Source: an optimization exercise on an open RTL-to-GDS flow (aim: small area and a short achievable clock period). Production flows keep margins and buffers that such runs may drop.
Where RTL was checked, it was by simulation tests only, not by an equivalence proof against the original.
Not every run is shown, and edits may drop behaviour that the tests do not exercise.
Function not checked in runs 2 to 4: the RTL went through the layout flow alone.

## flow/constraint.sdc

```tcl
create_clock -name core_clock -period 15.0 [get_ports {clk}]
set_input_delay 3.0000 -clock core_clock [delete_from_list [all_inputs] [get_ports {clk}]]
set_output_delay 3.0000 -clock core_clock [all_outputs]
set_load 0.01 [all_outputs]
```

## flow/run.sh

```bash
#!/bin/bash
# synth_recipe.tcl (not shown) runs the flow's synth.tcl, then flattens the netlist and writes it again
# the make line also repeats each setting of config.mk as NAME=value (left out here)
make -C /OpenROAD-flow-scripts/flow DESIGN_CONFIG=/design/flow/config.mk WORK_HOME=/design/flow/orfs CLKGATE_MAP_FILE= SYNTH_SCRIPT=/design/flow/synth_recipe.tcl finish
```

## flow/config.mk

```make
export PLATFORM = sky130hd
export DESIGN_NAME = mac16
export DESIGN_NICKNAME = mac16
export VERILOG_FILES = /design/flow/design.v
export SDC_FILE = /design/flow/constraint.sdc
export NUM_CORES = 4
export LEC_CHECK = 0
export CAP_MARGIN = 20
export CORE_MARGIN = 2
export CORE_UTILIZATION = 40
export SLEW_MARGIN = 20
```

## flow/design.v

```verilog
`timescale 1ns / 1ps
module CLA #(
    parameter DATA_WIDTH = 8
    )
    (   
    input [DATA_WIDTH-1:0] a,
    input [DATA_WIDTH-1:0] b,
    input  cin,
    output [DATA_WIDTH-1:0] sum,
    output cout
    );
    wire [DATA_WIDTH-1:0] g;
    wire [DATA_WIDTH-1:0] p;
    wire [DATA_WIDTH:0]   c;
    assign c[0] = cin;
    genvar i;
    generate
     for(i=0;i<DATA_WIDTH;i=i+1) begin
            assign sum[i] = a[i] ^ b[i] ^ c[i];
            assign p[i] = a[i] | b[i];
            assign g[i] = a[i] & b[i];
            assign c[i+1] = g[i] | (p[i] & c[i]);
            end
     endgenerate
     assign cout  = c[DATA_WIDTH];       
endmodule
`timescale 1ns / 1ps
module mul2x2(
    input [1:0] a,
    input [1:0] b,
    output [3:0] p
    );
  wire pp0, pp1, pp2, pp3;        
    wire sum1, carry1;
    assign pp0 = a[0] & b[0];       
    assign pp1 = a[1] & b[0];       
    assign pp2 = a[0] & b[1];       
    assign pp3 = a[1] & b[1];       
    assign sum1   = pp1 ^ pp2;
    assign carry1 = pp1 & pp2;
    assign p[0] = pp0;
    assign p[1] = sum1;
    assign p[2] = carry1 ^ pp3;
    assign p[3] = carry1 & pp3;
endmodule
`timescale 1ns / 1ps
module mul4x4 #(parameter N = 4)(
    input  [N-1:0] a,
    input  [N-1:0] b,
    output [2*N-1:0] p
);
    wire [3:0] pp_ah_bh, pp_al_bh, pp_ah_bl, pp_al_bl;
    wire [7:0] shifted_pp1, shifted_pp2, shifted_pp3, shifted_pp4;
    wire [7:0] sum1, sum2;
    wire c1, c2;
    mul2x2 u1(.a(a[3:2]), .b(b[3:2]), .p(pp_ah_bh));
    mul2x2 u2(.a(a[1:0]), .b(b[3:2]), .p(pp_al_bh));
    mul2x2 u3(.a(a[3:2]), .b(b[1:0]), .p(pp_ah_bl));
    mul2x2 u4(.a(a[1:0]), .b(b[1:0]), .p(pp_al_bl));
    assign shifted_pp1 = {pp_ah_bh, 4'b0000};
    assign shifted_pp2 = {2'b00, pp_al_bh, 2'b00};
    assign shifted_pp3 = {2'b00, pp_ah_bl, 2'b00};
    assign shifted_pp4 = {4'b0000, pp_al_bl};
    CLA #(.DATA_WIDTH(8)) cla1(.a(shifted_pp3), .b(shifted_pp4), .cin(1'b0), .sum(sum1), .cout(c1));
    CLA #(.DATA_WIDTH(8)) cla2(.a(shifted_pp1), .b(shifted_pp2), .cin(c1), .sum(sum2), .cout(c2));
    CLA #(.DATA_WIDTH(8)) cla3(.a(sum1), .b(sum2), .cin(c2), .sum(p), .cout());
endmodule
`timescale 1ns / 1ps
module mul8x8 (
    input  [7:0]  a,
    input  [7:0]  b,
    output [15:0] p
);
    wire [7:0] pp_hh;  
    wire [7:0] pp_lh;  
    wire [7:0] pp_hl;  
    wire [7:0] pp_ll;  
    wire [15:0] sum1, sum2;
    wire carry1, carry2;
    mul4x4 u_hh (.a(a[7:4]), .b(b[7:4]), .p(pp_hh));  
    mul4x4 u_lh (.a(a[3:0]), .b(b[7:4]), .p(pp_lh));
    mul4x4 u_hl (.a(a[7:4]), .b(b[3:0]), .p(pp_hl));
    mul4x4 u_ll (.a(a[3:0]), .b(b[3:0]), .p(pp_ll));  
    CLA #(.DATA_WIDTH(16)) cla1 (
        .a({4'b0000, pp_hl, 4'b0000}), 
        .b({8'b00000000, pp_ll}), 
        .cin(1'b0), 
        .sum(sum1), 
        .cout(carry1)
    );
    CLA #(.DATA_WIDTH(16)) cla2 (
        .a({pp_hh, 8'b00000000}), 
        .b({4'b0000, pp_lh, 4'b0000}), 
        .cin(carry1), 
        .sum(sum2), 
        .cout(carry2)
    );
    CLA #(.DATA_WIDTH(16)) cla3 (
        .a(sum1), 
        .b(sum2), 
        .cin(carry2), 
        .sum(p), 
        .cout()  
    );
endmodule
`timescale 1ns / 1ps
module mul16x16 (
    input  [15:0] a,
    input  [15:0] b,
    output [31:0] p
);
    wire [7:0] a_high = a[15:8];
    wire [7:0] a_low  = a[7:0];
    wire [7:0] b_high = b[15:8];
    wire [7:0] b_low  = b[7:0];
    wire [15:0] pp_hh, pp_lh, pp_hl, pp_ll;
    mul8x8 u_hh (.a(a_high), .b(b_high), .p(pp_hh));
    mul8x8 u_lh (.a(a_low),  .b(b_high), .p(pp_lh));
    mul8x8 u_hl (.a(a_high), .b(b_low),  .p(pp_hl));
    mul8x8 u_ll (.a(a_low),  .b(b_low),  .p(pp_ll));
    wire [31:0] term_ll = {16'b0, pp_ll};                 
    wire [31:0] term_lh = {8'b0, pp_lh, 8'b0};            
    wire [31:0] term_hl = {8'b0, pp_hl, 8'b0};            
    wire [31:0] term_hh = {pp_hh, 16'b0};                 
    assign p = term_ll + term_lh + term_hl + term_hh;
endmodule
    `timescale 1ns / 1ps
    module mac16 (
        input         clk,
        input         rst_n,
        input  [15:0] a,      
        input  [15:0] b,      
        input  [31:0] acc,    
        output reg [31:0] out  
    );
        wire [31:0] prod;
        mul16x16 mul_inst (
            .a(a),
            .b(b),
            .p(prod)   
        );
        reg [31:0] prod_d;
        always @(posedge clk or negedge rst_n) begin
            if (!rst_n)
                prod_d <= 0;
            else
                prod_d <= prod;
        end
        reg [31:0] reg_prod;
        always @(posedge clk or negedge rst_n) begin
            if (!rst_n)
                reg_prod <= 0;
            else
                reg_prod <= prod_d;   
        end
        reg [31:0] acc_d1, acc_d2;
        always @(posedge clk or negedge rst_n) begin
            if (!rst_n) begin
                acc_d1 <= 0;
                acc_d2 <= 0;
            end else begin
                acc_d1 <= acc;
                acc_d2 <= acc_d1;
            end
        end
        wire [31:0] sum;
        wire cout_dummy;
        CLA #(.DATA_WIDTH(32)) adder (
            .a(reg_prod),
            .b(acc_d2),
            .cin(1'b0),
            .sum(sum),
            .cout(cout_dummy)
        );
        always @(posedge clk or negedge rst_n) begin
            if (!rst_n)
                out <= 0;
            else
                out <= sum;
        end
    endmodule
```

Run 1, layout detail:
Region (145, 145) to (175, 175) um. Cells in grey, sequential cells in the stronger grey; small squares are vias.
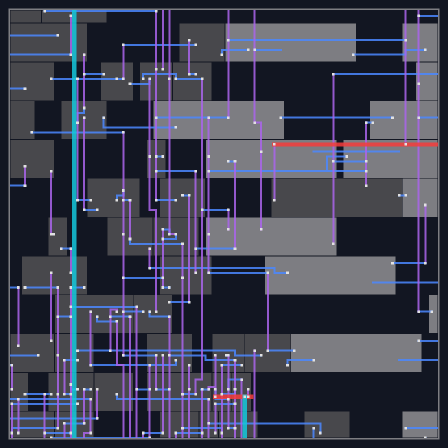
Purple is M2. Red is M3. Blue is M1. Cyan is M4.
Most frequent: dfrtp_1 (8), buf_4 (5), xnor2_1 (4). 42 logic cells have their middle in the window. Netlist names of flops here include `prod_d` (6), `reg_prod` (2). Sequential cells in the window: 8.

Run 1, signal metal coverage by tile:
Drawn at 2 px/um. The die is cut into 21 by 21 equal tiles; dark blue is low, red is high, scaled to the fullest tile. Values are wire area over tile area, all layers added.
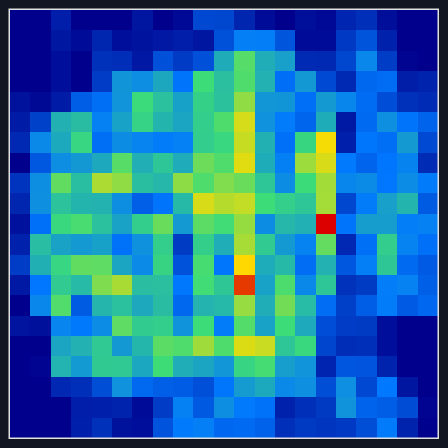
13% of the tiles are over half the peak. The densest ninth of the die: middle. 11% of the tiles are nearly empty. The fullest tile reaches 0.44.

Run 1, routing view:
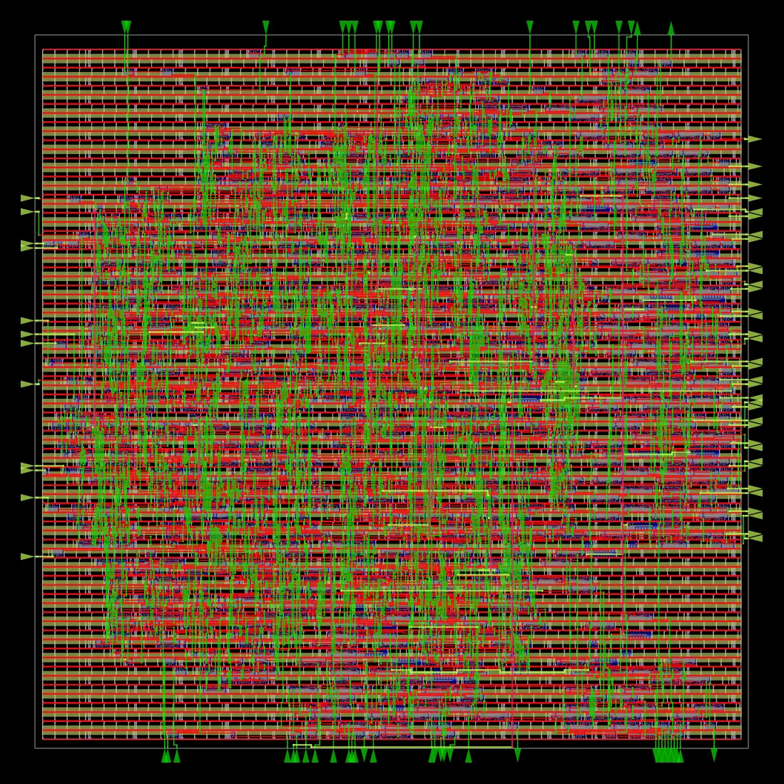
metal3 WL: 802 um
Total Wirelength: 35700 um
total number of vias: 11.0k
detail-routed net length per standard cell: 14.7 um
total routed wire length on the met1 layer: 16100 um

Run 1, worst path highlighted:
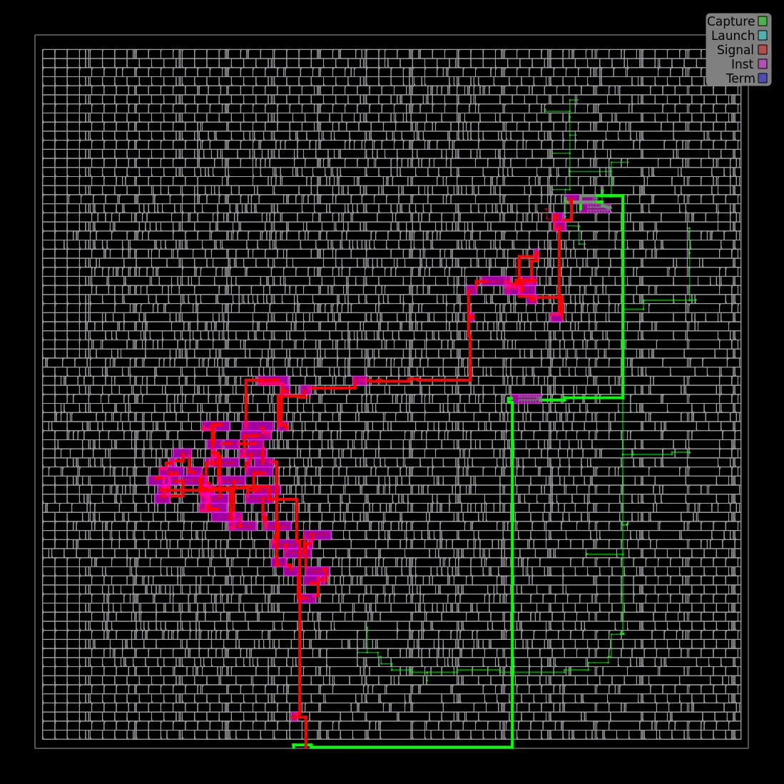
final cell utilization of the core: 48.0%
setup TNS: 0 ns

==> run summary, run 1 <==
Global route:
- The all-layer global routing usage is 17.0%.
- The first global-routing pass estimated 60300 um of wire.
- The largest net degree at the start of global routing is 107.
- The initial antenna violation count was 2.
- The via count of the first global-routing pass is 12.4k.
- Global routing finished with a remaining overflow of 0.

CTS:
- Clock latency on the worst-skew pair, taken at its later pin, is 0.42 ns.
- The root buffer cell chosen for the clock tree is clkbuf_16.
- Clock-pin slew was measured on the worst setup and hold paths at 0.06 ns.
- The H-tree generated during clock tree synthesis spans 4 levels.
- TritonCTS built the clock tree.
- The clock passes through at most 2 buffers.
- TritonCTS created 17 clock buffers.
- The clock sink count is 160.

Place:
- The number of placed instances, taps included, is 2388.
- Once detailed placement completed, the half-perimeter wirelength came to 30100 um.
- At the placement stage, the worst setup path has a slack of -0.895 ns.
- The routability-driven placement congestion ratio is 0.846.
- The count of buffers from port buffering is 97.

Floorplanning:
- Once the floorplan was initialized, standard cells occupied 40.7% of the core.
- The region available for standard cell placement spans 0.0433 sq mm.
- In this run the horizontal extent of the chip is 214 um.
- The floorplan die area is 0.0457 sq mm.
- The die is 214 um tall.
- For this design the top-level I/O count stands at 98.
- The floorplan has 76 rows.

Critical path:
- The stage delay of the slowest cell on the critical path is 0.53 ns.
- The largest individual stage delay along the critical path comes from the cell fa_1.
- The element type at the critical path end is a register.
- The critical path class is in2reg.
- The most common cell type on the critical path is fa_2.
- Of all nets on the critical path, the largest fanout is 4.
- The startpoint class of the critical path is an input port.
- Data on the critical path is required at its endpoint by 15.30 ns.
- The worst path arrival time is 14.91 ns.

Timing:
- The time the worst path needs with I/O delays and setup is 14.60 ns.
- The final max-slew violation count is 0.
- On the final layout, the worst clock skew is 0.0105 ns.
- Static timing analysis puts the maximum clock frequency at 68.5 MHz.
- The transition time at the pin with the least slew margin is 0.953 ns.
- The count of final hold-check violations came to 0.
- Setup violations remaining at the end of the flow were counted as 0.
- Measured against its own limit, the worst slew margin works out to 36.5%.
- Setup slack closes at 0.396 ns.
- In the finished design, the share of the clock period the worst path needs comes to 97.4%.

Finish:
- The fraction of layout instances using a drive strength above 1 is 10.7%.
- Excluding fillers, the count of instances in the completed layout stands at 2420.
- The number of antenna cells inserted is 0.
- In the final design database the tool counted 2458 nets.
- Compared with the post-synthesis result, the final layout area differs by 18.1%.
- After filler insertion, the fill cell instance count of the layout stands at 3979.

Logic synthesis:
- Sequential cells were found to cover 22.7% of the synthesized design area.
- The library cell occupying the most area in the post-synthesis netlist is fa_1.
- The cell area after synthesis is 0.0176 sq mm.
- The warning count from the yosys run is 1.
- The post-synthesis instance total is 1644.
- The count of flip-flops with a built-in enable after synthesis is 0.
- The mean post-synth cell area is 10.7 sq um.
- Sorting the synthesized cells by area gives the leading types as fa_1 26%, ha_1 24%, dfrtp_1 23%.
- Of the post-synthesis cell area, the dominant cell type holds 26.0%.
- Yosys mapped the design onto 47 distinct sky130hd cell types.
- inv_1 is the most common cell in the netlist.
- When the netlist entered floorplanning its net count stood at 2278.
- Sorting the synthesized cells by how often they occur yields 399 x inv_1, 339 x ha_1, 232 x and2_1.
- In this run, synthesis produced a sequential element count of 160.
- The leading register cell type out of synthesis is dfrtp_1.
- After synthesis, the share of flip-flops with an asynchronous set or reset is 100%.

Route:
- In this run, the number of DRC markers left after iteration 0 of detailed routing was 397.
- The detailed-routing iteration count for the pre-antenna-repair pass is 4.
- Once detail routing completed, the nets flagged for antenna violations numbered 0.
- In the routed layout, each cell is associated on average with a via count of 4.53.
- After detailed routing, the number of remaining DRC violations is 0.

Job:
- Max-cap violations in this run came to 0.

Worst hold path:
- The path class of the tightest hold or removal check is reg2reg.

Outcome:
- The flow ran to the end and the layout has no timing, DRC or antenna violations.
-- run 1: metrics by stage --
stage               hold WS (ns)  instance area [sq um]
floorplan                  0.331                  17600
global placement           0.331                  19900
detailed placement         0.335                  19900
CTS                        0.345                  20600
global route               0.355                  20800
finish                     0.344                  20800
-- run 1: state kept, by name, indices dropped and copies added, names as in the netlist --
| register | cells |
|---|---|
| acc_d2 | 32 |
| out | 32 |
| prod_d | 32 |
| acc_d1 | 32 |
| reg_prod | 32 |
-- run 1: layout by cell type, fill, tap and decap left out, types with 17 or more instances in the layout --
master,instances
inv_1,397
ha_1,324
and2_1,231
fa_1,215
dfrtp_1,160
buf_4,102
clkdlybuf4s50_1,88
xor2_1,43
nand2_1,39
xnor2_1,27
clkbuf_16,17
-- run 1: layout make-up --
class,instances,area (sq um),area share [%]
Multi-Input combinational cell,1045,12200,58.9
Sequential cell,160,4000,19.3
Timing Repair Buffer,201,1760,8.46
Inverter,399,1500,7.21
Tap cell,585,732,3.52
Clock buffer,17,425,2.05
Clock inverter,13,129,0.620
-- run 1: worst max-delay path: cells and delay by family --
family | cells | cell delay (ns)
fa+ha+maj | 36 | 8.95
compound gates | 6 | 1.29
xor+xnor | 2 | 0.30
simple gates | 5 | 0.56
buf+inv | 11 | 0.79
-- run 1: cells by family after synthesis --
kind of cell,share of synthesized area [%]
AOI/OAI and AO/OA,2.20
xor gates and xnor gates,3.58
adders and majority gates,50.9
buffers and inverters,9.36
DFF,22.7
and+or+nand+nor,11.2
-- run 1: worst paths after layout --
check	start	end	slack, ns	depth (start not counted)
setup / recovery	a[0]	prod_d[30]	0.40	60
hold / removal	prod_d[12]	reg_prod[12]	0.34	0
setup reg to reg	acc_d2[0]	out[31]	1.27	34
hold reg to reg	prod_d[12]	reg_prod[12]	0.34	0
max in group asynchronous	rst_n	acc_d2[31]	11.04	2
min in group asynchronous	rst_n	acc_d2[0]	2.64	1
-- run 1: layer usage --
metal,share of wire [%],vias up,track usage (%)
li1,-,5305,-
met1,45,5514,21.5
met2,51,118,30.8
met3,2.2,35,1.76
met4,2.0,0,4.81
met5,0,-,0
-- run 1: repair_timing --
item | in CTS | in global routing
hold buffers | 0 | 0
hold endpoints to repair | 0 | 0
resized for setup | 22 | 51
endpoints found under the setup margin | 14 | 15
pin swaps | 7 | 27
buffers inserted | 1 | 1
--- run 2 (changed files replaced; the others as in run 1) ---
==> flow/design.v <==
`timescale 1ns / 1ps
module mac16 (
    input             clk,
    input             rst_n,
    input      [15:0] a,
    input      [15:0] b,
    input      [31:0] acc,
    output reg [31:0] out
);
    reg v1, v2;
    always @(posedge clk or negedge rst_n) begin
        if (!rst_n) begin
            v1 <= 1'b0;
            v2 <= 1'b0;
        end else begin
            v1 <= 1'b1;
            v2 <= v1;
        end
    end
    reg [15:0] a_r, b_r;
    reg [31:0] acc_r;
    always @(posedge clk) begin
        a_r   <= a;
        b_r   <= b;
        acc_r <= acc;
    end
    wire pp_0_0 = a_r[0] & b_r[0];
    wire pp_0_1 = a_r[0] & b_r[1];
    wire pp_0_2 = a_r[0] & b_r[2];
    wire pp_0_3 = a_r[0] & b_r[3];
    wire pp_0_4 = a_r[0] & b_r[4];
    wire pp_0_5 = a_r[0] & b_r[5];
    wire pp_0_6 = a_r[0] & b_r[6];
    wire pp_0_7 = a_r[0] & b_r[7];
    wire pp_0_8 = a_r[0] & b_r[8];
    wire pp_0_9 = a_r[0] & b_r[9];
    wire pp_0_10 = a_r[0] & b_r[10];
    wire pp_0_11 = a_r[0] & b_r[11];
    wire pp_0_12 = a_r[0] & b_r[12];
    wire pp_0_13 = a_r[0] & b_r[13];
    wire pp_0_14 = a_r[0] & b_r[14];
    wire pp_0_15 = a_r[0] & b_r[15];
    wire pp_1_0 = a_r[1] & b_r[0];
    wire pp_1_1 = a_r[1] & b_r[1];
    wire pp_1_2 = a_r[1] & b_r[2];
    wire pp_1_3 = a_r[1] & b_r[3];
    wire pp_1_4 = a_r[1] & b_r[4];
    wire pp_1_5 = a_r[1] & b_r[5];
    wire pp_1_6 = a_r[1] & b_r[6];
    wire pp_1_7 = a_r[1] & b_r[7];
    wire pp_1_8 = a_r[1] & b_r[8];
    wire pp_1_9 = a_r[1] & b_r[9];
    wire pp_1_10 = a_r[1] & b_r[10];
    wire pp_1_11 = a_r[1] & b_r[11];
    wire pp_1_12 = a_r[1] & b_r[12];
    wire pp_1_13 = a_r[1] & b_r[13];
    wire pp_1_14 = a_r[1] & b_r[14];
    wire pp_1_15 = a_r[1] & b_r[15];
    wire pp_2_0 = a_r[2] & b_r[0];
    wire pp_2_1 = a_r[2] & b_r[1];
    wire pp_2_2 = a_r[2] & b_r[2];
    wire pp_2_3 = a_r[2] & b_r[3];
    wire pp_2_4 = a_r[2] & b_r[4];
    wire pp_2_5 = a_r[2] & b_r[5];
    wire pp_2_6 = a_r[2] & b_r[6];
    wire pp_2_7 = a_r[2] & b_r[7];
    wire pp_2_8 = a_r[2] & b_r[8];
    wire pp_2_9 = a_r[2] & b_r[9];
    wire pp_2_10 = a_r[2] & b_r[10];
    wire pp_2_11 = a_r[2] & b_r[11];
    wire pp_2_12 = a_r[2] & b_r[12];
    wire pp_2_13 = a_r[2] & b_r[13];
    wire pp_2_14 = a_r[2] & b_r[14];
    wire pp_2_15 = a_r[2] & b_r[15];
    wire pp_3_0 = a_r[3] & b_r[0];
    wire pp_3_1 = a_r[3] & b_r[1];
    wire pp_3_2 = a_r[3] & b_r[2];
    wire pp_3_3 = a_r[3] & b_r[3];
    wire pp_3_4 = a_r[3] & b_r[4];
    wire pp_3_5 = a_r[3] & b_r[5];
    wire pp_3_6 = a_r[3] & b_r[6];
    wire pp_3_7 = a_r[3] & b_r[7];
    wire pp_3_8 = a_r[3] & b_r[8];
    wire pp_3_9 = a_r[3] & b_r[9];
    wire pp_3_10 = a_r[3] & b_r[10];
    wire pp_3_11 = a_r[3] & b_r[11];
    wire pp_3_12 = a_r[3] & b_r[12];
    wire pp_3_13 = a_r[3] & b_r[13];
    wire pp_3_14 = a_r[3] & b_r[14];
    wire pp_3_15 = a_r[3] & b_r[15];
    wire pp_4_0 = a_r[4] & b_r[0];
    wire pp_4_1 = a_r[4] & b_r[1];
    wire pp_4_2 = a_r[4] & b_r[2];
    wire pp_4_3 = a_r[4] & b_r[3];
    wire pp_4_4 = a_r[4] & b_r[4];
    wire pp_4_5 = a_r[4] & b_r[5];
    wire pp_4_6 = a_r[4] & b_r[6];
    wire pp_4_7 = a_r[4] & b_r[7];
    wire pp_4_8 = a_r[4] & b_r[8];
    wire pp_4_9 = a_r[4] & b_r[9];
    wire pp_4_10 = a_r[4] & b_r[10];
    wire pp_4_11 = a_r[4] & b_r[11];
    wire pp_4_12 = a_r[4] & b_r[12];
    wire pp_4_13 = a_r[4] & b_r[13];
    wire pp_4_14 = a_r[4] & b_r[14];
    wire pp_4_15 = a_r[4] & b_r[15];
    wire pp_5_0 = a_r[5] & b_r[0];
    wire pp_5_1 = a_r[5] & b_r[1];
    wire pp_5_2 = a_r[5] & b_r[2];
    wire pp_5_3 = a_r[5] & b_r[3];
    wire pp_5_4 = a_r[5] & b_r[4];
    wire pp_5_5 = a_r[5] & b_r[5];
    wire pp_5_6 = a_r[5] & b_r[6];
    wire pp_5_7 = a_r[5] & b_r[7];
    wire pp_5_8 = a_r[5] & b_r[8];
    wire pp_5_9 = a_r[5] & b_r[9];
    wire pp_5_10 = a_r[5] & b_r[10];
    wire pp_5_11 = a_r[5] & b_r[11];
    wire pp_5_12 = a_r[5] & b_r[12];
    wire pp_5_13 = a_r[5] & b_r[13];
    wire pp_5_14 = a_r[5] & b_r[14];
    wire pp_5_15 = a_r[5] & b_r[15];
    wire pp_6_0 = a_r[6] & b_r[0];
    wire pp_6_1 = a_r[6] & b_r[1];
    wire pp_6_2 = a_r[6] & b_r[2];
    wire pp_6_3 = a_r[6] & b_r[3];
    wire pp_6_4 = a_r[6] & b_r[4];
    wire pp_6_5 = a_r[6] & b_r[5];
    wire pp_6_6 = a_r[6] & b_r[6];
    wire pp_6_7 = a_r[6] & b_r[7];
    wire pp_6_8 = a_r[6] & b_r[8];
    wire pp_6_9 = a_r[6] & b_r[9];
    wire pp_6_10 = a_r[6] & b_r[10];
    wire pp_6_11 = a_r[6] & b_r[11];
    wire pp_6_12 = a_r[6] & b_r[12];
    wire pp_6_13 = a_r[6] & b_r[13];
    wire pp_6_14 = a_r[6] & b_r[14];
    wire pp_6_15 = a_r[6] & b_r[15];
    wire pp_7_0 = a_r[7] & b_r[0];
    wire pp_7_1 = a_r[7] & b_r[1];
    wire pp_7_2 = a_r[7] & b_r[2];
    wire pp_7_3 = a_r[7] & b_r[3];
    wire pp_7_4 = a_r[7] & b_r[4];
    wire pp_7_5 = a_r[7] & b_r[5];
    wire pp_7_6 = a_r[7] & b_r[6];
    wire pp_7_7 = a_r[7] & b_r[7];
    wire pp_7_8 = a_r[7] & b_r[8];
    wire pp_7_9 = a_r[7] & b_r[9];
    wire pp_7_10 = a_r[7] & b_r[10];
    wire pp_7_11 = a_r[7] & b_r[11];
    wire pp_7_12 = a_r[7] & b_r[12];
    wire pp_7_13 = a_r[7] & b_r[13];
    wire pp_7_14 = a_r[7] & b_r[14];
    wire pp_7_15 = a_r[7] & b_r[15];
    wire pp_8_0 = a_r[8] & b_r[0];
    wire pp_8_1 = a_r[8] & b_r[1];
    wire pp_8_2 = a_r[8] & b_r[2];
    wire pp_8_3 = a_r[8] & b_r[3];
    wire pp_8_4 = a_r[8] & b_r[4];
    wire pp_8_5 = a_r[8] & b_r[5];
    wire pp_8_6 = a_r[8] & b_r[6];
    wire pp_8_7 = a_r[8] & b_r[7];
    wire pp_8_8 = a_r[8] & b_r[8];
    wire pp_8_9 = a_r[8] & b_r[9];
    wire pp_8_10 = a_r[8] & b_r[10];
    wire pp_8_11 = a_r[8] & b_r[11];
    wire pp_8_12 = a_r[8] & b_r[12];
    wire pp_8_13 = a_r[8] & b_r[13];
    wire pp_8_14 = a_r[8] & b_r[14];
    wire pp_8_15 = a_r[8] & b_r[15];
    wire pp_9_0 = a_r[9] & b_r[0];
    wire pp_9_1 = a_r[9] & b_r[1];
    wire pp_9_2 = a_r[9] & b_r[2];
    wire pp_9_3 = a_r[9] & b_r[3];
    wire pp_9_4 = a_r[9] & b_r[4];
    wire pp_9_5 = a_r[9] & b_r[5];
    wire pp_9_6 = a_r[9] & b_r[6];
    wire pp_9_7 = a_r[9] & b_r[7];
    wire pp_9_8 = a_r[9] & b_r[8];
    wire pp_9_9 = a_r[9] & b_r[9];
    wire pp_9_10 = a_r[9] & b_r[10];
    wire pp_9_11 = a_r[9] & b_r[11];
    wire pp_9_12 = a_r[9] & b_r[12];
    wire pp_9_13 = a_r[9] & b_r[13];
    wire pp_9_14 = a_r[9] & b_r[14];
    wire pp_9_15 = a_r[9] & b_r[15];
    wire pp_10_0 = a_r[10] & b_r[0];
    wire pp_10_1 = a_r[10] & b_r[1];
    wire pp_10_2 = a_r[10] & b_r[2];
    wire pp_10_3 = a_r[10] & b_r[3];
    wire pp_10_4 = a_r[10] & b_r[4];
    wire pp_10_5 = a_r[10] & b_r[5];
    wire pp_10_6 = a_r[10] & b_r[6];
    wire pp_10_7 = a_r[10] & b_r[7];
    wire pp_10_8 = a_r[10] & b_r[8];
    wire pp_10_9 = a_r[10] & b_r[9];
    wire pp_10_10 = a_r[10] & b_r[10];
    wire pp_10_11 = a_r[10] & b_r[11];
    wire pp_10_12 = a_r[10] & b_r[12];
    wire pp_10_13 = a_r[10] & b_r[13];
    wire pp_10_14 = a_r[10] & b_r[14];
    wire pp_10_15 = a_r[10] & b_r[15];
    wire pp_11_0 = a_r[11] & b_r[0];
    wire pp_11_1 = a_r[11] & b_r[1];
    wire pp_11_2 = a_r[11] & b_r[2];
    wire pp_11_3 = a_r[11] & b_r[3];
    wire pp_11_4 = a_r[11] & b_r[4];
    wire pp_11_5 = a_r[11] & b_r[5];
    wire pp_11_6 = a_r[11] & b_r[6];
    wire pp_11_7 = a_r[11] & b_r[7];
    wire pp_11_8 = a_r[11] & b_r[8];
    wire pp_11_9 = a_r[11] & b_r[9];
    wire pp_11_10 = a_r[11] & b_r[10];
    wire pp_11_11 = a_r[11] & b_r[11];
    wire pp_11_12 = a_r[11] & b_r[12];
    wire pp_11_13 = a_r[11] & b_r[13];
    wire pp_11_14 = a_r[11] & b_r[14];
    wire pp_11_15 = a_r[11] & b_r[15];
    wire pp_12_0 = a_r[12] & b_r[0];
    wire pp_12_1 = a_r[12] & b_r[1];
    wire pp_12_2 = a_r[12] & b_r[2];
    wire pp_12_3 = a_r[12] & b_r[3];
    wire pp_12_4 = a_r[12] & b_r[4];
    wire pp_12_5 = a_r[12] & b_r[5];
    wire pp_12_6 = a_r[12] & b_r[6];
    wire pp_12_7 = a_r[12] & b_r[7];
    wire pp_12_8 = a_r[12] & b_r[8];
    wire pp_12_9 = a_r[12] & b_r[9];
    wire pp_12_10 = a_r[12] & b_r[10];
    wire pp_12_11 = a_r[12] & b_r[11];
    wire pp_12_12 = a_r[12] & b_r[12];
    wire pp_12_13 = a_r[12] & b_r[13];
    wire pp_12_14 = a_r[12] & b_r[14];
    wire pp_12_15 = a_r[12] & b_r[15];
    wire pp_13_0 = a_r[13] & b_r[0];
    wire pp_13_1 = a_r[13] & b_r[1];
    wire pp_13_2 = a_r[13] & b_r[2];
    wire pp_13_3 = a_r[13] & b_r[3];
    wire pp_13_4 = a_r[13] & b_r[4];
    wire pp_13_5 = a_r[13] & b_r[5];
    wire pp_13_6 = a_r[13] & b_r[6];
    wire pp_13_7 = a_r[13] & b_r[7];
    wire pp_13_8 = a_r[13] & b_r[8];
    wire pp_13_9 = a_r[13] & b_r[9];
    wire pp_13_10 = a_r[13] & b_r[10];
    wire pp_13_11 = a_r[13] & b_r[11];
    wire pp_13_12 = a_r[13] & b_r[12];
    wire pp_13_13 = a_r[13] & b_r[13];
    wire pp_13_14 = a_r[13] & b_r[14];
    wire pp_13_15 = a_r[13] & b_r[15];
    wire pp_14_0 = a_r[14] & b_r[0];
    wire pp_14_1 = a_r[14] & b_r[1];
    wire pp_14_2 = a_r[14] & b_r[2];
    wire pp_14_3 = a_r[14] & b_r[3];
    wire pp_14_4 = a_r[14] & b_r[4];
    wire pp_14_5 = a_r[14] & b_r[5];
    wire pp_14_6 = a_r[14] & b_r[6];
    wire pp_14_7 = a_r[14] & b_r[7];
    wire pp_14_8 = a_r[14] & b_r[8];
    wire pp_14_9 = a_r[14] & b_r[9];
    wire pp_14_10 = a_r[14] & b_r[10];
    wire pp_14_11 = a_r[14] & b_r[11];
    wire pp_14_12 = a_r[14] & b_r[12];
    wire pp_14_13 = a_r[14] & b_r[13];
    wire pp_14_14 = a_r[14] & b_r[14];
    wire pp_14_15 = a_r[14] & b_r[15];
    wire pp_15_0 = a_r[15] & b_r[0];
    wire pp_15_1 = a_r[15] & b_r[1];
    wire pp_15_2 = a_r[15] & b_r[2];
    wire pp_15_3 = a_r[15] & b_r[3];
    wire pp_15_4 = a_r[15] & b_r[4];
    wire pp_15_5 = a_r[15] & b_r[5];
    wire pp_15_6 = a_r[15] & b_r[6];
    wire pp_15_7 = a_r[15] & b_r[7];
    wire pp_15_8 = a_r[15] & b_r[8];
    wire pp_15_9 = a_r[15] & b_r[9];
    wire pp_15_10 = a_r[15] & b_r[10];
    wire pp_15_11 = a_r[15] & b_r[11];
    wire pp_15_12 = a_r[15] & b_r[12];
    wire pp_15_13 = a_r[15] & b_r[13];
    wire pp_15_14 = a_r[15] & b_r[14];
    wire pp_15_15 = a_r[15] & b_r[15];
    wire s1, c2;
    mac16_ha us1 (.a(acc_r[0]), .b(pp_0_0), .s(s1), .co(c2));
    wire s3, c4;
    mac16_fa us3 (.a(acc_r[1]), .b(pp_0_1), .c(pp_1_0), .s(s3), .co(c4));
    wire s5, c6;
    mac16_ha us5 (.a(c2), .b(s3), .s(s5), .co(c6));
    wire s7, c8;
    mac16_fa us7 (.a(acc_r[2]), .b(pp_0_2), .c(pp_1_1), .s(s7), .co(c8));
    wire s9, c10;
    mac16_fa us9 (.a(pp_2_0), .b(c4), .c(s7), .s(s9), .co(c10));
    wire s11, c12;
    mac16_ha us11 (.a(c6), .b(s9), .s(s11), .co(c12));
    wire s13, c14;
    mac16_fa us13 (.a(acc_r[3]), .b(pp_0_3), .c(pp_1_2), .s(s13), .co(c14));
    wire s15, c16;
    mac16_fa us15 (.a(pp_2_1), .b(pp_3_0), .c(c8), .s(s15), .co(c16));
    wire s17, c18;
    mac16_fa us17 (.a(s13), .b(c10), .c(s15), .s(s17), .co(c18));
    wire s19, c20;
    mac16_ha us19 (.a(c12), .b(s17), .s(s19), .co(c20));
    wire s21, c22;
    mac16_fa us21 (.a(acc_r[4]), .b(pp_0_4), .c(pp_1_3), .s(s21), .co(c22));
    wire s23, c24;
    mac16_fa us23 (.a(pp_2_2), .b(pp_3_1), .c(pp_4_0), .s(s23), .co(c24));
    wire s25, c26;
    mac16_fa us25 (.a(c14), .b(s21), .c(s23), .s(s25), .co(c26));
    wire s27, c28;
    mac16_fa us27 (.a(c16), .b(s25), .c(c18), .s(s27), .co(c28));
    wire s29, c30;
    mac16_ha us29 (.a(c20), .b(s27), .s(s29), .co(c30));
    wire s31, c32;
    mac16_fa us31 (.a(acc_r[5]), .b(pp_0_5), .c(pp_1_4), .s(s31), .co(c32));
    wire s33, c34;
    mac16_fa us33 (.a(pp_2_3), .b(pp_3_2), .c(pp_4_1), .s(s33), .co(c34));
    wire s35, c36;
    mac16_fa us35 (.a(pp_5_0), .b(c22), .c(c24), .s(s35), .co(c36));
    wire s37, c38;
    mac16_fa us37 (.a(s31), .b(s33), .c(c26), .s(s37), .co(c38));
    wire s39, c40;
    mac16_fa us39 (.a(s35), .b(s37), .c(c28), .s(s39), .co(c40));
    wire s41, c42;
    mac16_ha us41 (.a(c30), .b(s39), .s(s41), .co(c42));
    wire s43, c44;
    mac16_fa us43 (.a(acc_r[6]), .b(pp_0_6), .c(pp_1_5), .s(s43), .co(c44));
    wire s45, c46;
    mac16_fa us45 (.a(pp_2_4), .b(pp_3_3), .c(pp_4_2), .s(s45), .co(c46));
    wire s47, c48;
    mac16_fa us47 (.a(pp_5_1), .b(pp_6_0), .c(c32), .s(s47), .co(c48));
    wire s49, c50;
    mac16_fa us49 (.a(c34), .b(s43), .c(s45), .s(s49), .co(c50));
    wire s51, c52;
    mac16_fa us51 (.a(c36), .b(s47), .c(s49), .s(s51), .co(c52));
    wire s53, c54;
    mac16_fa us53 (.a(c38), .b(s51), .c(c40), .s(s53), .co(c54));
    wire s55, c56;
    mac16_ha us55 (.a(c42), .b(s53), .s(s55), .co(c56));
    wire s57, c58;
    mac16_fa us57 (.a(acc_r[7]), .b(pp_0_7), .c(pp_1_6), .s(s57), .co(c58));
    wire s59, c60;
    mac16_fa us59 (.a(pp_2_5), .b(pp_3_4), .c(pp_4_3), .s(s59), .co(c60));
    wire s61, c62;
    mac16_fa us61 (.a(pp_5_2), .b(pp_6_1), .c(pp_7_0), .s(s61), .co(c62));
    wire s63, c64;
    mac16_fa us63 (.a(c44), .b(c46), .c(s57), .s(s63), .co(c64));
    wire s65, c66;
    mac16_fa us65 (.a(s59), .b(s61), .c(c48), .s(s65), .co(c66));
    wire s67, c68;
    mac16_fa us67 (.a(c50), .b(s63), .c(s65), .s(s67), .co(c68));
    wire s69, c70;
    mac16_fa us69 (.a(c52), .b(s67), .c(c54), .s(s69), .co(c70));
    wire s71, c72;
    mac16_fa us71 (.a(acc_r[8]), .b(pp_0_8), .c(pp_1_7), .s(s71), .co(c72));
    wire s73, c74;
    mac16_fa us73 (.a(pp_2_6), .b(pp_3_5), .c(pp_4_4), .s(s73), .co(c74));
    wire s75, c76;
    mac16_fa us75 (.a(pp_5_3), .b(pp_6_2), .c(pp_7_1), .s(s75), .co(c76));
    wire s77, c78;
    mac16_fa us77 (.a(pp_8_0), .b(c58), .c(c60), .s(s77), .co(c78));
    wire s79, c80;
    mac16_fa us79 (.a(c62), .b(s71), .c(s73), .s(s79), .co(c80));
    wire s81, c82;
    mac16_fa us81 (.a(s75), .b(c64), .c(s77), .s(s81), .co(c82));
    wire s83, c84;
    mac16_fa us83 (.a(s79), .b(c66), .c(s81), .s(s83), .co(c84));
    wire s85, c86;
    mac16_ha us85 (.a(c68), .b(s83), .s(s85), .co(c86));
    wire s87, c88;
    mac16_fa us87 (.a(acc_r[9]), .b(pp_0_9), .c(pp_1_8), .s(s87), .co(c88));
    wire s89, c90;
    mac16_fa us89 (.a(pp_2_7), .b(pp_3_6), .c(pp_4_5), .s(s89), .co(c90));
    wire s91, c92;
    mac16_fa us91 (.a(pp_5_4), .b(pp_6_3), .c(pp_7_2), .s(s91), .co(c92));
    wire s93, c94;
    mac16_fa us93 (.a(pp_8_1), .b(pp_9_0), .c(c72), .s(s93), .co(c94));
    wire s95, c96;
    mac16_fa us95 (.a(c74), .b(c76), .c(s87), .s(s95), .co(c96));
    wire s97, c98;
    mac16_fa us97 (.a(s89), .b(s91), .c(c78), .s(s97), .co(c98));
    wire s99, c100;
    mac16_fa us99 (.a(s93), .b(c80), .c(s95), .s(s99), .co(c100));
    wire s101, c102;
    mac16_fa us101 (.a(c82), .b(s97), .c(s99), .s(s101), .co(c102));
    wire s103, c104;
    mac16_fa us103 (.a(c84), .b(s101), .c(c86), .s(s103), .co(c104));
    wire s105, c106;
    mac16_fa us105 (.a(acc_r[10]), .b(pp_0_10), .c(pp_10_0), .s(s105), .co(c106));
    wire s107, c108;
    mac16_fa us107 (.a(pp_1_9), .b(pp_2_8), .c(pp_3_7), .s(s107), .co(c108));
    wire s109, c110;
    mac16_fa us109 (.a(pp_4_6), .b(pp_5_5), .c(pp_6_4), .s(s109), .co(c110));
    wire s111, c112;
    mac16_fa us111 (.a(pp_7_3), .b(pp_8_2), .c(pp_9_1), .s(s111), .co(c112));
    wire s113, c114;
    mac16_fa us113 (.a(c88), .b(c90), .c(c92), .s(s113), .co(c114));
    wire s115, c116;
    mac16_fa us115 (.a(s105), .b(s107), .c(s109), .s(s115), .co(c116));
    wire s117, c118;
    mac16_fa us117 (.a(s111), .b(c94), .c(c96), .s(s117), .co(c118));
    wire s119, c120;
    mac16_fa us119 (.a(s113), .b(s115), .c(c98), .s(s119), .co(c120));
    wire s121, c122;
    mac16_fa us121 (.a(c100), .b(s117), .c(s119), .s(s121), .co(c122));
    wire s123, c124;
    mac16_fa us123 (.a(c102), .b(s121), .c(c104), .s(s123), .co(c124));
    wire s125, c126;
    mac16_fa us125 (.a(acc_r[11]), .b(pp_0_11), .c(pp_10_1), .s(s125), .co(c126));
    wire s127, c128;
    mac16_fa us127 (.a(pp_11_0), .b(pp_1_10), .c(pp_2_9), .s(s127), .co(c128));
    wire s129, c130;
    mac16_fa us129 (.a(pp_3_8), .b(pp_4_7), .c(pp_5_6), .s(s129), .co(c130));
    wire s131, c132;
    mac16_fa us131 (.a(pp_6_5), .b(pp_7_4), .c(pp_8_3), .s(s131), .co(c132));
    wire s133, c134;
    mac16_fa us133 (.a(pp_9_2), .b(c106), .c(c108), .s(s133), .co(c134));
    wire s135, c136;
    mac16_fa us135 (.a(c110), .b(c112), .c(s125), .s(s135), .co(c136));
    wire s137, c138;
    mac16_fa us137 (.a(s127), .b(s129), .c(s131), .s(s137), .co(c138));
    wire s139, c140;
    mac16_fa us139 (.a(c114), .b(s133), .c(c116), .s(s139), .co(c140));
    wire s141, c142;
    mac16_fa us141 (.a(s135), .b(s137), .c(c118), .s(s141), .co(c142));
    wire s143, c144;
    mac16_fa us143 (.a(s139), .b(c120), .c(s141), .s(s143), .co(c144));
    wire s145, c146;
    mac16_ha us145 (.a(c122), .b(s143), .s(s145), .co(c146));
    wire s147, c148;
    mac16_fa us147 (.a(acc_r[12]), .b(pp_0_12), .c(pp_10_2), .s(s147), .co(c148));
    wire s149, c150;
    mac16_fa us149 (.a(pp_11_1), .b(pp_12_0), .c(pp_1_11), .s(s149), .co(c150));
    wire s151, c152;
    mac16_fa us151 (.a(pp_2_10), .b(pp_3_9), .c(pp_4_8), .s(s151), .co(c152));
    wire s153, c154;
    mac16_fa us153 (.a(pp_5_7), .b(pp_6_6), .c(pp_7_5), .s(s153), .co(c154));
    wire s155, c156;
    mac16_fa us155 (.a(pp_8_4), .b(pp_9_3), .c(c126), .s(s155), .co(c156));
    wire s157, c158;
    mac16_fa us157 (.a(c128), .b(c130), .c(c132), .s(s157), .co(c158));
    wire s159, c160;
    mac16_fa us159 (.a(s147), .b(s149), .c(s151), .s(s159), .co(c160));
    wire s161, c162;
    mac16_fa us161 (.a(s153), .b(c134), .c(s155), .s(s161), .co(c162));
    wire s163, c164;
    mac16_fa us163 (.a(c136), .b(c138), .c(s157), .s(s163), .co(c164));
    wire s165, c166;
    mac16_fa us165 (.a(s159), .b(c140), .c(s161), .s(s165), .co(c166));
    wire s167, c168;
    mac16_fa us167 (.a(s163), .b(c142), .c(s165), .s(s167), .co(c168));
    wire s169, c170;
    mac16_fa us169 (.a(c144), .b(s167), .c(c146), .s(s169), .co(c170));
    wire s171, c172;
    mac16_fa us171 (.a(acc_r[13]), .b(pp_0_13), .c(pp_10_3), .s(s171), .co(c172));
    wire s173, c174;
    mac16_fa us173 (.a(pp_11_2), .b(pp_12_1), .c(pp_13_0), .s(s173), .co(c174));
    wire s175, c176;
    mac16_fa us175 (.a(pp_1_12), .b(pp_2_11), .c(pp_3_10), .s(s175), .co(c176));
    wire s177, c178;
    mac16_fa us177 (.a(pp_4_9), .b(pp_5_8), .c(pp_6_7), .s(s177), .co(c178));
    wire s179, c180;
    mac16_fa us179 (.a(pp_7_6), .b(pp_8_5), .c(pp_9_4), .s(s179), .co(c180));
    wire s181, c182;
    mac16_fa us181 (.a(c148), .b(c150), .c(c152), .s(s181), .co(c182));
    wire s183, c184;
    mac16_fa us183 (.a(c154), .b(s171), .c(s173), .s(s183), .co(c184));
    wire s185, c186;
    mac16_fa us185 (.a(s175), .b(s177), .c(s179), .s(s185), .co(c186));
    wire s187, c188;
    mac16_fa us187 (.a(c156), .b(c158), .c(c160), .s(s187), .co(c188));
    wire s189, c190;
    mac16_fa us189 (.a(s181), .b(s183), .c(s185), .s(s189), .co(c190));
    wire s191, c192;
    mac16_fa us191 (.a(c162), .b(c164), .c(s187), .s(s191), .co(c192));
    wire s193, c194;
    mac16_fa us193 (.a(s189), .b(c166), .c(s191), .s(s193), .co(c194));
    wire s195, c196;
    mac16_ha us195 (.a(c168), .b(s193), .s(s195), .co(c196));
    wire s197, c198;
    mac16_fa us197 (.a(acc_r[14]), .b(pp_0_14), .c(pp_10_4), .s(s197), .co(c198));
    wire s199, c200;
    mac16_fa us199 (.a(pp_11_3), .b(pp_12_2), .c(pp_13_1), .s(s199), .co(c200));
    wire s201, c202;
    mac16_fa us201 (.a(pp_14_0), .b(pp_1_13), .c(pp_2_12), .s(s201), .co(c202));
    wire s203, c204;
    mac16_fa us203 (.a(pp_3_11), .b(pp_4_10), .c(pp_5_9), .s(s203), .co(c204));
    wire s205, c206;
    mac16_fa us205 (.a(pp_6_8), .b(pp_7_7), .c(pp_8_6), .s(s205), .co(c206));
    wire s207, c208;
    mac16_fa us207 (.a(pp_9_5), .b(c172), .c(c174), .s(s207), .co(c208));
    wire s209, c210;
    mac16_fa us209 (.a(c176), .b(c178), .c(c180), .s(s209), .co(c210));
    wire s211, c212;
    mac16_fa us211 (.a(s197), .b(s199), .c(s201), .s(s211), .co(c212));
    wire s213, c214;
    mac16_fa us213 (.a(s203), .b(s205), .c(c182), .s(s213), .co(c214));
    wire s215, c216;
    mac16_fa us215 (.a(c184), .b(s207), .c(c186), .s(s215), .co(c216));
    wire s217, c218;
    mac16_fa us217 (.a(s209), .b(s211), .c(c188), .s(s217), .co(c218));
    wire s219, c220;
    mac16_fa us219 (.a(s213), .b(c190), .c(s215), .s(s219), .co(c220));
    wire s221, c222;
    mac16_fa us221 (.a(s217), .b(c192), .c(s219), .s(s221), .co(c222));
    wire s223, c224;
    mac16_ha us223 (.a(c194), .b(s221), .s(s223), .co(c224));
    wire s225, c226;
    mac16_ha us225 (.a(c196), .b(s223), .s(s225), .co(c226));
    wire s227, c228;
    mac16_fa us227 (.a(acc_r[15]), .b(pp_0_15), .c(pp_10_5), .s(s227), .co(c228));
    wire s229, c230;
    mac16_fa us229 (.a(pp_11_4), .b(pp_12_3), .c(pp_13_2), .s(s229), .co(c230));
    wire s231, c232;
    mac16_fa us231 (.a(pp_14_1), .b(pp_15_0), .c(pp_1_14), .s(s231), .co(c232));
    wire s233, c234;
    mac16_fa us233 (.a(pp_2_13), .b(pp_3_12), .c(pp_4_11), .s(s233), .co(c234));
    wire s235, c236;
    mac16_fa us235 (.a(pp_5_10), .b(pp_6_9), .c(pp_7_8), .s(s235), .co(c236));
    wire s237, c238;
    mac16_fa us237 (.a(pp_8_7), .b(pp_9_6), .c(c198), .s(s237), .co(c238));
    wire s239, c240;
    mac16_fa us239 (.a(c200), .b(c202), .c(c204), .s(s239), .co(c240));
    wire s241, c242;
    mac16_fa us241 (.a(c206), .b(s227), .c(s229), .s(s241), .co(c242));
    wire s243, c244;
    mac16_fa us243 (.a(s231), .b(s233), .c(s235), .s(s243), .co(c244));
    wire s245, c246;
    mac16_fa us245 (.a(c208), .b(s237), .c(c210), .s(s245), .co(c246));
    wire s247, c248;
    mac16_fa us247 (.a(c212), .b(s239), .c(s241), .s(s247), .co(c248));
    wire s249, c250;
    mac16_fa us249 (.a(s243), .b(c214), .c(c216), .s(s249), .co(c250));
    wire s251, c252;
    mac16_fa us251 (.a(s245), .b(s247), .c(c218), .s(s251), .co(c252));
    wire s253, c254;
    mac16_fa us253 (.a(c220), .b(s249), .c(s251), .s(s253), .co(c254));
    wire s255, c256;
    mac16_fa us255 (.a(c222), .b(s253), .c(c224), .s(s255), .co(c256));
    wire s257, c258;
    mac16_fa us257 (.a(acc_r[16]), .b(pp_10_6), .c(pp_11_5), .s(s257), .co(c258));
    wire s259, c260;
    mac16_fa us259 (.a(pp_12_4), .b(pp_13_3), .c(pp_14_2), .s(s259), .co(c260));
    wire s261, c262;
    mac16_fa us261 (.a(pp_15_1), .b(pp_1_15), .c(pp_2_14), .s(s261), .co(c262));
    wire s263, c264;
    mac16_fa us263 (.a(pp_3_13), .b(pp_4_12), .c(pp_5_11), .s(s263), .co(c264));
    wire s265, c266;
    mac16_fa us265 (.a(pp_6_10), .b(pp_7_9), .c(pp_8_8), .s(s265), .co(c266));
    wire s267, c268;
    mac16_fa us267 (.a(pp_9_7), .b(c228), .c(c230), .s(s267), .co(c268));
    wire s269, c270;
    mac16_fa us269 (.a(c232), .b(c234), .c(c236), .s(s269), .co(c270));
    wire s271, c272;
    mac16_fa us271 (.a(s257), .b(s259), .c(s261), .s(s271), .co(c272));
    wire s273, c274;
    mac16_fa us273 (.a(s263), .b(s265), .c(c238), .s(s273), .co(c274));
    wire s275, c276;
    mac16_fa us275 (.a(c240), .b(c242), .c(s267), .s(s275), .co(c276));
    wire s277, c278;
    mac16_fa us277 (.a(c244), .b(s269), .c(s271), .s(s277), .co(c278));
    wire s279, c280;
    mac16_fa us279 (.a(s273), .b(c246), .c(c248), .s(s279), .co(c280));
    wire s281, c282;
    mac16_fa us281 (.a(s275), .b(s277), .c(c250), .s(s281), .co(c282));
    wire s283, c284;
    mac16_fa us283 (.a(s279), .b(c252), .c(s281), .s(s283), .co(c284));
    wire s285, c286;
    mac16_ha us285 (.a(c254), .b(s283), .s(s285), .co(c286));
    wire s287, c288;
    mac16_fa us287 (.a(acc_r[17]), .b(pp_10_7), .c(pp_11_6), .s(s287), .co(c288));
    wire s289, c290;
    mac16_fa us289 (.a(pp_12_5), .b(pp_13_4), .c(pp_14_3), .s(s289), .co(c290));
    wire s291, c292;
    mac16_fa us291 (.a(pp_15_2), .b(pp_2_15), .c(pp_3_14), .s(s291), .co(c292));
    wire s293, c294;
    mac16_fa us293 (.a(pp_4_13), .b(pp_5_12), .c(pp_6_11), .s(s293), .co(c294));
    wire s295, c296;
    mac16_fa us295 (.a(pp_7_10), .b(pp_8_9), .c(pp_9_8), .s(s295), .co(c296));
    wire s297, c298;
    mac16_fa us297 (.a(c258), .b(c260), .c(c262), .s(s297), .co(c298));
    wire s299, c300;
    mac16_fa us299 (.a(c264), .b(c266), .c(s287), .s(s299), .co(c300));
    wire s301, c302;
    mac16_fa us301 (.a(s289), .b(s291), .c(s293), .s(s301), .co(c302));
    wire s303, c304;
    mac16_fa us303 (.a(s295), .b(c268), .c(c270), .s(s303), .co(c304));
    wire s305, c306;
    mac16_fa us305 (.a(c272), .b(s297), .c(s299), .s(s305), .co(c306));
    wire s307, c308;
    mac16_fa us307 (.a(s301), .b(c274), .c(c276), .s(s307), .co(c308));
    wire s309, c310;
    mac16_fa us309 (.a(s303), .b(c278), .c(s305), .s(s309), .co(c310));
    wire s311, c312;
    mac16_fa us311 (.a(c280), .b(s307), .c(s309), .s(s311), .co(c312));
    wire s313, c314;
    mac16_fa us313 (.a(c282), .b(s311), .c(c284), .s(s313), .co(c314));
    wire s315, c316;
    mac16_fa us315 (.a(acc_r[18]), .b(pp_10_8), .c(pp_11_7), .s(s315), .co(c316));
    wire s317, c318;
    mac16_fa us317 (.a(pp_12_6), .b(pp_13_5), .c(pp_14_4), .s(s317), .co(c318));
    wire s319, c320;
    mac16_fa us319 (.a(pp_15_3), .b(pp_3_15), .c(pp_4_14), .s(s319), .co(c320));
    wire s321, c322;
    mac16_fa us321 (.a(pp_5_13), .b(pp_6_12), .c(pp_7_11), .s(s321), .co(c322));
    wire s323, c324;
    mac16_fa us323 (.a(pp_8_10), .b(pp_9_9), .c(c288), .s(s323), .co(c324));
    wire s325, c326;
    mac16_fa us325 (.a(c290), .b(c292), .c(c294), .s(s325), .co(c326));
    wire s327, c328;
    mac16_fa us327 (.a(c296), .b(s315), .c(s317), .s(s327), .co(c328));
    wire s329, c330;
    mac16_fa us329 (.a(s319), .b(s321), .c(c298), .s(s329), .co(c330));
    wire s331, c332;
    mac16_fa us331 (.a(s323), .b(c300), .c(c302), .s(s331), .co(c332));
    wire s333, c334;
    mac16_fa us333 (.a(s325), .b(s327), .c(c304), .s(s333), .co(c334));
    wire s335, c336;
    mac16_fa us335 (.a(s329), .b(c306), .c(s331), .s(s335), .co(c336));
    wire s337, c338;
    mac16_fa us337 (.a(c308), .b(s333), .c(c310), .s(s337), .co(c338));
    wire s339, c340;
    mac16_fa us339 (.a(s335), .b(c312), .c(s337), .s(s339), .co(c340));
    wire s341, c342;
    mac16_fa us341 (.a(acc_r[19]), .b(pp_10_9), .c(pp_11_8), .s(s341), .co(c342));
    wire s343, c344;
    mac16_fa us343 (.a(pp_12_7), .b(pp_13_6), .c(pp_14_5), .s(s343), .co(c344));
    wire s345, c346;
    mac16_fa us345 (.a(pp_15_4), .b(pp_4_15), .c(pp_5_14), .s(s345), .co(c346));
    wire s347, c348;
    mac16_fa us347 (.a(pp_6_13), .b(pp_7_12), .c(pp_8_11), .s(s347), .co(c348));
    wire s349, c350;
    mac16_fa us349 (.a(pp_9_10), .b(c316), .c(c318), .s(s349), .co(c350));
    wire s351, c352;
    mac16_fa us351 (.a(c320), .b(c322), .c(s341), .s(s351), .co(c352));
    wire s353, c354;
    mac16_fa us353 (.a(s343), .b(s345), .c(s347), .s(s353), .co(c354));
    wire s355, c356;
    mac16_fa us355 (.a(c324), .b(c326), .c(c328), .s(s355), .co(c356));
    wire s357, c358;
    mac16_fa us357 (.a(s349), .b(s351), .c(s353), .s(s357), .co(c358));
    wire s359, c360;
    mac16_fa us359 (.a(c330), .b(c332), .c(s355), .s(s359), .co(c360));
    wire s361, c362;
    mac16_fa us361 (.a(s357), .b(c334), .c(c336), .s(s361), .co(c362));
    wire s363, c364;
    mac16_fa us363 (.a(s359), .b(c338), .c(s361), .s(s363), .co(c364));
    wire s365, c366;
    mac16_fa us365 (.a(acc_r[20]), .b(pp_10_10), .c(pp_11_9), .s(s365), .co(c366));
    wire s367, c368;
    mac16_fa us367 (.a(pp_12_8), .b(pp_13_7), .c(pp_14_6), .s(s367), .co(c368));
    wire s369, c370;
    mac16_fa us369 (.a(pp_15_5), .b(pp_5_15), .c(pp_6_14), .s(s369), .co(c370));
    wire s371, c372;
    mac16_fa us371 (.a(pp_7_13), .b(pp_8_12), .c(pp_9_11), .s(s371), .co(c372));
    wire s373, c374;
    mac16_fa us373 (.a(c342), .b(c344), .c(c346), .s(s373), .co(c374));
    wire s375, c376;
    mac16_fa us375 (.a(c348), .b(s365), .c(s367), .s(s375), .co(c376));
    wire s377, c378;
    mac16_fa us377 (.a(s369), .b(s371), .c(c350), .s(s377), .co(c378));
    wire s379, c380;
    mac16_fa us379 (.a(c352), .b(s373), .c(c354), .s(s379), .co(c380));
    wire s381, c382;
    mac16_fa us381 (.a(s375), .b(s377), .c(c356), .s(s381), .co(c382));
    wire s383, c384;
    mac16_fa us383 (.a(c358), .b(s379), .c(c360), .s(s383), .co(c384));
    wire s385, c386;
    mac16_fa us385 (.a(s381), .b(c362), .c(s383), .s(s385), .co(c386));
    wire s387, c388;
    mac16_ha us387 (.a(c364), .b(s385), .s(s387), .co(c388));
    wire s389, c390;
    mac16_fa us389 (.a(acc_r[21]), .b(pp_10_11), .c(pp_11_10), .s(s389), .co(c390));
    wire s391, c392;
    mac16_fa us391 (.a(pp_12_9), .b(pp_13_8), .c(pp_14_7), .s(s391), .co(c392));
    wire s393, c394;
    mac16_fa us393 (.a(pp_15_6), .b(pp_6_15), .c(pp_7_14), .s(s393), .co(c394));
    wire s395, c396;
    mac16_fa us395 (.a(pp_8_13), .b(pp_9_12), .c(c366), .s(s395), .co(c396));
    wire s397, c398;
    mac16_fa us397 (.a(c368), .b(c370), .c(c372), .s(s397), .co(c398));
    wire s399, c400;
    mac16_fa us399 (.a(s389), .b(s391), .c(s393), .s(s399), .co(c400));
    wire s401, c402;
    mac16_fa us401 (.a(c374), .b(s395), .c(c376), .s(s401), .co(c402));
    wire s403, c404;
    mac16_fa us403 (.a(s397), .b(s399), .c(c378), .s(s403), .co(c404));
    wire s405, c406;
    mac16_fa us405 (.a(c380), .b(s401), .c(s403), .s(s405), .co(c406));
    wire s407, c408;
    mac16_fa us407 (.a(c382), .b(s405), .c(c384), .s(s407), .co(c408));
    wire s409, c410;
    mac16_ha us409 (.a(c386), .b(s407), .s(s409), .co(c410));
    wire s411, c412;
    mac16_fa us411 (.a(acc_r[22]), .b(pp_10_12), .c(pp_11_11), .s(s411), .co(c412));
    wire s413, c414;
    mac16_fa us413 (.a(pp_12_10), .b(pp_13_9), .c(pp_14_8), .s(s413), .co(c414));
    wire s415, c416;
    mac16_fa us415 (.a(pp_15_7), .b(pp_7_15), .c(pp_8_14), .s(s415), .co(c416));
    wire s417, c418;
    mac16_fa us417 (.a(pp_9_13), .b(c390), .c(c392), .s(s417), .co(c418));
    wire s419, c420;
    mac16_fa us419 (.a(c394), .b(s411), .c(s413), .s(s419), .co(c420));
    wire s421, c422;
    mac16_fa us421 (.a(s415), .b(c396), .c(c398), .s(s421), .co(c422));
    wire s423, c424;
    mac16_fa us423 (.a(s417), .b(c400), .c(s419), .s(s423), .co(c424));
    wire s425, c426;
    mac16_fa us425 (.a(c402), .b(s421), .c(s423), .s(s425), .co(c426));
    wire s427, c428;
    mac16_fa us427 (.a(c404), .b(s425), .c(c406), .s(s427), .co(c428));
    wire s429, c430;
    mac16_ha us429 (.a(s427), .b(c408), .s(s429), .co(c430));
    wire s431, c432;
    mac16_fa us431 (.a(acc_r[23]), .b(pp_10_13), .c(pp_11_12), .s(s431), .co(c432));
    wire s433, c434;
    mac16_fa us433 (.a(pp_12_11), .b(pp_13_10), .c(pp_14_9), .s(s433), .co(c434));
    wire s435, c436;
    mac16_fa us435 (.a(pp_15_8), .b(pp_8_15), .c(pp_9_14), .s(s435), .co(c436));
    wire s437, c438;
    mac16_fa us437 (.a(c412), .b(c414), .c(c416), .s(s437), .co(c438));
    wire s439, c440;
    mac16_fa us439 (.a(s431), .b(s433), .c(s435), .s(s439), .co(c440));
    wire s441, c442;
    mac16_fa us441 (.a(c418), .b(c420), .c(s437), .s(s441), .co(c442));
    wire s443, c444;
    mac16_fa us443 (.a(s439), .b(c422), .c(c424), .s(s443), .co(c444));
    wire s445, c446;
    mac16_fa us445 (.a(s441), .b(c426), .c(s443), .s(s445), .co(c446));
    wire s447, c448;
    mac16_ha us447 (.a(s445), .b(c428), .s(s447), .co(c448));
    wire s449, c450;
    mac16_fa us449 (.a(acc_r[24]), .b(pp_10_14), .c(pp_11_13), .s(s449), .co(c450));
    wire s451, c452;
    mac16_fa us451 (.a(pp_12_12), .b(pp_13_11), .c(pp_14_10), .s(s451), .co(c452));
    wire s453, c454;
    mac16_fa us453 (.a(pp_15_9), .b(pp_9_15), .c(c432), .s(s453), .co(c454));
    wire s455, c456;
    mac16_fa us455 (.a(c434), .b(c436), .c(s449), .s(s455), .co(c456));
    wire s457, c458;
    mac16_fa us457 (.a(s451), .b(c438), .c(s453), .s(s457), .co(c458));
    wire s459, c460;
    mac16_fa us459 (.a(c440), .b(s455), .c(c442), .s(s459), .co(c460));
    wire s461, c462;
    mac16_fa us461 (.a(s457), .b(c444), .c(s459), .s(s461), .co(c462));
    wire s463, c464;
    mac16_ha us463 (.a(c446), .b(s461), .s(s463), .co(c464));
    wire s465, c466;
    mac16_fa us465 (.a(acc_r[25]), .b(pp_10_15), .c(pp_11_14), .s(s465), .co(c466));
    wire s467, c468;
    mac16_fa us467 (.a(pp_12_13), .b(pp_13_12), .c(pp_14_11), .s(s467), .co(c468));
    wire s469, c470;
    mac16_fa us469 (.a(pp_15_10), .b(c450), .c(c452), .s(s469), .co(c470));
    wire s471, c472;
    mac16_fa us471 (.a(s465), .b(s467), .c(c454), .s(s471), .co(c472));
    wire s473, c474;
    mac16_fa us473 (.a(c456), .b(s469), .c(s471), .s(s473), .co(c474));
    wire s475, c476;
    mac16_fa us475 (.a(c458), .b(c460), .c(s473), .s(s475), .co(c476));
    wire s477, c478;
    mac16_fa us477 (.a(c462), .b(s475), .c(c464), .s(s477), .co(c478));
    wire s479, c480;
    mac16_fa us479 (.a(acc_r[26]), .b(pp_11_15), .c(pp_12_14), .s(s479), .co(c480));
    wire s481, c482;
    mac16_fa us481 (.a(pp_13_13), .b(pp_14_12), .c(pp_15_11), .s(s481), .co(c482));
    wire s483, c484;
    mac16_fa us483 (.a(c466), .b(c468), .c(s479), .s(s483), .co(c484));
    wire s485, c486;
    mac16_fa us485 (.a(s481), .b(c470), .c(s483), .s(s485), .co(c486));
    wire s487, c488;
    mac16_fa us487 (.a(c472), .b(s485), .c(c474), .s(s487), .co(c488));
    wire s489, c490;
    mac16_ha us489 (.a(s487), .b(c476), .s(s489), .co(c490));
    wire s491, c492;
    mac16_fa us491 (.a(acc_r[27]), .b(pp_12_15), .c(pp_13_14), .s(s491), .co(c492));
    wire s493, c494;
    mac16_fa us493 (.a(pp_14_13), .b(pp_15_12), .c(c480), .s(s493), .co(c494));
    wire s495, c496;
    mac16_fa us495 (.a(c482), .b(s491), .c(c484), .s(s495), .co(c496));
    wire s497, c498;
    mac16_fa us497 (.a(s493), .b(c486), .c(s495), .s(s497), .co(c498));
    wire s499, c500;
    mac16_fa us499 (.a(s497), .b(c488), .c(c490), .s(s499), .co(c500));
    wire s501, c502;
    mac16_fa us501 (.a(acc_r[28]), .b(pp_13_15), .c(pp_14_14), .s(s501), .co(c502));
    wire s503, c504;
    mac16_fa us503 (.a(pp_15_13), .b(c492), .c(s501), .s(s503), .co(c504));
    wire s505, c506;
    mac16_fa us505 (.a(c494), .b(s503), .c(c496), .s(s505), .co(c506));
    wire s507, c508;
    mac16_ha us507 (.a(s505), .b(c498), .s(s507), .co(c508));
    wire s509, c510;
    mac16_fa us509 (.a(acc_r[29]), .b(pp_14_15), .c(pp_15_14), .s(s509), .co(c510));
    wire s511, c512;
    mac16_fa us511 (.a(c502), .b(s509), .c(c504), .s(s511), .co(c512));
    wire s513, c514;
    mac16_fa us513 (.a(s511), .b(c506), .c(c508), .s(s513), .co(c514));
    wire s515, c516;
    mac16_fa us515 (.a(acc_r[30]), .b(pp_15_15), .c(c510), .s(s515), .co(c516));
    wire s517, c518;
    mac16_fa us517 (.a(s515), .b(c512), .c(c514), .s(s517), .co(c518));
    wire s519 = acc_r[31] ^ c516 ^ c518;
    reg [31:0] x_r;
    reg [31:0] y_r;
    always @(posedge clk) begin
        x_r[0] <= s1;
        x_r[1] <= s5;
        x_r[2] <= s11;
        x_r[3] <= s19;
        x_r[4] <= s29;
        x_r[5] <= s41;
        x_r[6] <= s55;
        x_r[7] <= c56;
        x_r[8] <= s85;
        x_r[9] <= s103;
        x_r[10] <= s123;
        x_r[11] <= s145;
        x_r[12] <= s169;
        x_r[13] <= s195;
        x_r[14] <= s225;
        x_r[15] <= c226;
        x_r[16] <= s285;
        x_r[17] <= c286;
        x_r[18] <= s339;
        x_r[19] <= c340;
        x_r[20] <= s387;
        x_r[21] <= s409;
        x_r[22] <= s429;
        x_r[23] <= s447;
        x_r[24] <= s463;
        x_r[25] <= s477;
        x_r[26] <= s489;
        x_r[27] <= s499;
        x_r[28] <= s507;
        x_r[29] <= s513;
        x_r[30] <= s517;
        x_r[31] <= s519;
        y_r[7] <= s69;
        y_r[8] <= c70;
        y_r[11] <= c124;
        y_r[13] <= c170;
        y_r[15] <= s255;
        y_r[16] <= c256;
        y_r[17] <= s313;
        y_r[18] <= c314;
        y_r[19] <= s363;
        y_r[21] <= c388;
        y_r[22] <= c410;
        y_r[23] <= c430;
        y_r[24] <= c448;
        y_r[26] <= c478;
        y_r[28] <= c500;
    end
    wire [31:0] y_v = {1'b0, 1'b0, 1'b0, y_r[28], 1'b0, y_r[26], 1'b0, y_r[24], y_r[23], y_r[22], y_r[21], 1'b0, y_r[19], y_r[18], y_r[17], y_r[16], y_r[15], 1'b0, y_r[13], 1'b0, y_r[11], 1'b0, 1'b0, y_r[8], y_r[7], 1'b0, 1'b0, 1'b0, 1'b0, 1'b0, 1'b0, 1'b0};
    wire [31:0] sum = x_r + y_v;
    always @(posedge clk or negedge rst_n) begin
        if (!rst_n)
            out <= 32'd0;
        else
            out <= v2 ? sum : 32'd0;
    end
endmodule
module mac16_fa (input a, input b, input c, output s, output co);
    assign s  = a ^ b ^ c;
    assign co = (a & b) | (a & c) | (b & c);
endmodule
module mac16_ha (input a, input b, output s, output co);
    assign s  = a ^ b;
    assign co = a & b;
endmodule
==> flow/config.mk <==
export PLATFORM = sky130hd
export DESIGN_NAME = mac16
export DESIGN_NICKNAME = mac16
export VERILOG_FILES = /design/flow/design.v
export SDC_FILE = /design/flow/constraint.sdc
export NUM_CORES = 4
export LEC_CHECK = 0
export CAP_MARGIN = 20
export CORE_MARGIN = 2
export CORE_UTILIZATION = 40
export SLEW_MARGIN = 20
export SYNTH_HIERARCHICAL = 1
export SYNTH_MINIMUM_KEEP_SIZE = 0
Run 2, clock wires, drivers and flops:
Drawn at 2 px/um.
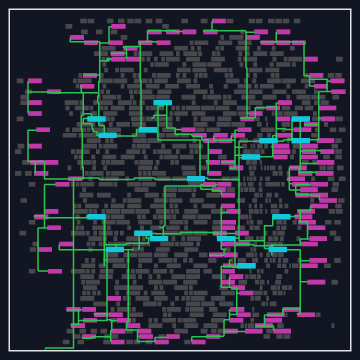
Cyan is clock-net drivers, count 17. Green is clock wires, length 2210 um. Magenta is flip-flops, count 145.
Position of the flops: all over the die. There are 18 routed clock nets.

Run 2, nets reached from selected ports:
Drawn at 3 px/um.
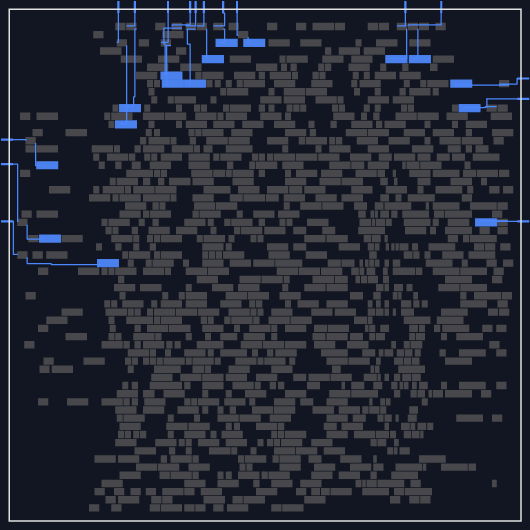
Blue is `b`, bits 16, direction input, edge 10 top, 3 right, 3 left, end cells 16, buffers 16, wire 416 um.
I/O pins: 98
Buffers on Ports: 97

==> run 2 against run 1 <==
Die area decreased by 37%. Utilization decreased by 0.37 points. Maximum frequency increased to 3.4 times the previous value. Via count decreased by 41%. Synthesized area decreased by 37%. Clock skew increased by 0.0031 ns. First-iteration DRC count increased by 6.3%. Critical endpoint is now y_r[17]. Highest routed layer unchanged. Sequential share of layout area increased by 4.6 points.
==> run summary, run 2 <==
Finish:
- The number of antenna cells inserted came to 0 (unchanged).
- The final non-filler cell total is 1298 (-46%).
- The count of fill cells added during filler insertion is 2456 (-38%).
- The area of all placed cells without fillers was 0.0129 sq mm (-38%).
- The core utilization of the finished layout is 47.7% (-0.37 points).
- The most frequent standard cell in the layout excluding fill and tap cells is and2_1.
- The final net count was 1285 (-48%).
- Relative to the synthesized area, the layout overhead comes to 16.8%.
- In the layout the commonest cells are 277 x and2_1, 240 x fa_1, 111 x dfxtp_1.
- The fraction of layout instances using a drive strength above 1 came to 4.49% (-6.2 points).
- The largest registers in the layout are acc_r x32, out x32, x_r x32.

Critical path:
- The largest fanout on the critical path came to 16 (+12).
- The worst setup path is captured at a register.
- STA classifies the critical path startpoint as a register.
- The number of cells on the worst reg-to-reg path was 8 (-76%).
- The worst path arrival time is 4.62 ns (-10.29 ns).
- The reg-to-reg startpoint is a_r[0].
- The worst path required time is 15.31 ns (about the same).
- The end of the worst register-to-register path is y_r[17].
- The setup path with the least slack is of type reg2reg.

CTS:
- The maximum count of clock buffers along a single path is 2 (unchanged).
- The number of buffers inserted by hold repair at cts is 0 (unchanged).
- The tree is rooted in a clkbuf_16.
- TritonCTS built the clock tree.
- The post-cts sizing count is 0 (-100%).
- The clock latency of the later-clocked register in the worst-skew pair came to 0.43 ns (about the same).
- The clock-pin slew on the worst setup and hold paths is 0.07 ns (about the same).
- The number of buffers inserted during clock tree synthesis came to 17 (unchanged).
- The post-CTS repair timing setup buffer count is 0 (-1).

Worst hold path:
- The worst hold path terminates at v2.
- The beginning of the worst hold path is v1.

Logic synthesis:
- The top-area cell type share of the netlist area is 43.6% (+18 points).
- The leading register cell type out of synthesis is dfxtp_1.
- The net count of the mapped netlist is 1203 (-47%).
- In the synthesized netlist, the cells that appear most often are 277 x and2_1, 240 x fa_1, 111 x dfxtp_1.
- The cell area after synthesis is 0.0110 sq mm (-37%).
- The portion of the post-synthesis area used by sequential elements is 27.9% (+5.1 points).
- The mean post-synth cell area came to 12.8 sq um (+19%).
- The total of flip-flops plus latches after synthesis is 145 (-9.4%).
- The proportion of synthesized flip-flops having asynchronous set or reset is 23.4% (-77 points).
- The post-synthesis instance total is 862 (-48%).
- The number of unique standard cell types used by synthesis is 48 (+2.1%).
- The most repeated cell in the gate-level netlist after synthesis is and2_1.
- The count of flip-flops with a built-in enable after synthesis is 0 (unchanged).
- By area the synthesized netlist is led by fa_1 44%, dfxtp_1 20%, and2_1 16%.
- The warning count from the yosys run is 7 (+6).

Route:
- The vias per cell was 4.98 (+9.9%).
- The number of nets still failing antenna checks after routing is 0 (unchanged).
- The DRC violation count after routing came to 0 (unchanged).
- The detailed router's first-iteration violation count came to 422 (+6.3%).

Outcome:
- The flow ran to the end and the layout has no timing, DRC or antenna violations.

Floorplanning:
- The die span in x is 170 um (-20%).
- The standard-cell row count is 60 (-21%).
- The floorplan die area is 0.0289 sq mm (-37%).
- The core region area is 0.0270 sq mm (-38%).
- The chip height is 170 um (-20%).
- The initial standard-cell utilization of the core is 40.8% (+0.12 points).

Timing:
- The final-report setup violation count is 0 (unchanged).
- The achievable frequency is 232 MHz (+240%).
- The final critical-path setup slack is 10.68 ns (+10.29 ns).
- The total negative slack for setup checks is 0 ns (unchanged).
- The final max-slew violation count is 0 (unchanged).
- The relative max-transition margin came to 46.4% (+9.9 points).
- The count of final hold-check violations was 0 (unchanged).
- The final setup skew is 0.0136 ns (+0.00310 ns).
- The share of the cycle needed by the critical path after routing was 28.8% (-69 points).
- The transition time at the pin with the least slew margin came to 0.803 ns (-0.150 ns).

Place:
- The half-perimeter wire length after detailed placement is 18800 um (-37%).
- The pre-CTS setup slack is 10.72 ns (+11.61 ns).
- The post-placement cell area is 0.0123 sq mm (-38%).
- The routability-driven placement congestion ratio is 0.851 (+0.48%).
- The cell count after placement is 1266 (-47%).

Global route:
- The initial antenna violation count came to 0 (-2).
- The via count of the first global-routing pass is 7210 (-42%).
- The global-route wire length before repair is 40600 um (-33%).

Job:
- The max-cap violation count is 0 (unchanged).
Run 2, signal metal coverage by tile:
Drawn at 2 px/um. The die is cut into 34 by 34 equal tiles; dark blue is low, red is high, scaled to the fullest tile. Values are wire area over tile area, all layers added.
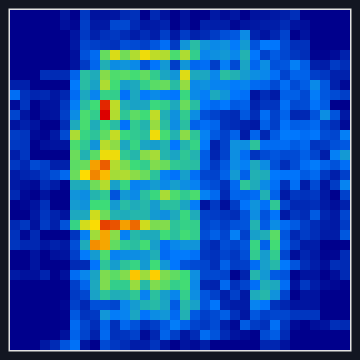
The mean over all tiles is 0.14. The fullest tile reaches 0.67. 16% of the tiles are nearly empty. The densest ninth of the die: middle. 9.3% of the tiles are over half the peak.
total routing resource utilization after global routing: 18.7%
Total Wirelength: 25400 um
total number of vias: 6468
detail-routed net length per standard cell: 19.6 um

==> run 2: cell families (layout without fill, tap and decap cells) <==
| family | Yosys count | after routing | share of synthesized area (%) |
|---|---|---|---|
| AOI/OAI and AO/OA | 42 | 42 | 2.62 |
| xor gates and xnor gates | 15 | 15 | 1.19 |
| adders and majority gates | 275 | 275 | 47.5 |
| buffers and inverters | 42 | 137 | 1.43 |
| DFF | 145 | 145 | 27.9 |
| muxes | 5 | 5 | 0.454 |
| other | 1 | 1 | 0.0340 |
| and+or+nand+nor | 337 | 337 | 18.9 |
==> run 2: how the worst max path moves through the flow <==
stage,start,to,slack [ns],cells past startpoint
after floorplan,a_r[10],y_r[15],11.16,9
after global routing,a_r[1],y_r[17],10.51,8
after detailed placement,a_r[0],y_r[15],10.72,8
final,a_r[0],y_r[17],10.68,8
after global placement,a_r[0],y_r[15],10.76,8
after CTS,a_r[0],y_r[17],10.66,8
==> run 2: metal layers <==
layer / wire length (um) / GRT usage, % / part of all wire [%]
met1: 11600 / 25.9 / 46
met2: 11800 / 29.6 / 46
met3: 1620 / 4.91 / 6.4
met4: 385 / 4.46 / 1.5
met5: 0 / 0 / 0
==> run 2: layout make-up <==
class	instances	area [sq um]	area share, %
multi-input combinational	675	7800	60.5
timing repair buffer	99	981	7.61
clock inverter	15	154	1.19
sequential	145	3070	23.9
tap	341	427	3.31
clock buffer	17	425	3.30
inverter	6	22.5	0.175
==> run 2: critical path, stage by stage (launching register included) <==
cell and delay, ns:
dfxtp_1 0.78, and2_1 0.25, fa_1 0.47, fa_1 0.46
fa_1 0.47, fa_1 0.44, fa_1 0.46, fa_1 0.41
fa_1 0.44
==> run 2: modules after synthesis (local to each module, per instance) <==
| module | cells | flip-flops and latches | area (sq um) |
|---|---|---|---|
| mac16 | 603 | 145 | 6000 |
| mac16_ha | 1 | 0 | 12.5 |
| mac16_fa | 1 | 0 | 20.0 |
## Run 3: large edit since run 2, in outline
flow/design.v: 869 -> 1158 lines; modules unchanged: 2
  mac16: edited, 860 -> 1146 lines
  mac16_pp: new, 3 lines
==> module mac16_pp as of run 3 <==
module mac16_pp (input a, input b, output p);
    assign p = ~(a | b);
endmodule
Run 3, nets reached from selected ports:
Drawn at 3 px/um.
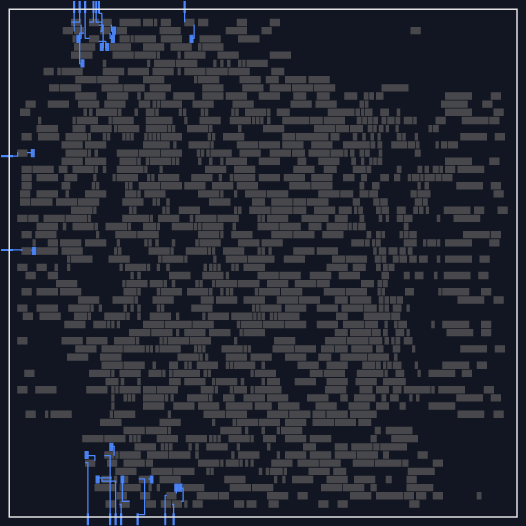
Blue is `b`, bits 16, direction input, edge 7 bottom, 7 top, 2 left, end cells 16, buffers 16, wire 217 um.

Run 3, signal metal coverage by tile:
Drawn at 2 px/um. The die is cut into 34 by 34 equal tiles; dark blue is low, red is high, scaled to the fullest tile. Values are wire area over tile area, all layers added.
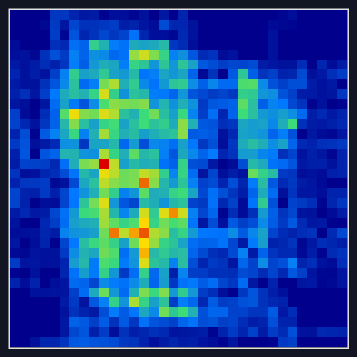
The mean over all tiles is 0.15. 17% of the tiles are nearly empty. The fullest tile reaches 0.79.

==> run 3 against run 2 <==
Still clean. Synthesized cell count is 7.9% higher. Synthesized area is 1.6% lower. Utilization is 0.18 points higher. Sequential share of layout area is 1.0 points higher. First-iteration DRC count is 11% higher. Highest routed layer unchanged.
==> run summary, run 3 <==
Outcome:
- The flow ran to the end and the layout has no timing, DRC or antenna violations.

Critical path:
- The worst path arrival time came to 1.31 ns (-3.31 ns).
- The worst setup path is of the reg2out kind.
- The element type at the critical path end is an output port.
- The startpoint class of the critical path is a register.
- The combined buffer and inverter count along the critical path is 1 (+1).
- Traced cell by cell, the critical path runs through clkdlybuf4s50_1.
- The cell type of the slowest stage on the worst timing path is clkdlybuf4s50_1.
- The largest delay contributor family on the critical path is buffers and inverters.

Timing:
- The final-report setup violation count was 0 (unchanged).
- The total negative slack for setup checks is 0 ns (unchanged).
- The relative max-transition margin is 35.5% (-11 points).
- The transition time at the pin with the least slew margin is 0.967 ns (+0.163 ns).
- The final max-slew violation count is 0 (unchanged).
- The share of the cycle needed by the critical path after routing is 28.7% (-0.066 points).
- The final setup skew is 0.0124 ns (-0.00116 ns).

Finish:
- The fraction of layout instances using a drive strength above 1 is 4.09% (-0.40 points).
- The largest registers in the layout are acc_r x32, out x32, x_r x32.
- The most frequent standard cell in the layout excluding fill and tap cells is nor2_1.
- The core utilization of the finished layout is 47.8% (+0.18 points).
- The final net count is 1397 (+8.7%).
- Compared with the post-synthesis result, the final layout area differs by 18.1%.

Logic synthesis:
- By count the netlist is led by 279 x nor2_1, 233 x fa_1, 117 x dfxtp_1.
- The number of unique standard cell types used by synthesis is 46 (-4.2%).
- The post-synthesis instance total came to 930 (+7.9%).
- The warning count from the yosys run is 7 (unchanged).
- The cell area after synthesis came to 0.0109 sq mm (-1.6%).
- The net count of the mapped netlist is 1289 (+7.1%).
- The mean post-synth cell area is 11.7 sq um (-8.8%).
- The total of flip-flops plus latches after synthesis is 151 (+4.1%).
- The most repeated cell in the gate-level netlist after synthesis is nor2_1.
- The top-area cell type share of the netlist area is 43.0% (-0.59 points).

CTS:
- The post-CTS repair timing setup buffer count is 0 (unchanged).
- The post-cts sizing count was 0 (unchanged).
- The number of buffers inserted by hold repair at cts is 0 (unchanged).
- The number of buffers inserted during clock tree synthesis is 17 (unchanged).

Floorplanning:
- The initial standard-cell utilization of the core is 40.5% (-0.31 points).
- The chip height is 169 um (-0.78%).
- The floorplan die area is 0.0285 sq mm (-1.6%).
- The number of top-level design ports is 98 (unchanged).

Place:
- The cell count after placement is 1360 (+7.4%).
- The routability-driven placement congestion ratio is 0.930 (+9.3%).
- The half-perimeter wire length after detailed placement is 19800 um (+5.5%).

Route:
- The total vias in the final route came to 7122 (+10%).
- The average detailed-routed wire length per instance came to 19.1 um (-2.8%).
- The vias per cell is 5.12 (+2.7%).
- The DRC violation count after routing came to 0 (unchanged).
- The detailed router's first-iteration violation count is 470 (+11%).

Global route:
- The initial antenna violation count was 0 (unchanged).
- The all-layer global routing usage is 19.9% (+1.2 points).
Run 3, clock wires, drivers and flops:
Drawn at 2 px/um.
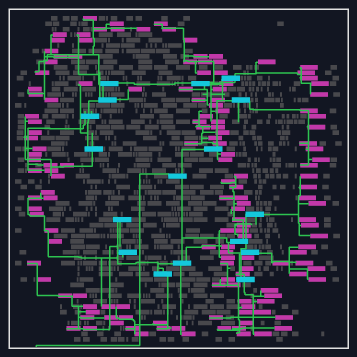
Magenta is flip-flops, count 151. Green is clock wires, length 2200 um. Cyan is clock-net drivers, count 17.
Position of the flops: all over the die.
clock latency of the later-clocked register in the worst-skew pair: 0.44 ns

[run 3: changes by cell type after synthesis, moves of 6 or more]
cell and change:
dfxtp_1 +6, o21ai_0 +13, fa_1 -7, clkbuf_1 -30, nand2_1 +9, and2_1 -269, nor3_1 +6, a21oi_1 +12
ha_1 +25, inv_1 +33, nor2_1 +276
[run 3: worst paths after layout]
check,from,endpoint,cells past startpoint
worst max-delay path,out[5],out[5],1
worst min-delay path,v1,v2,0
worst max register to register,b_r[4],y_r[17],8
worst min register to register,v1,v2,0
max in group asynchronous,rst_n,out[27],1
min in group asynchronous,rst_n,out[2],1
[run 3: area by class of cell]
cell class / count / area [sq um] / area share (%)
clock buffer: 17 / 425 / 3.32
clock inverter: 15 / 181 / 1.41
inverter: 39 / 146 / 1.14
multi-input combinational: 731 / 7480 / 58.3
sequential: 151 / 3190 / 24.9
tap: 341 / 427 / 3.33
timing repair buffer: 98 / 973 / 7.59
[run 3: cells by family after synthesis]
logic type	Yosys count	synth area share (%)
buffers and inverters	48	1.71
multiplexers	3	0.277
other	1	0.0345
XOR/XNOR	19	1.53
AND/OR/NAND/NOR	347	13.0
AO/OA/AOI/OAI	68	4.15
adder cells (fa/ha/maj)	293	49.9
flip-flops	151	29.4
[run 3: per-stage QoR]
stage | instance area, sq um | setup WS, ns
finish | 12800 | 10.69
global route | 12800 | 10.57
floorplan | 10900 | 11.25
detailed placement | 12200 | 10.77
CTS | 12800 | 10.66
global placement | 12200 | 10.82
[run 3: metal layers]
layer	part of all wire [%]	vias up	GRT usage [%]
li1	-	3174	-
met1	44	3595	27.4
met2	45	305	30.4
met3	8.4	48	5.56
met4	2.3	0	6.93
met5	0	-	0
[run 3: Yosys stat by module, one instance, submodules excluded]
module    flip-flops and latches  area (sq um)
mac16                        151          4750
mac16_fa                       0          20.0
mac16_ha                       0          12.5
mac16_pp                       0          3.75
## Run 4: what changed since run 3
==> flow/flow/run.sh (new file) <==
#!/bin/bash
# Own layout flow: the standard ORFS flow (standard.sh), with one hook before
# the placement resizer step (flow/resize_hook.tcl) that picks the port buffer
# cells and the drive strength of the operand flip-flops.  Everything else,
# synthesis included, is the standard flow.
set -euo pipefail
here=$(pwd)
export PRE_RESIZE_TCL=$here/flow/resize_hook.tcl
bash standard.sh > $here/standard_flow.log 2>&1
==> flow/flow/resize_hook.tcl (new file) <==
# Port buffers: a small buffer on inputs, a faster one on outputs (out[*] drives
# the 10 fF load and sits on the output timing path).
set n_in 0
set n_out 0
foreach inst [get_cells *] {
  set name [get_property $inst name]
  set ref [get_property $inst ref_name]
  if {[regexp {^input[0-9]+$} $name] && [string match "*buf*" $ref]
      && [get_property [get_nets -of_objects [get_pins $name/A]] name] ne "rst_n"} {
    replace_cell $inst sky130_fd_sc_hd__buf_1
    incr n_in
  } elseif {[regexp {^output[0-9]+$} $name] && [string match "*buf*" $ref]} {
    replace_cell $inst sky130_fd_sc_hd__buf_2
    incr n_out
  } elseif {[regexp {^[ab]_r\[[0-9]+\]} $name] && $ref eq "sky130_fd_sc_hd__dfxtp_1"} {
    replace_cell $inst sky130_fd_sc_hd__dfxtp_4
  }
}
puts "resize_hook: $n_in input and $n_out output buffers replaced"
==> flow/standard.sh (new file) <==
#!/bin/bash
# synth_recipe.tcl (not shown) runs the flow's synth.tcl, then flattens the netlist and writes it again
# the make line also repeats each setting of config.mk as NAME=value (left out here)
make -C /OpenROAD-flow-scripts/flow DESIGN_CONFIG=/design/flow/config.mk WORK_HOME=/design/flow/orfs CLKGATE_MAP_FILE= SYNTH_SCRIPT=/design/flow/synth_recipe.tcl "${@:-finish}"
removed: flow/run.sh
Run 4, clock wires, drivers and flops:
Drawn at 2 px/um.
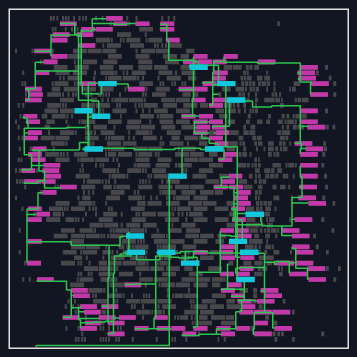
Cyan is clock-net drivers, count 17. Magenta is flip-flops, count 151. Green is clock wires, length 2210 um.
There are 18 routed clock nets. Position of the flops: all over the die.
Final Skew: 0.0161 ns

Run 4, signal metal coverage by tile:
Drawn at 2 px/um. The die is cut into 34 by 34 equal tiles; dark blue is low, red is high, scaled to the fullest tile. Values are wire area over tile area, all layers added.
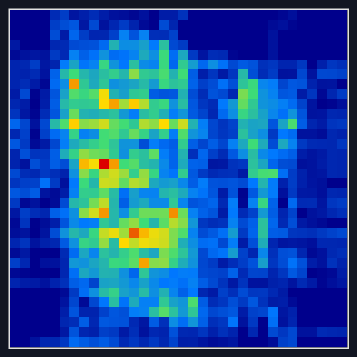
The fullest tile reaches 0.75. The emptiest ninth of the die: bottom right. 8.6% of the tiles are over half the peak.

==> run 4 against run 3 <==
Still clean. Non-clock buffer count stayed put. Global-route usage is 0.062 points higher. Die area stayed put. Critical path type unchanged. Largest cell class unchanged.
==> run summary, run 4 <==
Critical path:
- The number of cells on the worst reg-to-reg path is 8 (unchanged).
- Across all register-to-register paths, the minimum setup slack is 11.13 ns.
- Grouping stages by cell kind, the critical path spends the most delay in flip-flops.
- The critical path class is reg2out.
- The element type at the critical path end is an output port.
- The largest single stage delay on the critical path is 0.37 ns.
- The combined buffer and inverter count along the critical path is 1 (unchanged).
- The total number of cells along the worst setup path is 1 (unchanged).
- The signal on the critical path passes through buf_2.
- The destination of the critical timing path is out[5].
- The reg-to-reg startpoint is b_r[4].
- The worst register-to-register path ends at y_r[17].
- The worst path arrival time is 0.94 ns (-0.37 ns).
- The worst setup path is launched from a register.
- The timing startpoint of the critical path is out[5].
- The largest individual stage delay along the critical path comes from the cell dfrtp_1.
- Of all nets on the critical path, the largest fanout is 1.
- The worst path required time is 12.00 ns.

Place:
- The routability-driven placement congestion ratio is 0.930 (unchanged).
- The post-placement cell area is 0.0118 sq mm (-3.6%).
- The half-perimeter wire length after detailed placement came to 19900 um (+0.33%).
- The count of buffers from port buffering is 97.

Logic synthesis:
- The mean post-synth cell area is 11.7 sq um (unchanged).
- The number of unique standard cell types used by synthesis is 46 (unchanged).
- The net count of the mapped netlist came to 1289 (unchanged).
- The count of flip-flops with a built-in enable after synthesis is 0.
- In the post-synthesis netlist, the biggest area contributors are fa_1 43%, dfxtp_1 22%, nor2_1 9.6%.
- Of all cell types, the one taking the most synthesized area is fa_1.
- The most used flip-flop cell after synthesis is dfxtp_1.
- The cell area after synthesis was 0.0109 sq mm (unchanged).
- The total of flip-flops plus latches after synthesis is 151 (unchanged).
- The post-synthesis instance total is 930 (unchanged).
- By instance count, the leading cell after synthesis is nor2_1.
- The warning count from the yosys run was 7 (unchanged).
- The portion of the post-synthesis area used by sequential elements is 29.4%.
- The top-area cell type share of the netlist area is 43.0% (unchanged).
- The proportion of synthesized flip-flops having asynchronous set or reset is 22.5%.
- By count the netlist is led by 279 x nor2_1, 233 x fa_1, 117 x dfxtp_1.

Finish:
- The core utilization of the finished layout is 46.0% (-1.8 points).
- The fraction of layout instances using a drive strength above 1 is 10.2% (+6.1 points).
- In the final layout, the registers with the most flip-flops are acc_r x32, out x32, x_r x32.
- The number of antenna cells inserted is 0.
- The count of fill cells added during filler insertion is 2493.
- The area of all placed cells without fillers came to 0.0123 sq mm (-3.8%).
- The area added between synthesis and finish is 13.6%.
- The library cells used most frequently in the layout, excluding fill and tap cells, are 279 x nor2_1, 233 x fa_1, 85 x dfxtp_1.
- The most frequent standard cell in the layout excluding fill and tap cells is nor2_1.
- The final net count is 1397 (unchanged).

Worst hold path:
- The path type of the worst min-delay path is reg2reg.

Route:
- The detailed router's first-iteration violation count is 475 (+1.1%).
- The first detailed-routing pass ran for 5 iterations.
- The number of nets still failing antenna checks after routing is 0.
- The total vias in the final route is 7000 (-1.7%).
- The top layer used by detailed routing is met4.
- The average detailed-routed wire length per instance is 19.1 um (+0.29%).
- The met1 wire length came to 11700 um (+0.67%).
- The vias per cell is 5.03 (-1.7%).
- The met2 wire length is 11900 um (-0.72%).
- The met3 wire length came to 2410 um (+8.2%).
- The DRC violation count after routing is 0 (unchanged).
- Summed over all layers, the routed wires come to 26600 um.

Timing:
- The final-report setup violation count is 0 (unchanged).
- The total negative slack for setup checks was 0 ns (unchanged).
- The count of final hold-check violations was 0.
- The relative max-transition margin came to 50.9% (+15 points).
- The time the worst path needs with I/O delays and setup is 3.94 ns.
- The final max-slew violation count is 0 (unchanged).
- Setup repair after global routing left no endpoint under its margin.
- The share of the cycle needed by the critical path after routing was 26.2% (-2.5 points).
- The transition time at the pin with the least slew margin is 0.736 ns (-0.231 ns).
- Timing would allow up to 254 MHz.

Global route:
- Entering global routing, the biggest net connects 35 pins.
- The total overflow left after global routing is 0.
- The initial antenna violation count is 0 (unchanged).
- The all-layer global routing usage was 19.9% (+0.062 points).
- The via count of the first global-routing pass is 7849.
- The global-route wire length before repair is 42900 um.

CTS:
- The root buffer cell chosen for the clock tree is clkbuf_16.
- Counting every sink on the clock net gives 151.
- The total number of H-tree levels is 4.
- The post-CTS repair timing setup buffer count is 0 (unchanged).
- The number of buffers inserted by hold repair at cts came to 0 (unchanged).
- The maximum count of clock buffers along a single path is 2.
- The post-cts sizing count came to 0 (unchanged).
- After clock tree synthesis, the clock-pin slew on the worst setup and hold paths is 0.07 ns.
- The CTS tree is built.
- The clock latency of the later-clocked register in the worst-skew pair came to 0.44 ns (about the same).
- The number of buffers inserted during clock tree synthesis is 17 (unchanged).

Floorplanning:
- The chip height is 169 um (unchanged).
- In this run the core area contains 60 standard-cell rows.
- Measured along the x axis, the die boundary spans 169 um.
- The initial standard-cell utilization of the core is 40.5% (unchanged).
- The number of top-level design ports is 98 (unchanged).
- The floorplan die area was 0.0285 sq mm (unchanged).
- The region available for standard cell placement spans 0.0268 sq mm.

Job:
- Across the run, the number of max-cap violations was 0.

Outcome:
- The flow ran to the end and the layout has no timing, DRC or antenna violations.
Run 4, layout detail:
Region (112, 112) to (142, 142) um. Cells in grey, sequential cells in the stronger grey; small squares are vias.
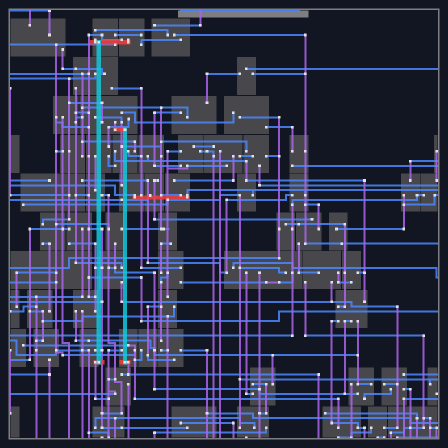
Red is M3. Cyan is M4. Purple is M2. Blue is M1.
Sequential cells in the window: 0. Most frequent: nand2_1 (11), a21oi_1 (10), o21ai_0 (10). 63 logic cells have their middle in the window.

run 4: kinds of logic (layout without fill, tap and decap cells):
kind of cell | after synthesis | count (layout) | synth area share (%)
AND/OR/NAND/NOR | 347 | 347 | 13.0
adder cells (fa/ha/maj) | 293 | 293 | 49.9
flip-flops | 151 | 151 | 29.4
AO/OA/AOI/OAI | 68 | 68 | 4.15
buffers and inverters | 48 | 169 | 1.71
XOR/XNOR | 19 | 19 | 1.53
multiplexers | 3 | 3 | 0.277
other | 1 | 1 | 0.0345
run 4: worst min-delay path by stage:
stage	cells past startpoint	startpoint	slack, ns	end
4_1_cts	0	v1	0.36	v2
3_3_place_gp	0	v1	0.33	v2
2_1_floorplan	0	v1	0.33	v2
5_1_grt	0	v1	0.36	v2
3_5_place_dp	0	v1	0.34	v2
6_report	0	v1	0.35	v2
run 4: area by class of cell:
type                       count  area (sq um)  area share (%)
clock buffer                  17           425            3.45
clock inverter                15           129            1.05
inverter                      39           146            1.19
multi-input combinational    731          7480            60.6
sequential                   151          3310            26.9
tap                          341           427            3.46
timing repair buffer          98           413            3.35
run 4: stage by stage:
step | hold slack [ns] | cells | setup WS [ns]
final | 0.354 | 1392 | 11.06
after CTS | 0.358 | 1392 | 11.03
after floorplan | 0.331 | 930 | 11.25
after global routing | 0.360 | 1392 | 11.02
after global placement | 0.333 | 1360 | 10.82
after detailed placement | 0.341 | 1360 | 11.19
run 4: per-module statistics from Yosys, one instance, submodules excluded:
module    area (sq um)  times used  flip-flops and latches  cells inside
mac16_pp          3.75         256                       0             1
mac16             4750           1                     151           403
mac16_fa          20.0         233                       0             1
mac16_ha          12.5          38                       0             1
run 4: per-layer routing:
layer	GRT usage, %	vias to the layer above
li1	-	3170
met1	27.1	3516
met2	30.5	274
met3	6.38	40
met4	6.60	0
met5	0	-
## Run 5: what changed since run 4
--- a/flow/design.v
+++ b/flow/design.v
@@ -1028,116 +1028,74 @@
     mac16_fa us489 (.a(c426), .b(s427), .c(c488), .s(s489), .co(c490));
     wire s491, c492;
     mac16_fa us491 (.a(c428), .b(s429), .c(c490), .s(s491), .co(c492));
-    wire s493, c494;
-    mac16_ha us493 (.a(c430), .b(s431), .s(s493), .co(c494));
-    wire s495, c496;
-    mac16_fa us495 (.a(c432), .b(s433), .c(c494), .s(s495), .co(c496));
-    wire s497, c498;
-    mac16_fa us497 (.a(c434), .b(s435), .c(c496), .s(s497), .co(c498));
-    wire s499, c500;
-    mac16_ha us499 (.a(c436), .b(s437), .s(s499), .co(c500));
-    wire s501, c502;
-    mac16_fa us501 (.a(c438), .b(s439), .c(c500), .s(s501), .co(c502));
-    wire s503, c504;
-    mac16_ha us503 (.a(c440), .b(s441), .s(s503), .co(c504));
-    wire s505, c506;
-    mac16_ha us505 (.a(c442), .b(s443), .s(s505), .co(c506));
-    wire s507, c508;
-    mac16_ha us507 (.a(c444), .b(s445), .s(s507), .co(c508));
-    wire s509, c510;
-    mac16_ha us509 (.a(c446), .b(s447), .s(s509), .co(c510));
-    wire s511, c512;
-    mac16_ha us511 (.a(c448), .b(s449), .s(s511), .co(c512));
-    wire s513, c514;
-    mac16_ha us513 (.a(c450), .b(s451), .s(s513), .co(c514));
-    wire s515, c516;
-    mac16_ha us515 (.a(c452), .b(s453), .s(s515), .co(c516));
-    wire s517, c518;
-    mac16_ha us517 (.a(c454), .b(s455), .s(s517), .co(c518));
-    wire s519, c520;
-    mac16_ha us519 (.a(c456), .b(s457), .s(s519), .co(c520));
-    wire s521, c522;
-    mac16_ha us521 (.a(c458), .b(s459), .s(s521), .co(c522));
-    wire s523, c524;
-    mac16_ha us523 (.a(s461), .b(c460), .s(s523), .co(c524));
-    wire s525, c526;
-    mac16_ha us525 (.a(s463), .b(c462), .s(s525), .co(c526));
-    wire s527, c528;
-    mac16_ha us527 (.a(s465), .b(c464), .s(s527), .co(c528));
-    wire s529, c530;
-    mac16_ha us529 (.a(c466), .b(s467), .s(s529), .co(c530));
-    wire s531, c532;
-    mac16_ha us531 (.a(s469), .b(c468), .s(s531), .co(c532));
-    wire s533, c534;
-    mac16_ha us533 (.a(s471), .b(c470), .s(s533), .co(c534));
-    wire s535, c536;
-    mac16_ha us535 (.a(s473), .b(c472), .s(s535), .co(c536));
-    wire s537, c538;
-    mac16_ha us537 (.a(s475), .b(c474), .s(s537), .co(c538));
-    wire s539, c540;
-    mac16_fa us539 (.a(s477), .b(c476), .c(c538), .s(s539), .co(c540));
-    wire s541, c542;
-    mac16_ha us541 (.a(s479), .b(c478), .s(s541), .co(c542));
-    wire s543 = acc_r[31] ^ c480 ^ c542;
-    reg [31:0] x_r;
-    reg [31:0] y_r;
+    reg [5:0] lo_r;
+    reg [31:6] x_r;
+    reg [31:6] y_r;
+    reg z_r;
     always @(posedge clk) begin
-        x_r[0] <= s481;
-        x_r[1] <= s483;
-        x_r[2] <= s485;
-        x_r[3] <= s487;
-        x_r[4] <= s489;
-        x_r[5] <= s491;
-        x_r[6] <= c492;
-        x_r[7] <= s495;
-        x_r[8] <= s497;
-        x_r[9] <= c498;
-        x_r[10] <= s501;
-        x_r[11] <= c502;
-        x_r[12] <= c504;
-        x_r[13] <= c506;
-        x_r[14] <= c508;
-        x_r[15] <= c510;
-        x_r[16] <= c512;
-        x_r[17] <= c514;
-        x_r[18] <= c516;
-        x_r[19] <= c518;
-        x_r[20] <= c520;
-        x_r[21] <= c522;
-        x_r[22] <= c524;
-        x_r[23] <= c526;
-        x_r[24] <= c528;
-        x_r[25] <= c530;
-        x_r[26] <= c532;
-        x_r[27] <= c534;
-        x_r[28] <= c536;
-        x_r[29] <= s539;
-        x_r[30] <= c540;
-        x_r[31] <= s543;
-        y_r[6] <= s493;
-        y_r[9] <= s499;
-        y_r[11] <= s503;
-        y_r[12] <= s505;
-        y_r[13] <= s507;
-        y_r[14] <= s509;
-        y_r[15] <= s511;
-        y_r[16] <= s513;
-        y_r[17] <= s515;
-        y_r[18] <= s517;
-        y_r[19] <= s519;
-        y_r[20] <= s521;
-        y_r[21] <= s523;
-        y_r[22] <= s525;
-        y_r[23] <= s527;
-        y_r[24] <= s529;
-        y_r[25] <= s531;
-        y_r[26] <= s533;
-        y_r[27] <= s535;
-        y_r[28] <= s537;
-        y_r[30] <= s541;
+        lo_r[0] <= s481;
+        lo_r[1] <= s483;
+        lo_r[2] <= s485;
+        lo_r[3] <= s487;
+        lo_r[4] <= s489;
+        lo_r[5] <= s491;
+        x_r[6] <= c430;
+        x_r[7] <= s433;
+        x_r[8] <= s435;
+        x_r[9] <= s437;
+        x_r[10] <= s439;
+        x_r[11] <= s441;
+        x_r[12] <= s443;
+        x_r[13] <= s445;
+        x_r[14] <= s447;
+        x_r[15] <= s449;
+        x_r[16] <= s451;
+        x_r[17] <= s453;
+        x_r[18] <= s455;
+        x_r[19] <= s457;
+        x_r[20] <= s459;
+        x_r[21] <= s461;
+        x_r[22] <= s463;
+        x_r[23] <= s465;
+        x_r[24] <= s467;
+        x_r[25] <= s469;
+        x_r[26] <= s471;
+        x_r[27] <= s473;
+        x_r[28] <= s475;
+        x_r[29] <= s477;
+        x_r[30] <= s479;
+        x_r[31] <= acc_r[31];
+        y_r[6] <= s431;
+        y_r[7] <= c432;
+        y_r[8] <= c434;
+        y_r[9] <= c436;
+        y_r[10] <= c438;
+        y_r[11] <= c440;
+        y_r[12] <= c442;
+        y_r[13] <= c444;
+        y_r[14] <= c446;
+        y_r[15] <= c448;
+        y_r[16] <= c450;
+        y_r[17] <= c452;
+        y_r[18] <= c454;
+        y_r[19] <= c456;
+        y_r[20] <= c458;
+        y_r[21] <= c460;
+        y_r[22] <= c462;
+        y_r[23] <= c464;
+        y_r[24] <= c466;
+        y_r[25] <= c468;
+        y_r[26] <= c470;
+        y_r[27] <= c472;
+        y_r[28] <= c474;
+        y_r[29] <= c476;
+        y_r[30] <= c478;
+        y_r[31] <= c480;
+        z_r <= c492;
     end
-    wire [31:0] y_v = {1'b0, y_r[30], 1'b0, y_r[28], y_r[27], y_r[26], y_r[25], y_r[24], y_r[23], y_r[22], y_r[21], y_r[20], y_r[19], y_r[18], y_r[17], y_r[16], y_r[15], y_r[14], y_r[13], y_r[12], y_r[11], 1'b0, y_r[9], 1'b0, 1'b0, y_r[6], 1'b0, 1'b0, 1'b0, 1'b0, 1'b0, 1'b0};
-    wire [31:0] sum = x_r + y_v;
+    wire [31:6] y_v = {y_r[31], y_r[30], y_r[29], y_r[28], y_r[27], y_r[26], y_r[25], y_r[24], y_r[23], y_r[22], y_r[21], y_r[20], y_r[19], y_r[18], y_r[17], y_r[16], y_r[15], y_r[14], y_r[13], y_r[12], y_r[11], y_r[10], y_r[9], y_r[8], y_r[7], y_r[6]};
+    wire [31:6] hi = x_r + y_v + z_r;
+    wire [31:0] sum = {hi, lo_r};
     always @(posedge clk or negedge rst_n) begin
         if (!rst_n)
             out <= 32'd0;
--- a/flow/config.mk
+++ b/flow/config.mk
@@ -8,6 +8,8 @@
 export CAP_MARGIN = 20
 export CORE_MARGIN = 2
 export CORE_UTILIZATION = 40
+export CTS_CLUSTER_DIAMETER = 150
+export CTS_CLUSTER_SIZE = 40
 export SLEW_MARGIN = 20
 export SYNTH_HIERARCHICAL = 1
 export SYNTH_MINIMUM_KEEP_SIZE = 0
Run 5, clock wires, drivers and flops:
Drawn at 2 px/um.
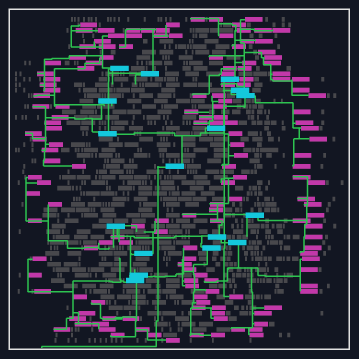
Cyan is clock-net drivers, count 17. Magenta is flip-flops, count 157. Green is clock wires, length 2280 um.
Position of the flops: all over the die. There are 18 routed clock nets.

Run 5, routing view:
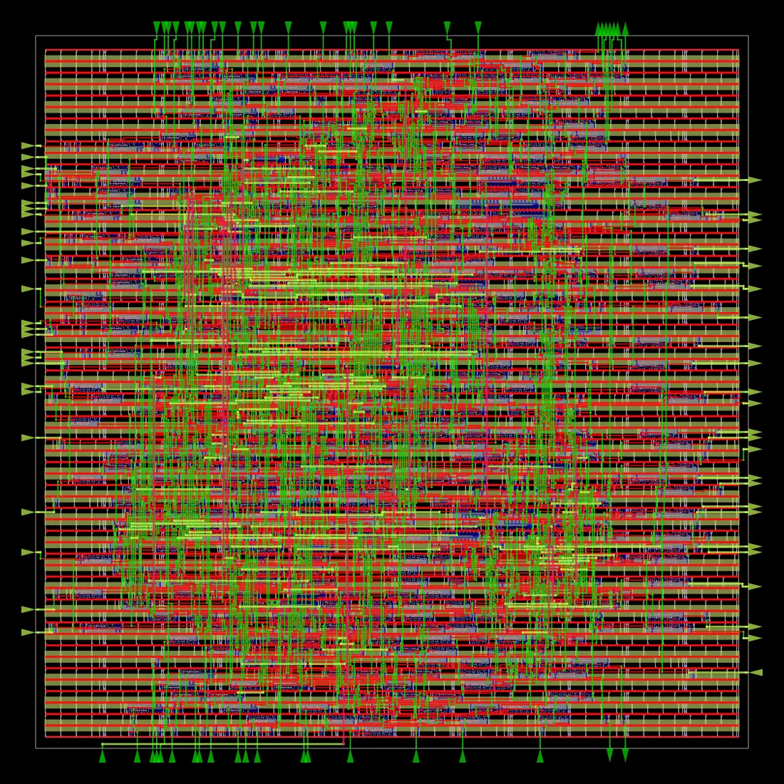
total routing resource utilization after global routing: 19.6%
Total Wirelength: 26500 um
topmost layer with routed signal wires: met4
detail-routed net length per standard cell: 19.0 um

==> run 5 against run 4 <==
Wire length down 0.43%. Non-clock buffer count up 3. Flip-flop and latch count up 6. Clock-buffer cell count up 1. Largest cell class unchanged.
==> run summary, run 5 <==
Critical path:
- The worst path arrival time came to 0.94 ns (about the same).
- The setup path with the least slack is of type reg2out.
- The element type at the critical path end is an output port.
- The largest fanout on the critical path is 1 (unchanged).
- The startpoint class of the critical path is a register.
- Among all stages on the critical path, the largest delay is contributed by dfrtp_1.
- In this run the critical register-to-register path is launched from b_r[6].
- The combined buffer and inverter count along the critical path was 1 (unchanged).
- The largest delay contributor family on the critical path is flip-flops.

Floorplanning:
- The core region area is 0.0269 sq mm (+0.28%).
- The number of top-level design ports is 98 (unchanged).
- The floorplan die area is 0.0287 sq mm (+0.65%).
- The chip height is 169 um (+0.32%).
- The initial standard-cell utilization of the core is 40.7% (+0.15 points).
- The die span in x is 169 um (+0.32%).
- The standard-cell row count is 60 (unchanged).

Global route:
- The global-route wire length before repair is 42500 um (-0.95%).
- The initial antenna violation count came to 0 (unchanged).
- The total overflow reported by the global router was 0 (unchanged).
- The largest net degree at the start of global routing is 35 (unchanged).

CTS:
- The number of buffers inserted during clock tree synthesis was 17 (unchanged).
- The CTS tree is built.
- The post-CTS repair timing setup buffer count is 0 (unchanged).
- The clock latency of the later-clocked register in the worst-skew pair came to 0.43 ns (about the same).
- The maximum count of clock buffers along a single path was 2 (unchanged).

Route:
- The number of nets still failing antenna checks after routing is 0 (unchanged).
- The detailed router's first-iteration violation count came to 477 (+0.42%).
- The detailed-routing iteration count for the pre-antenna-repair pass came to 6 (+1).
- The total vias in the final route was 7166 (+2.4%).

Timing:
- The final setup skew was 0.0140 ns (-0.00206 ns).
- The share of the cycle needed by the critical path after routing is 26.3% (about the same).
- Setup repair after global routing left no endpoint under its margin.
- The relative max-transition margin was 52.8% (+1.9 points).
- The transition time at the pin with the least slew margin is 0.708 ns (-0.0280 ns).

Logic synthesis:
- Summed over all instances, the cell type with the most area after synthesis is fa_1.
- The total of flip-flops plus latches after synthesis is 157 (+4.0%).
- The cell area after synthesis is 0.0109 sq mm (+0.66%).
- The top-area cell type share of the netlist area was 42.3% (-0.65 points).
- nor2_1 is the most common cell in the netlist.
- The portion of the post-synthesis area used by sequential elements was 30.3% (+0.91 points).
- Ranked by total cell area, the synthesized netlist is headed by fa_1 42%, dfxtp_1 23%, nor2_1 9.4%.
- The mean post-synth cell area is 11.7 sq um (+0.12%).
- The leading register cell type out of synthesis is dfxtp_1.
- The warning count from the yosys run was 7 (unchanged).

Finish:
- The count of fill cells added during filler insertion is 2489 (-0.16%).
- The area added between synthesis and finish is 13.6% (about the same).
- The sequential cell area in the final layout is 0.00343 sq mm (+3.6%).

Worst hold path:
- The worst hold path belongs to the class reg2reg.

Outcome:
- The run finished with no timing, DRC or antenna violations.

Job:
- The max-cap violation count is 0 (unchanged).

Place:
- The routability-driven placement congestion ratio is 0.862 (-7.3%).
Run 5, worst path highlighted:
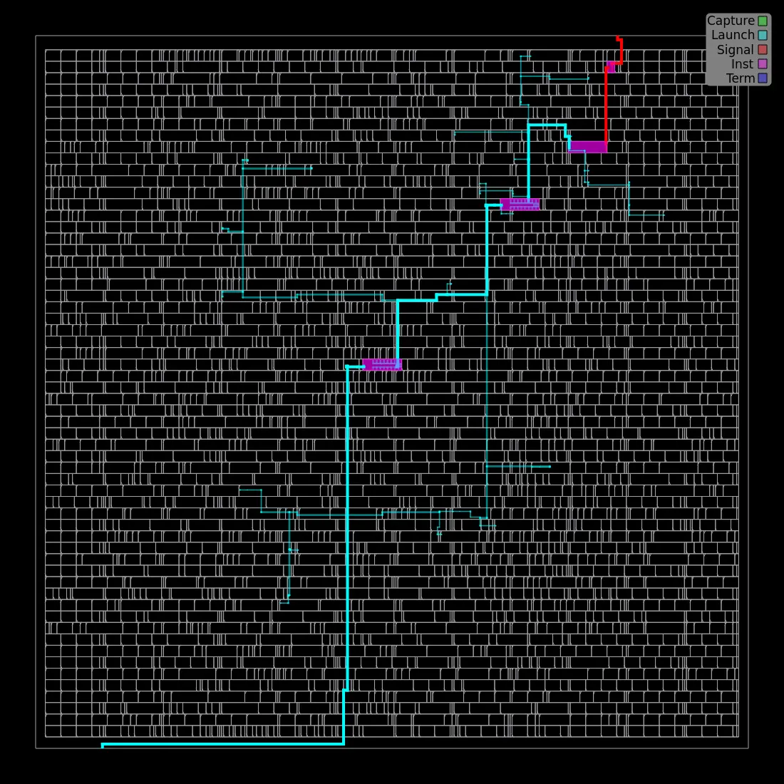
non-filler instance count after layout: 1396
final cell utilization of the core: 46.2%
PnR worst setup slack: 11.06 ns

==> run 5: cell count changes in the layout (fill, tap and decap cells not counted), moves of 4 or more <==
cell	previous run	this run
o21ai_0	18	6
nor2_1	279	275
dfxtp_1	85	91
ha_1	60	41
a21o_1	4	9
nand2b_1	3	8
nand2_1	25	33
mux2i_1	3	9
==> run 5: worst paths after layout <==
path                                end  slack [ns]  depth (start not counted)
worst max-delay path             out[6]       11.06                          1
worst min-delay path            x_r[31]        0.34                          0
worst max register to register  x_r[17]       11.37                          8
worst min register to register  x_r[31]        0.34                          0
max in group asynchronous        out[3]       11.92                          1
min in group asynchronous       out[29]        2.61                          1
==> run 5: per-layer routing <==
metal / global-route usage, % / up-vias / share of wire (%)
li1: - / 3189 / -
met3: 5.43 / 51 / 8.2
met2: 29.7 / 314 / 45
met1: 27.0 / 3612 / 44
met4: 7.17 / 0 / 2.8
met5: 0 / - / 0
==> run 5: metrics by stage <==
stage | setup WS (ns) | utilization, % | area, sq um | hold slack [ns]
after global routing | 11.02 | 46.2 | 12400 | 0.357
after global placement | 11.12 | 45.7 | 12300 | 0.314
after floorplan | 11.52 | - | 10900 | 0.310
after CTS | 11.04 | 46.2 | 12400 | 0.340
final | 11.06 | 46.2 | 12400 | 0.339
after detailed placement | 11.39 | 44.0 | 11800 | 0.323
==> run 5: per-module statistics from Yosys, one instance, submodules excluded <==
module    flip-flops and latches  cells inside  times used  area (sq um)
mac16                        157           433           1          5170
mac16_fa                       0             1         229          20.0
mac16_ha                       0             1          17          12.5
mac16_pp                       0             1         256          3.75
==> run 5: final cells by class <==
cell class,instances,share of cell area (%)
Clock inverter,14,1.25
Inverter,37,1.12
Timing Repair Buffer,101,3.51
Tap cell,341,3.44
Sequential cell,157,27.6
Multi-Input combinational cell,728,59.6
Clock buffer,18,3.46
==> run 5: cells by family after synthesis <==
family	after synthesis	share of synthesized area [%]
flip-flops	157	30.3
adder cells (fa/ha/maj)	272	47.0
XOR/XNOR	13	1.04
other	1	0.0343
AND/OR/NAND/NOR	351	12.9
multiplexers	9	0.824
AO/OA/AOI/OAI	82	5.87
buffers and inverters	50	1.96
## Run 6: what changed since run 5
--- a/flow/config.mk
+++ b/flow/config.mk
@@ -8,8 +8,9 @@
 export CAP_MARGIN = 20
 export CORE_MARGIN = 2
 export CORE_UTILIZATION = 40
+export CTS_BUF_LIST = sky130_fd_sc_hd__clkbuf_8
 export CTS_CLUSTER_DIAMETER = 150
-export CTS_CLUSTER_SIZE = 40
+export CTS_CLUSTER_SIZE = 30
 export SLEW_MARGIN = 20
 export SYNTH_HIERARCHICAL = 1
 export SYNTH_MINIMUM_KEEP_SIZE = 0
Run 6, nets reached from selected ports:
Drawn at 3 px/um.
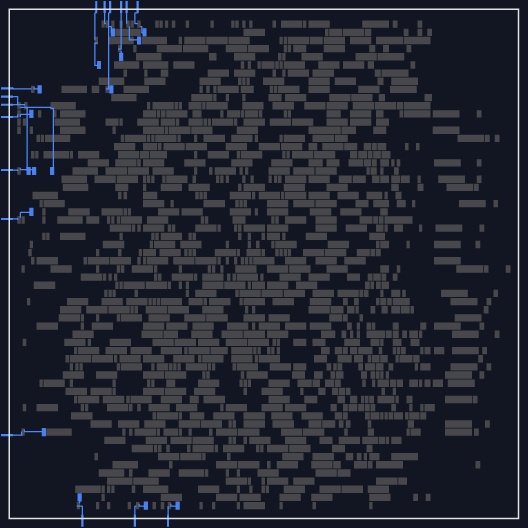
Blue is `b`, bits 16, direction input, edge 7 left, 6 top, 3 bottom, end cells 16, buffers 16, wire 218 um.

Run 6, signal metal coverage by tile:
Drawn at 2 px/um. The die is cut into 34 by 34 equal tiles; dark blue is low, red is high, scaled to the fullest tile. Values are wire area over tile area, all layers added.
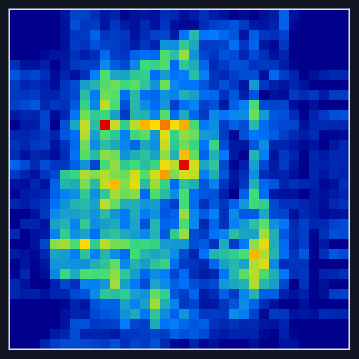
9.3% of the tiles are over half the peak. The mean over all tiles is 0.15. The densest ninth of the die: middle. The fullest tile reaches 0.74. 15% of the tiles are nearly empty.
total routing resource utilization after global routing: 19.4%
detail-routed net length per standard cell: 18.8 um
total number of vias: 7134
Total Wirelength: 26200 um

==> run 6 against run 5 <==
Still clean. Synthesized area stayed put. Clock-buffer cell count decreased by 1. Clock skew up 0.0094 ns. Worst hold slack improved by 0.0074 ns. Critical endpoint unchanged. Highest routed layer unchanged.
==> run summary, run 6 <==
Logic synthesis:
- The portion of the post-synthesis area used by sequential elements was 30.3% (unchanged).
- The cell area after synthesis is 0.0109 sq mm (unchanged).
- The most repeated cell in the gate-level netlist after synthesis is nor2_1.
- Yosys attributes the largest share of cell area to fa_1 42%, dfxtp_1 23%, nor2_1 9.4%.
- The mean post-synth cell area came to 11.7 sq um (unchanged).
- The total of flip-flops plus latches after synthesis was 157 (unchanged).
- The warning count from the yosys run is 7 (unchanged).
- For this run, the leading register cell type out of synthesis is dfxtp_1.
- The largest total area in the synthesized netlist belongs to fa_1.
- The top-area cell type share of the netlist area is 42.3% (unchanged).
- The net count of the mapped netlist is 1273.

Finish:
- The most frequent standard cell in the layout excluding fill and tap cells is nor2_1.
- Relative to the synthesized area, the layout overhead comes to 11.9%.
- The count of fill cells added during filler insertion came to 2511 (+0.88%).
- The area of all placed cells without fillers is 0.0122 sq mm (-1.5%).

CTS:
- The CTS tree is built.
- The post-CTS repair timing setup buffer count is 0 (unchanged).
- The clock latency of the later-clocked register in the worst-skew pair is 0.47 ns (+0.04 ns).
- The number of buffers inserted during clock tree synthesis came to 17 (unchanged).

Critical path:
- STA classifies the critical path startpoint as a register.
- The element type at the critical path end is an output port.
- The largest fanout on the critical path is 1 (unchanged).
- The cell type of the slowest stage on the worst timing path is dfrtp_1.
- The largest delay contributor family on the critical path is flip-flops.
- The combined buffer and inverter count along the critical path is 1 (unchanged).
- The total number of cells along the worst setup path is 1 (unchanged).
- The worst setup slack for register-to-register paths is 11.37 ns (about the same).
- The critical path class is reg2out.
- The worst path arrival time is 0.99 ns (+0.05 ns).
- The number of cells on the worst reg-to-reg path is 8 (unchanged).

Global route:
- The total overflow reported by the global router is 0 (unchanged).
- The global-route wire length before repair is 42100 um (-0.88%).
- The largest net degree at the start of global routing was 35 (unchanged).
- The initial antenna violation count came to 0 (unchanged).

Timing:
- The final setup skew is 0.0234 ns (+0.00939 ns).
- The share of the cycle needed by the critical path after routing came to 26.6% (+0.33 points).
- The relative max-transition margin is 52.8% (about the same).
- The transition time at the pin with the least slew margin is 0.708 ns (-0.000163 ns).
- Setup repair after global routing left no endpoint under its margin.
- The achievable frequency is 251 MHz.

Floorplanning:
- The floorplan die area is 0.0287 sq mm (unchanged).
- The chip height was 169 um (unchanged).
- The die span in x was 169 um (unchanged).
- The core region area is 0.0269 sq mm (unchanged).
- The standard-cell row count came to 60 (unchanged).
- The number of top-level design ports is 98 (unchanged).
- The initial standard-cell utilization of the core was 40.7% (unchanged).

Route:
- In the routed design, unresolved DRC markers number 0.
- The detailed router's first-iteration violation count is 482 (+1.0%).
- The detailed-routing iteration count for the pre-antenna-repair pass is 5 (-1).
- The number of nets still failing antenna checks after routing is 0 (unchanged).

Worst hold path:
- The worst hold path stage count is 0 (unchanged).
- The path type of the worst min-delay path is reg2reg.

Job:
- The max-cap violation count is 0 (unchanged).

Outcome:
- The flow ran to the end and the layout has no timing, DRC or antenna violations.

Place:
- The post-placement cell area is 0.0118 sq mm (unchanged).
- The routability-driven placement congestion ratio is 0.862 (unchanged).
Run 6, worst path highlighted:
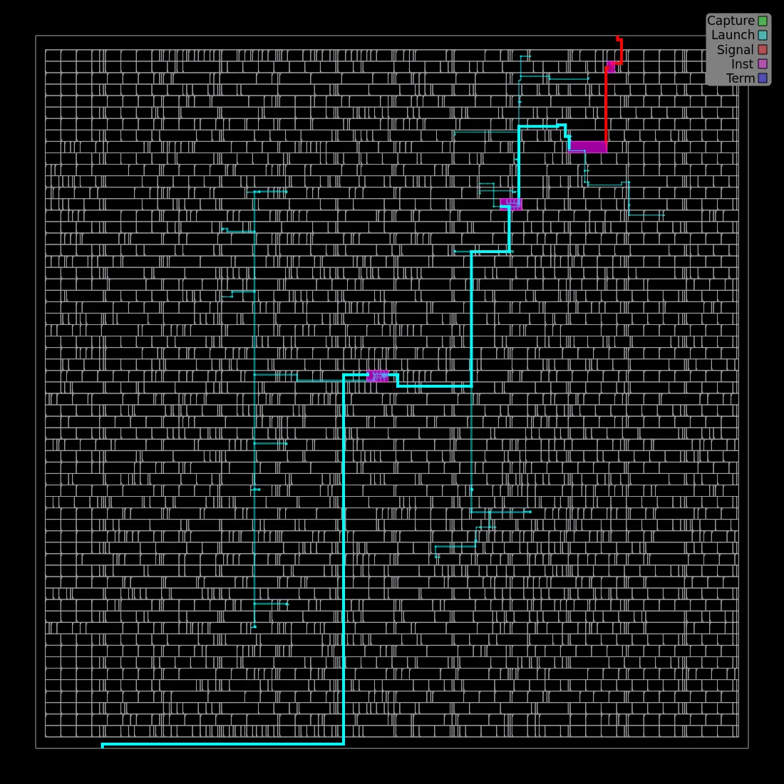
shortest clock period the worst path allows after layout: 3.99 ns
final cell utilization of the core: 45.5%
PnR worst setup slack: 11.01 ns

run 6: cell types whose count changed in the layout (fill, tap and decap cells not counted), sizes merged:
| cell | delta |
|---|---|
| inv | +1 |
| clkbuf | -1 |
run 6: metal layers:
metal / global-route usage, % / routed length [um] / vias up
met5: 0 / 0 / -
met4: 7.32 / 682 / 0
met3: 4.36 / 1920 / 47
met2: 29.5 / 11800 / 322
met1: 27.2 / 11800 / 3582
li1: - / - / 3183
run 6: final timing paths:
path | from | end
min in group asynchronous | rst_n | out[29]
worst max-delay path | out[6] | out[6]
worst max register to register | b_r[6] | x_r[20]
worst min register to register | acc_r[31] | x_r[31]
worst min-delay path | acc_r[31] | x_r[31]
max in group asynchronous | rst_n | out[10]
run 6: stage by stage:
| stage | instances | worst slack, ns | util (%) | hold slack [ns] |
|---|---|---|---|---|
| after floorplan | 935 | 11.52 | - | 0.310 |
| after global placement | 1364 | 11.12 | 45.7 | 0.314 |
| after detailed placement | 1364 | 11.39 | 44.0 | 0.323 |
| after CTS | 1396 | 10.98 | 45.5 | 0.348 |
| after global routing | 1396 | 10.96 | 45.5 | 0.362 |
| final | 1396 | 11.01 | 45.5 | 0.346 |
run 6: cell type report:
type                    instances  area (sq um)  share of cell area (%)
well taps                     341           427                    3.49
repair buffers                101           435                    3.56
clock inverters                15           159                    1.30
clock buffers                  17           234                    1.91
multi-input cells             728          7400                    60.5
flip-flops and latches        157          3430                    28.1
inverters                      37           139                    1.14
run 6: cells by family after synthesis:
logic type / share of synthesized area [%]
AOI/OAI and AO/OA: 5.87
buffers and inverters: 1.96
and+or+nand+nor: 12.9
muxes: 0.824
xor gates and xnor gates: 1.04
adders and majority gates: 47.0
DFF: 30.3
other: 0.0343
run 6: modules after synthesis, one instance, submodules excluded:
| module | cells | cell area, sq um | flops+latches | copies in the design |
|---|---|---|---|---|
| mac16_ha | 1 | 12.5 | 0 | 17 |
| mac16_pp | 1 | 3.75 | 0 | 256 |
| mac16 | 433 | 5170 | 157 | 1 |
| mac16_fa | 1 | 20.0 | 0 | 229 |

afterwards: timing with drivers on the ports:
Ports are ideal in the flow. The routed layouts listed here were re-timed in OpenROAD.
Step 1 assumes that a clkbuf_16 drives the clock port and a buf_2 every other input.
Step 2 also shifts input and output timing later by t, the mid clock arrival at the registers, as if the neighbouring blocks saw the same clock.
a / b / c = ideal ports / drivers / drivers and shift; a / b = the first two.
run | t, ns | setup slack, ns | hold slack, ns | worst setup path at the end
run 1 | 0.467 | 0.396 / 0.419 / -0.047 | 0.344 / 0.344 / 0.344 | input to register
run 2 | 0.477 | 10.684 / 10.657 / 10.684 | 0.350 / 0.350 / 0.350 | register to register
run 3 | 0.480 | 10.694 / 10.645 / 10.707 | 0.355 / 0.355 / 0.355 | register to register
run 4 | 0.474 | 11.064 / 11.017 / 11.135 | 0.354 / 0.354 / 0.354 | register to register
run 5 | 0.472 | 11.061 / 11.015 / 11.368 | 0.339 / 0.339 / 0.339 | register to register
run 6 | 0.504 | 11.012 / 10.969 / 11.367 | 0.346 / 0.346 / 0.346 | register to register
Met with ideal ports but missed after step 2: setup timing in run 1. The setup slack of run 1, which loses most, moves by +0.023 ns with the drivers and by -0.443 ns with both steps.
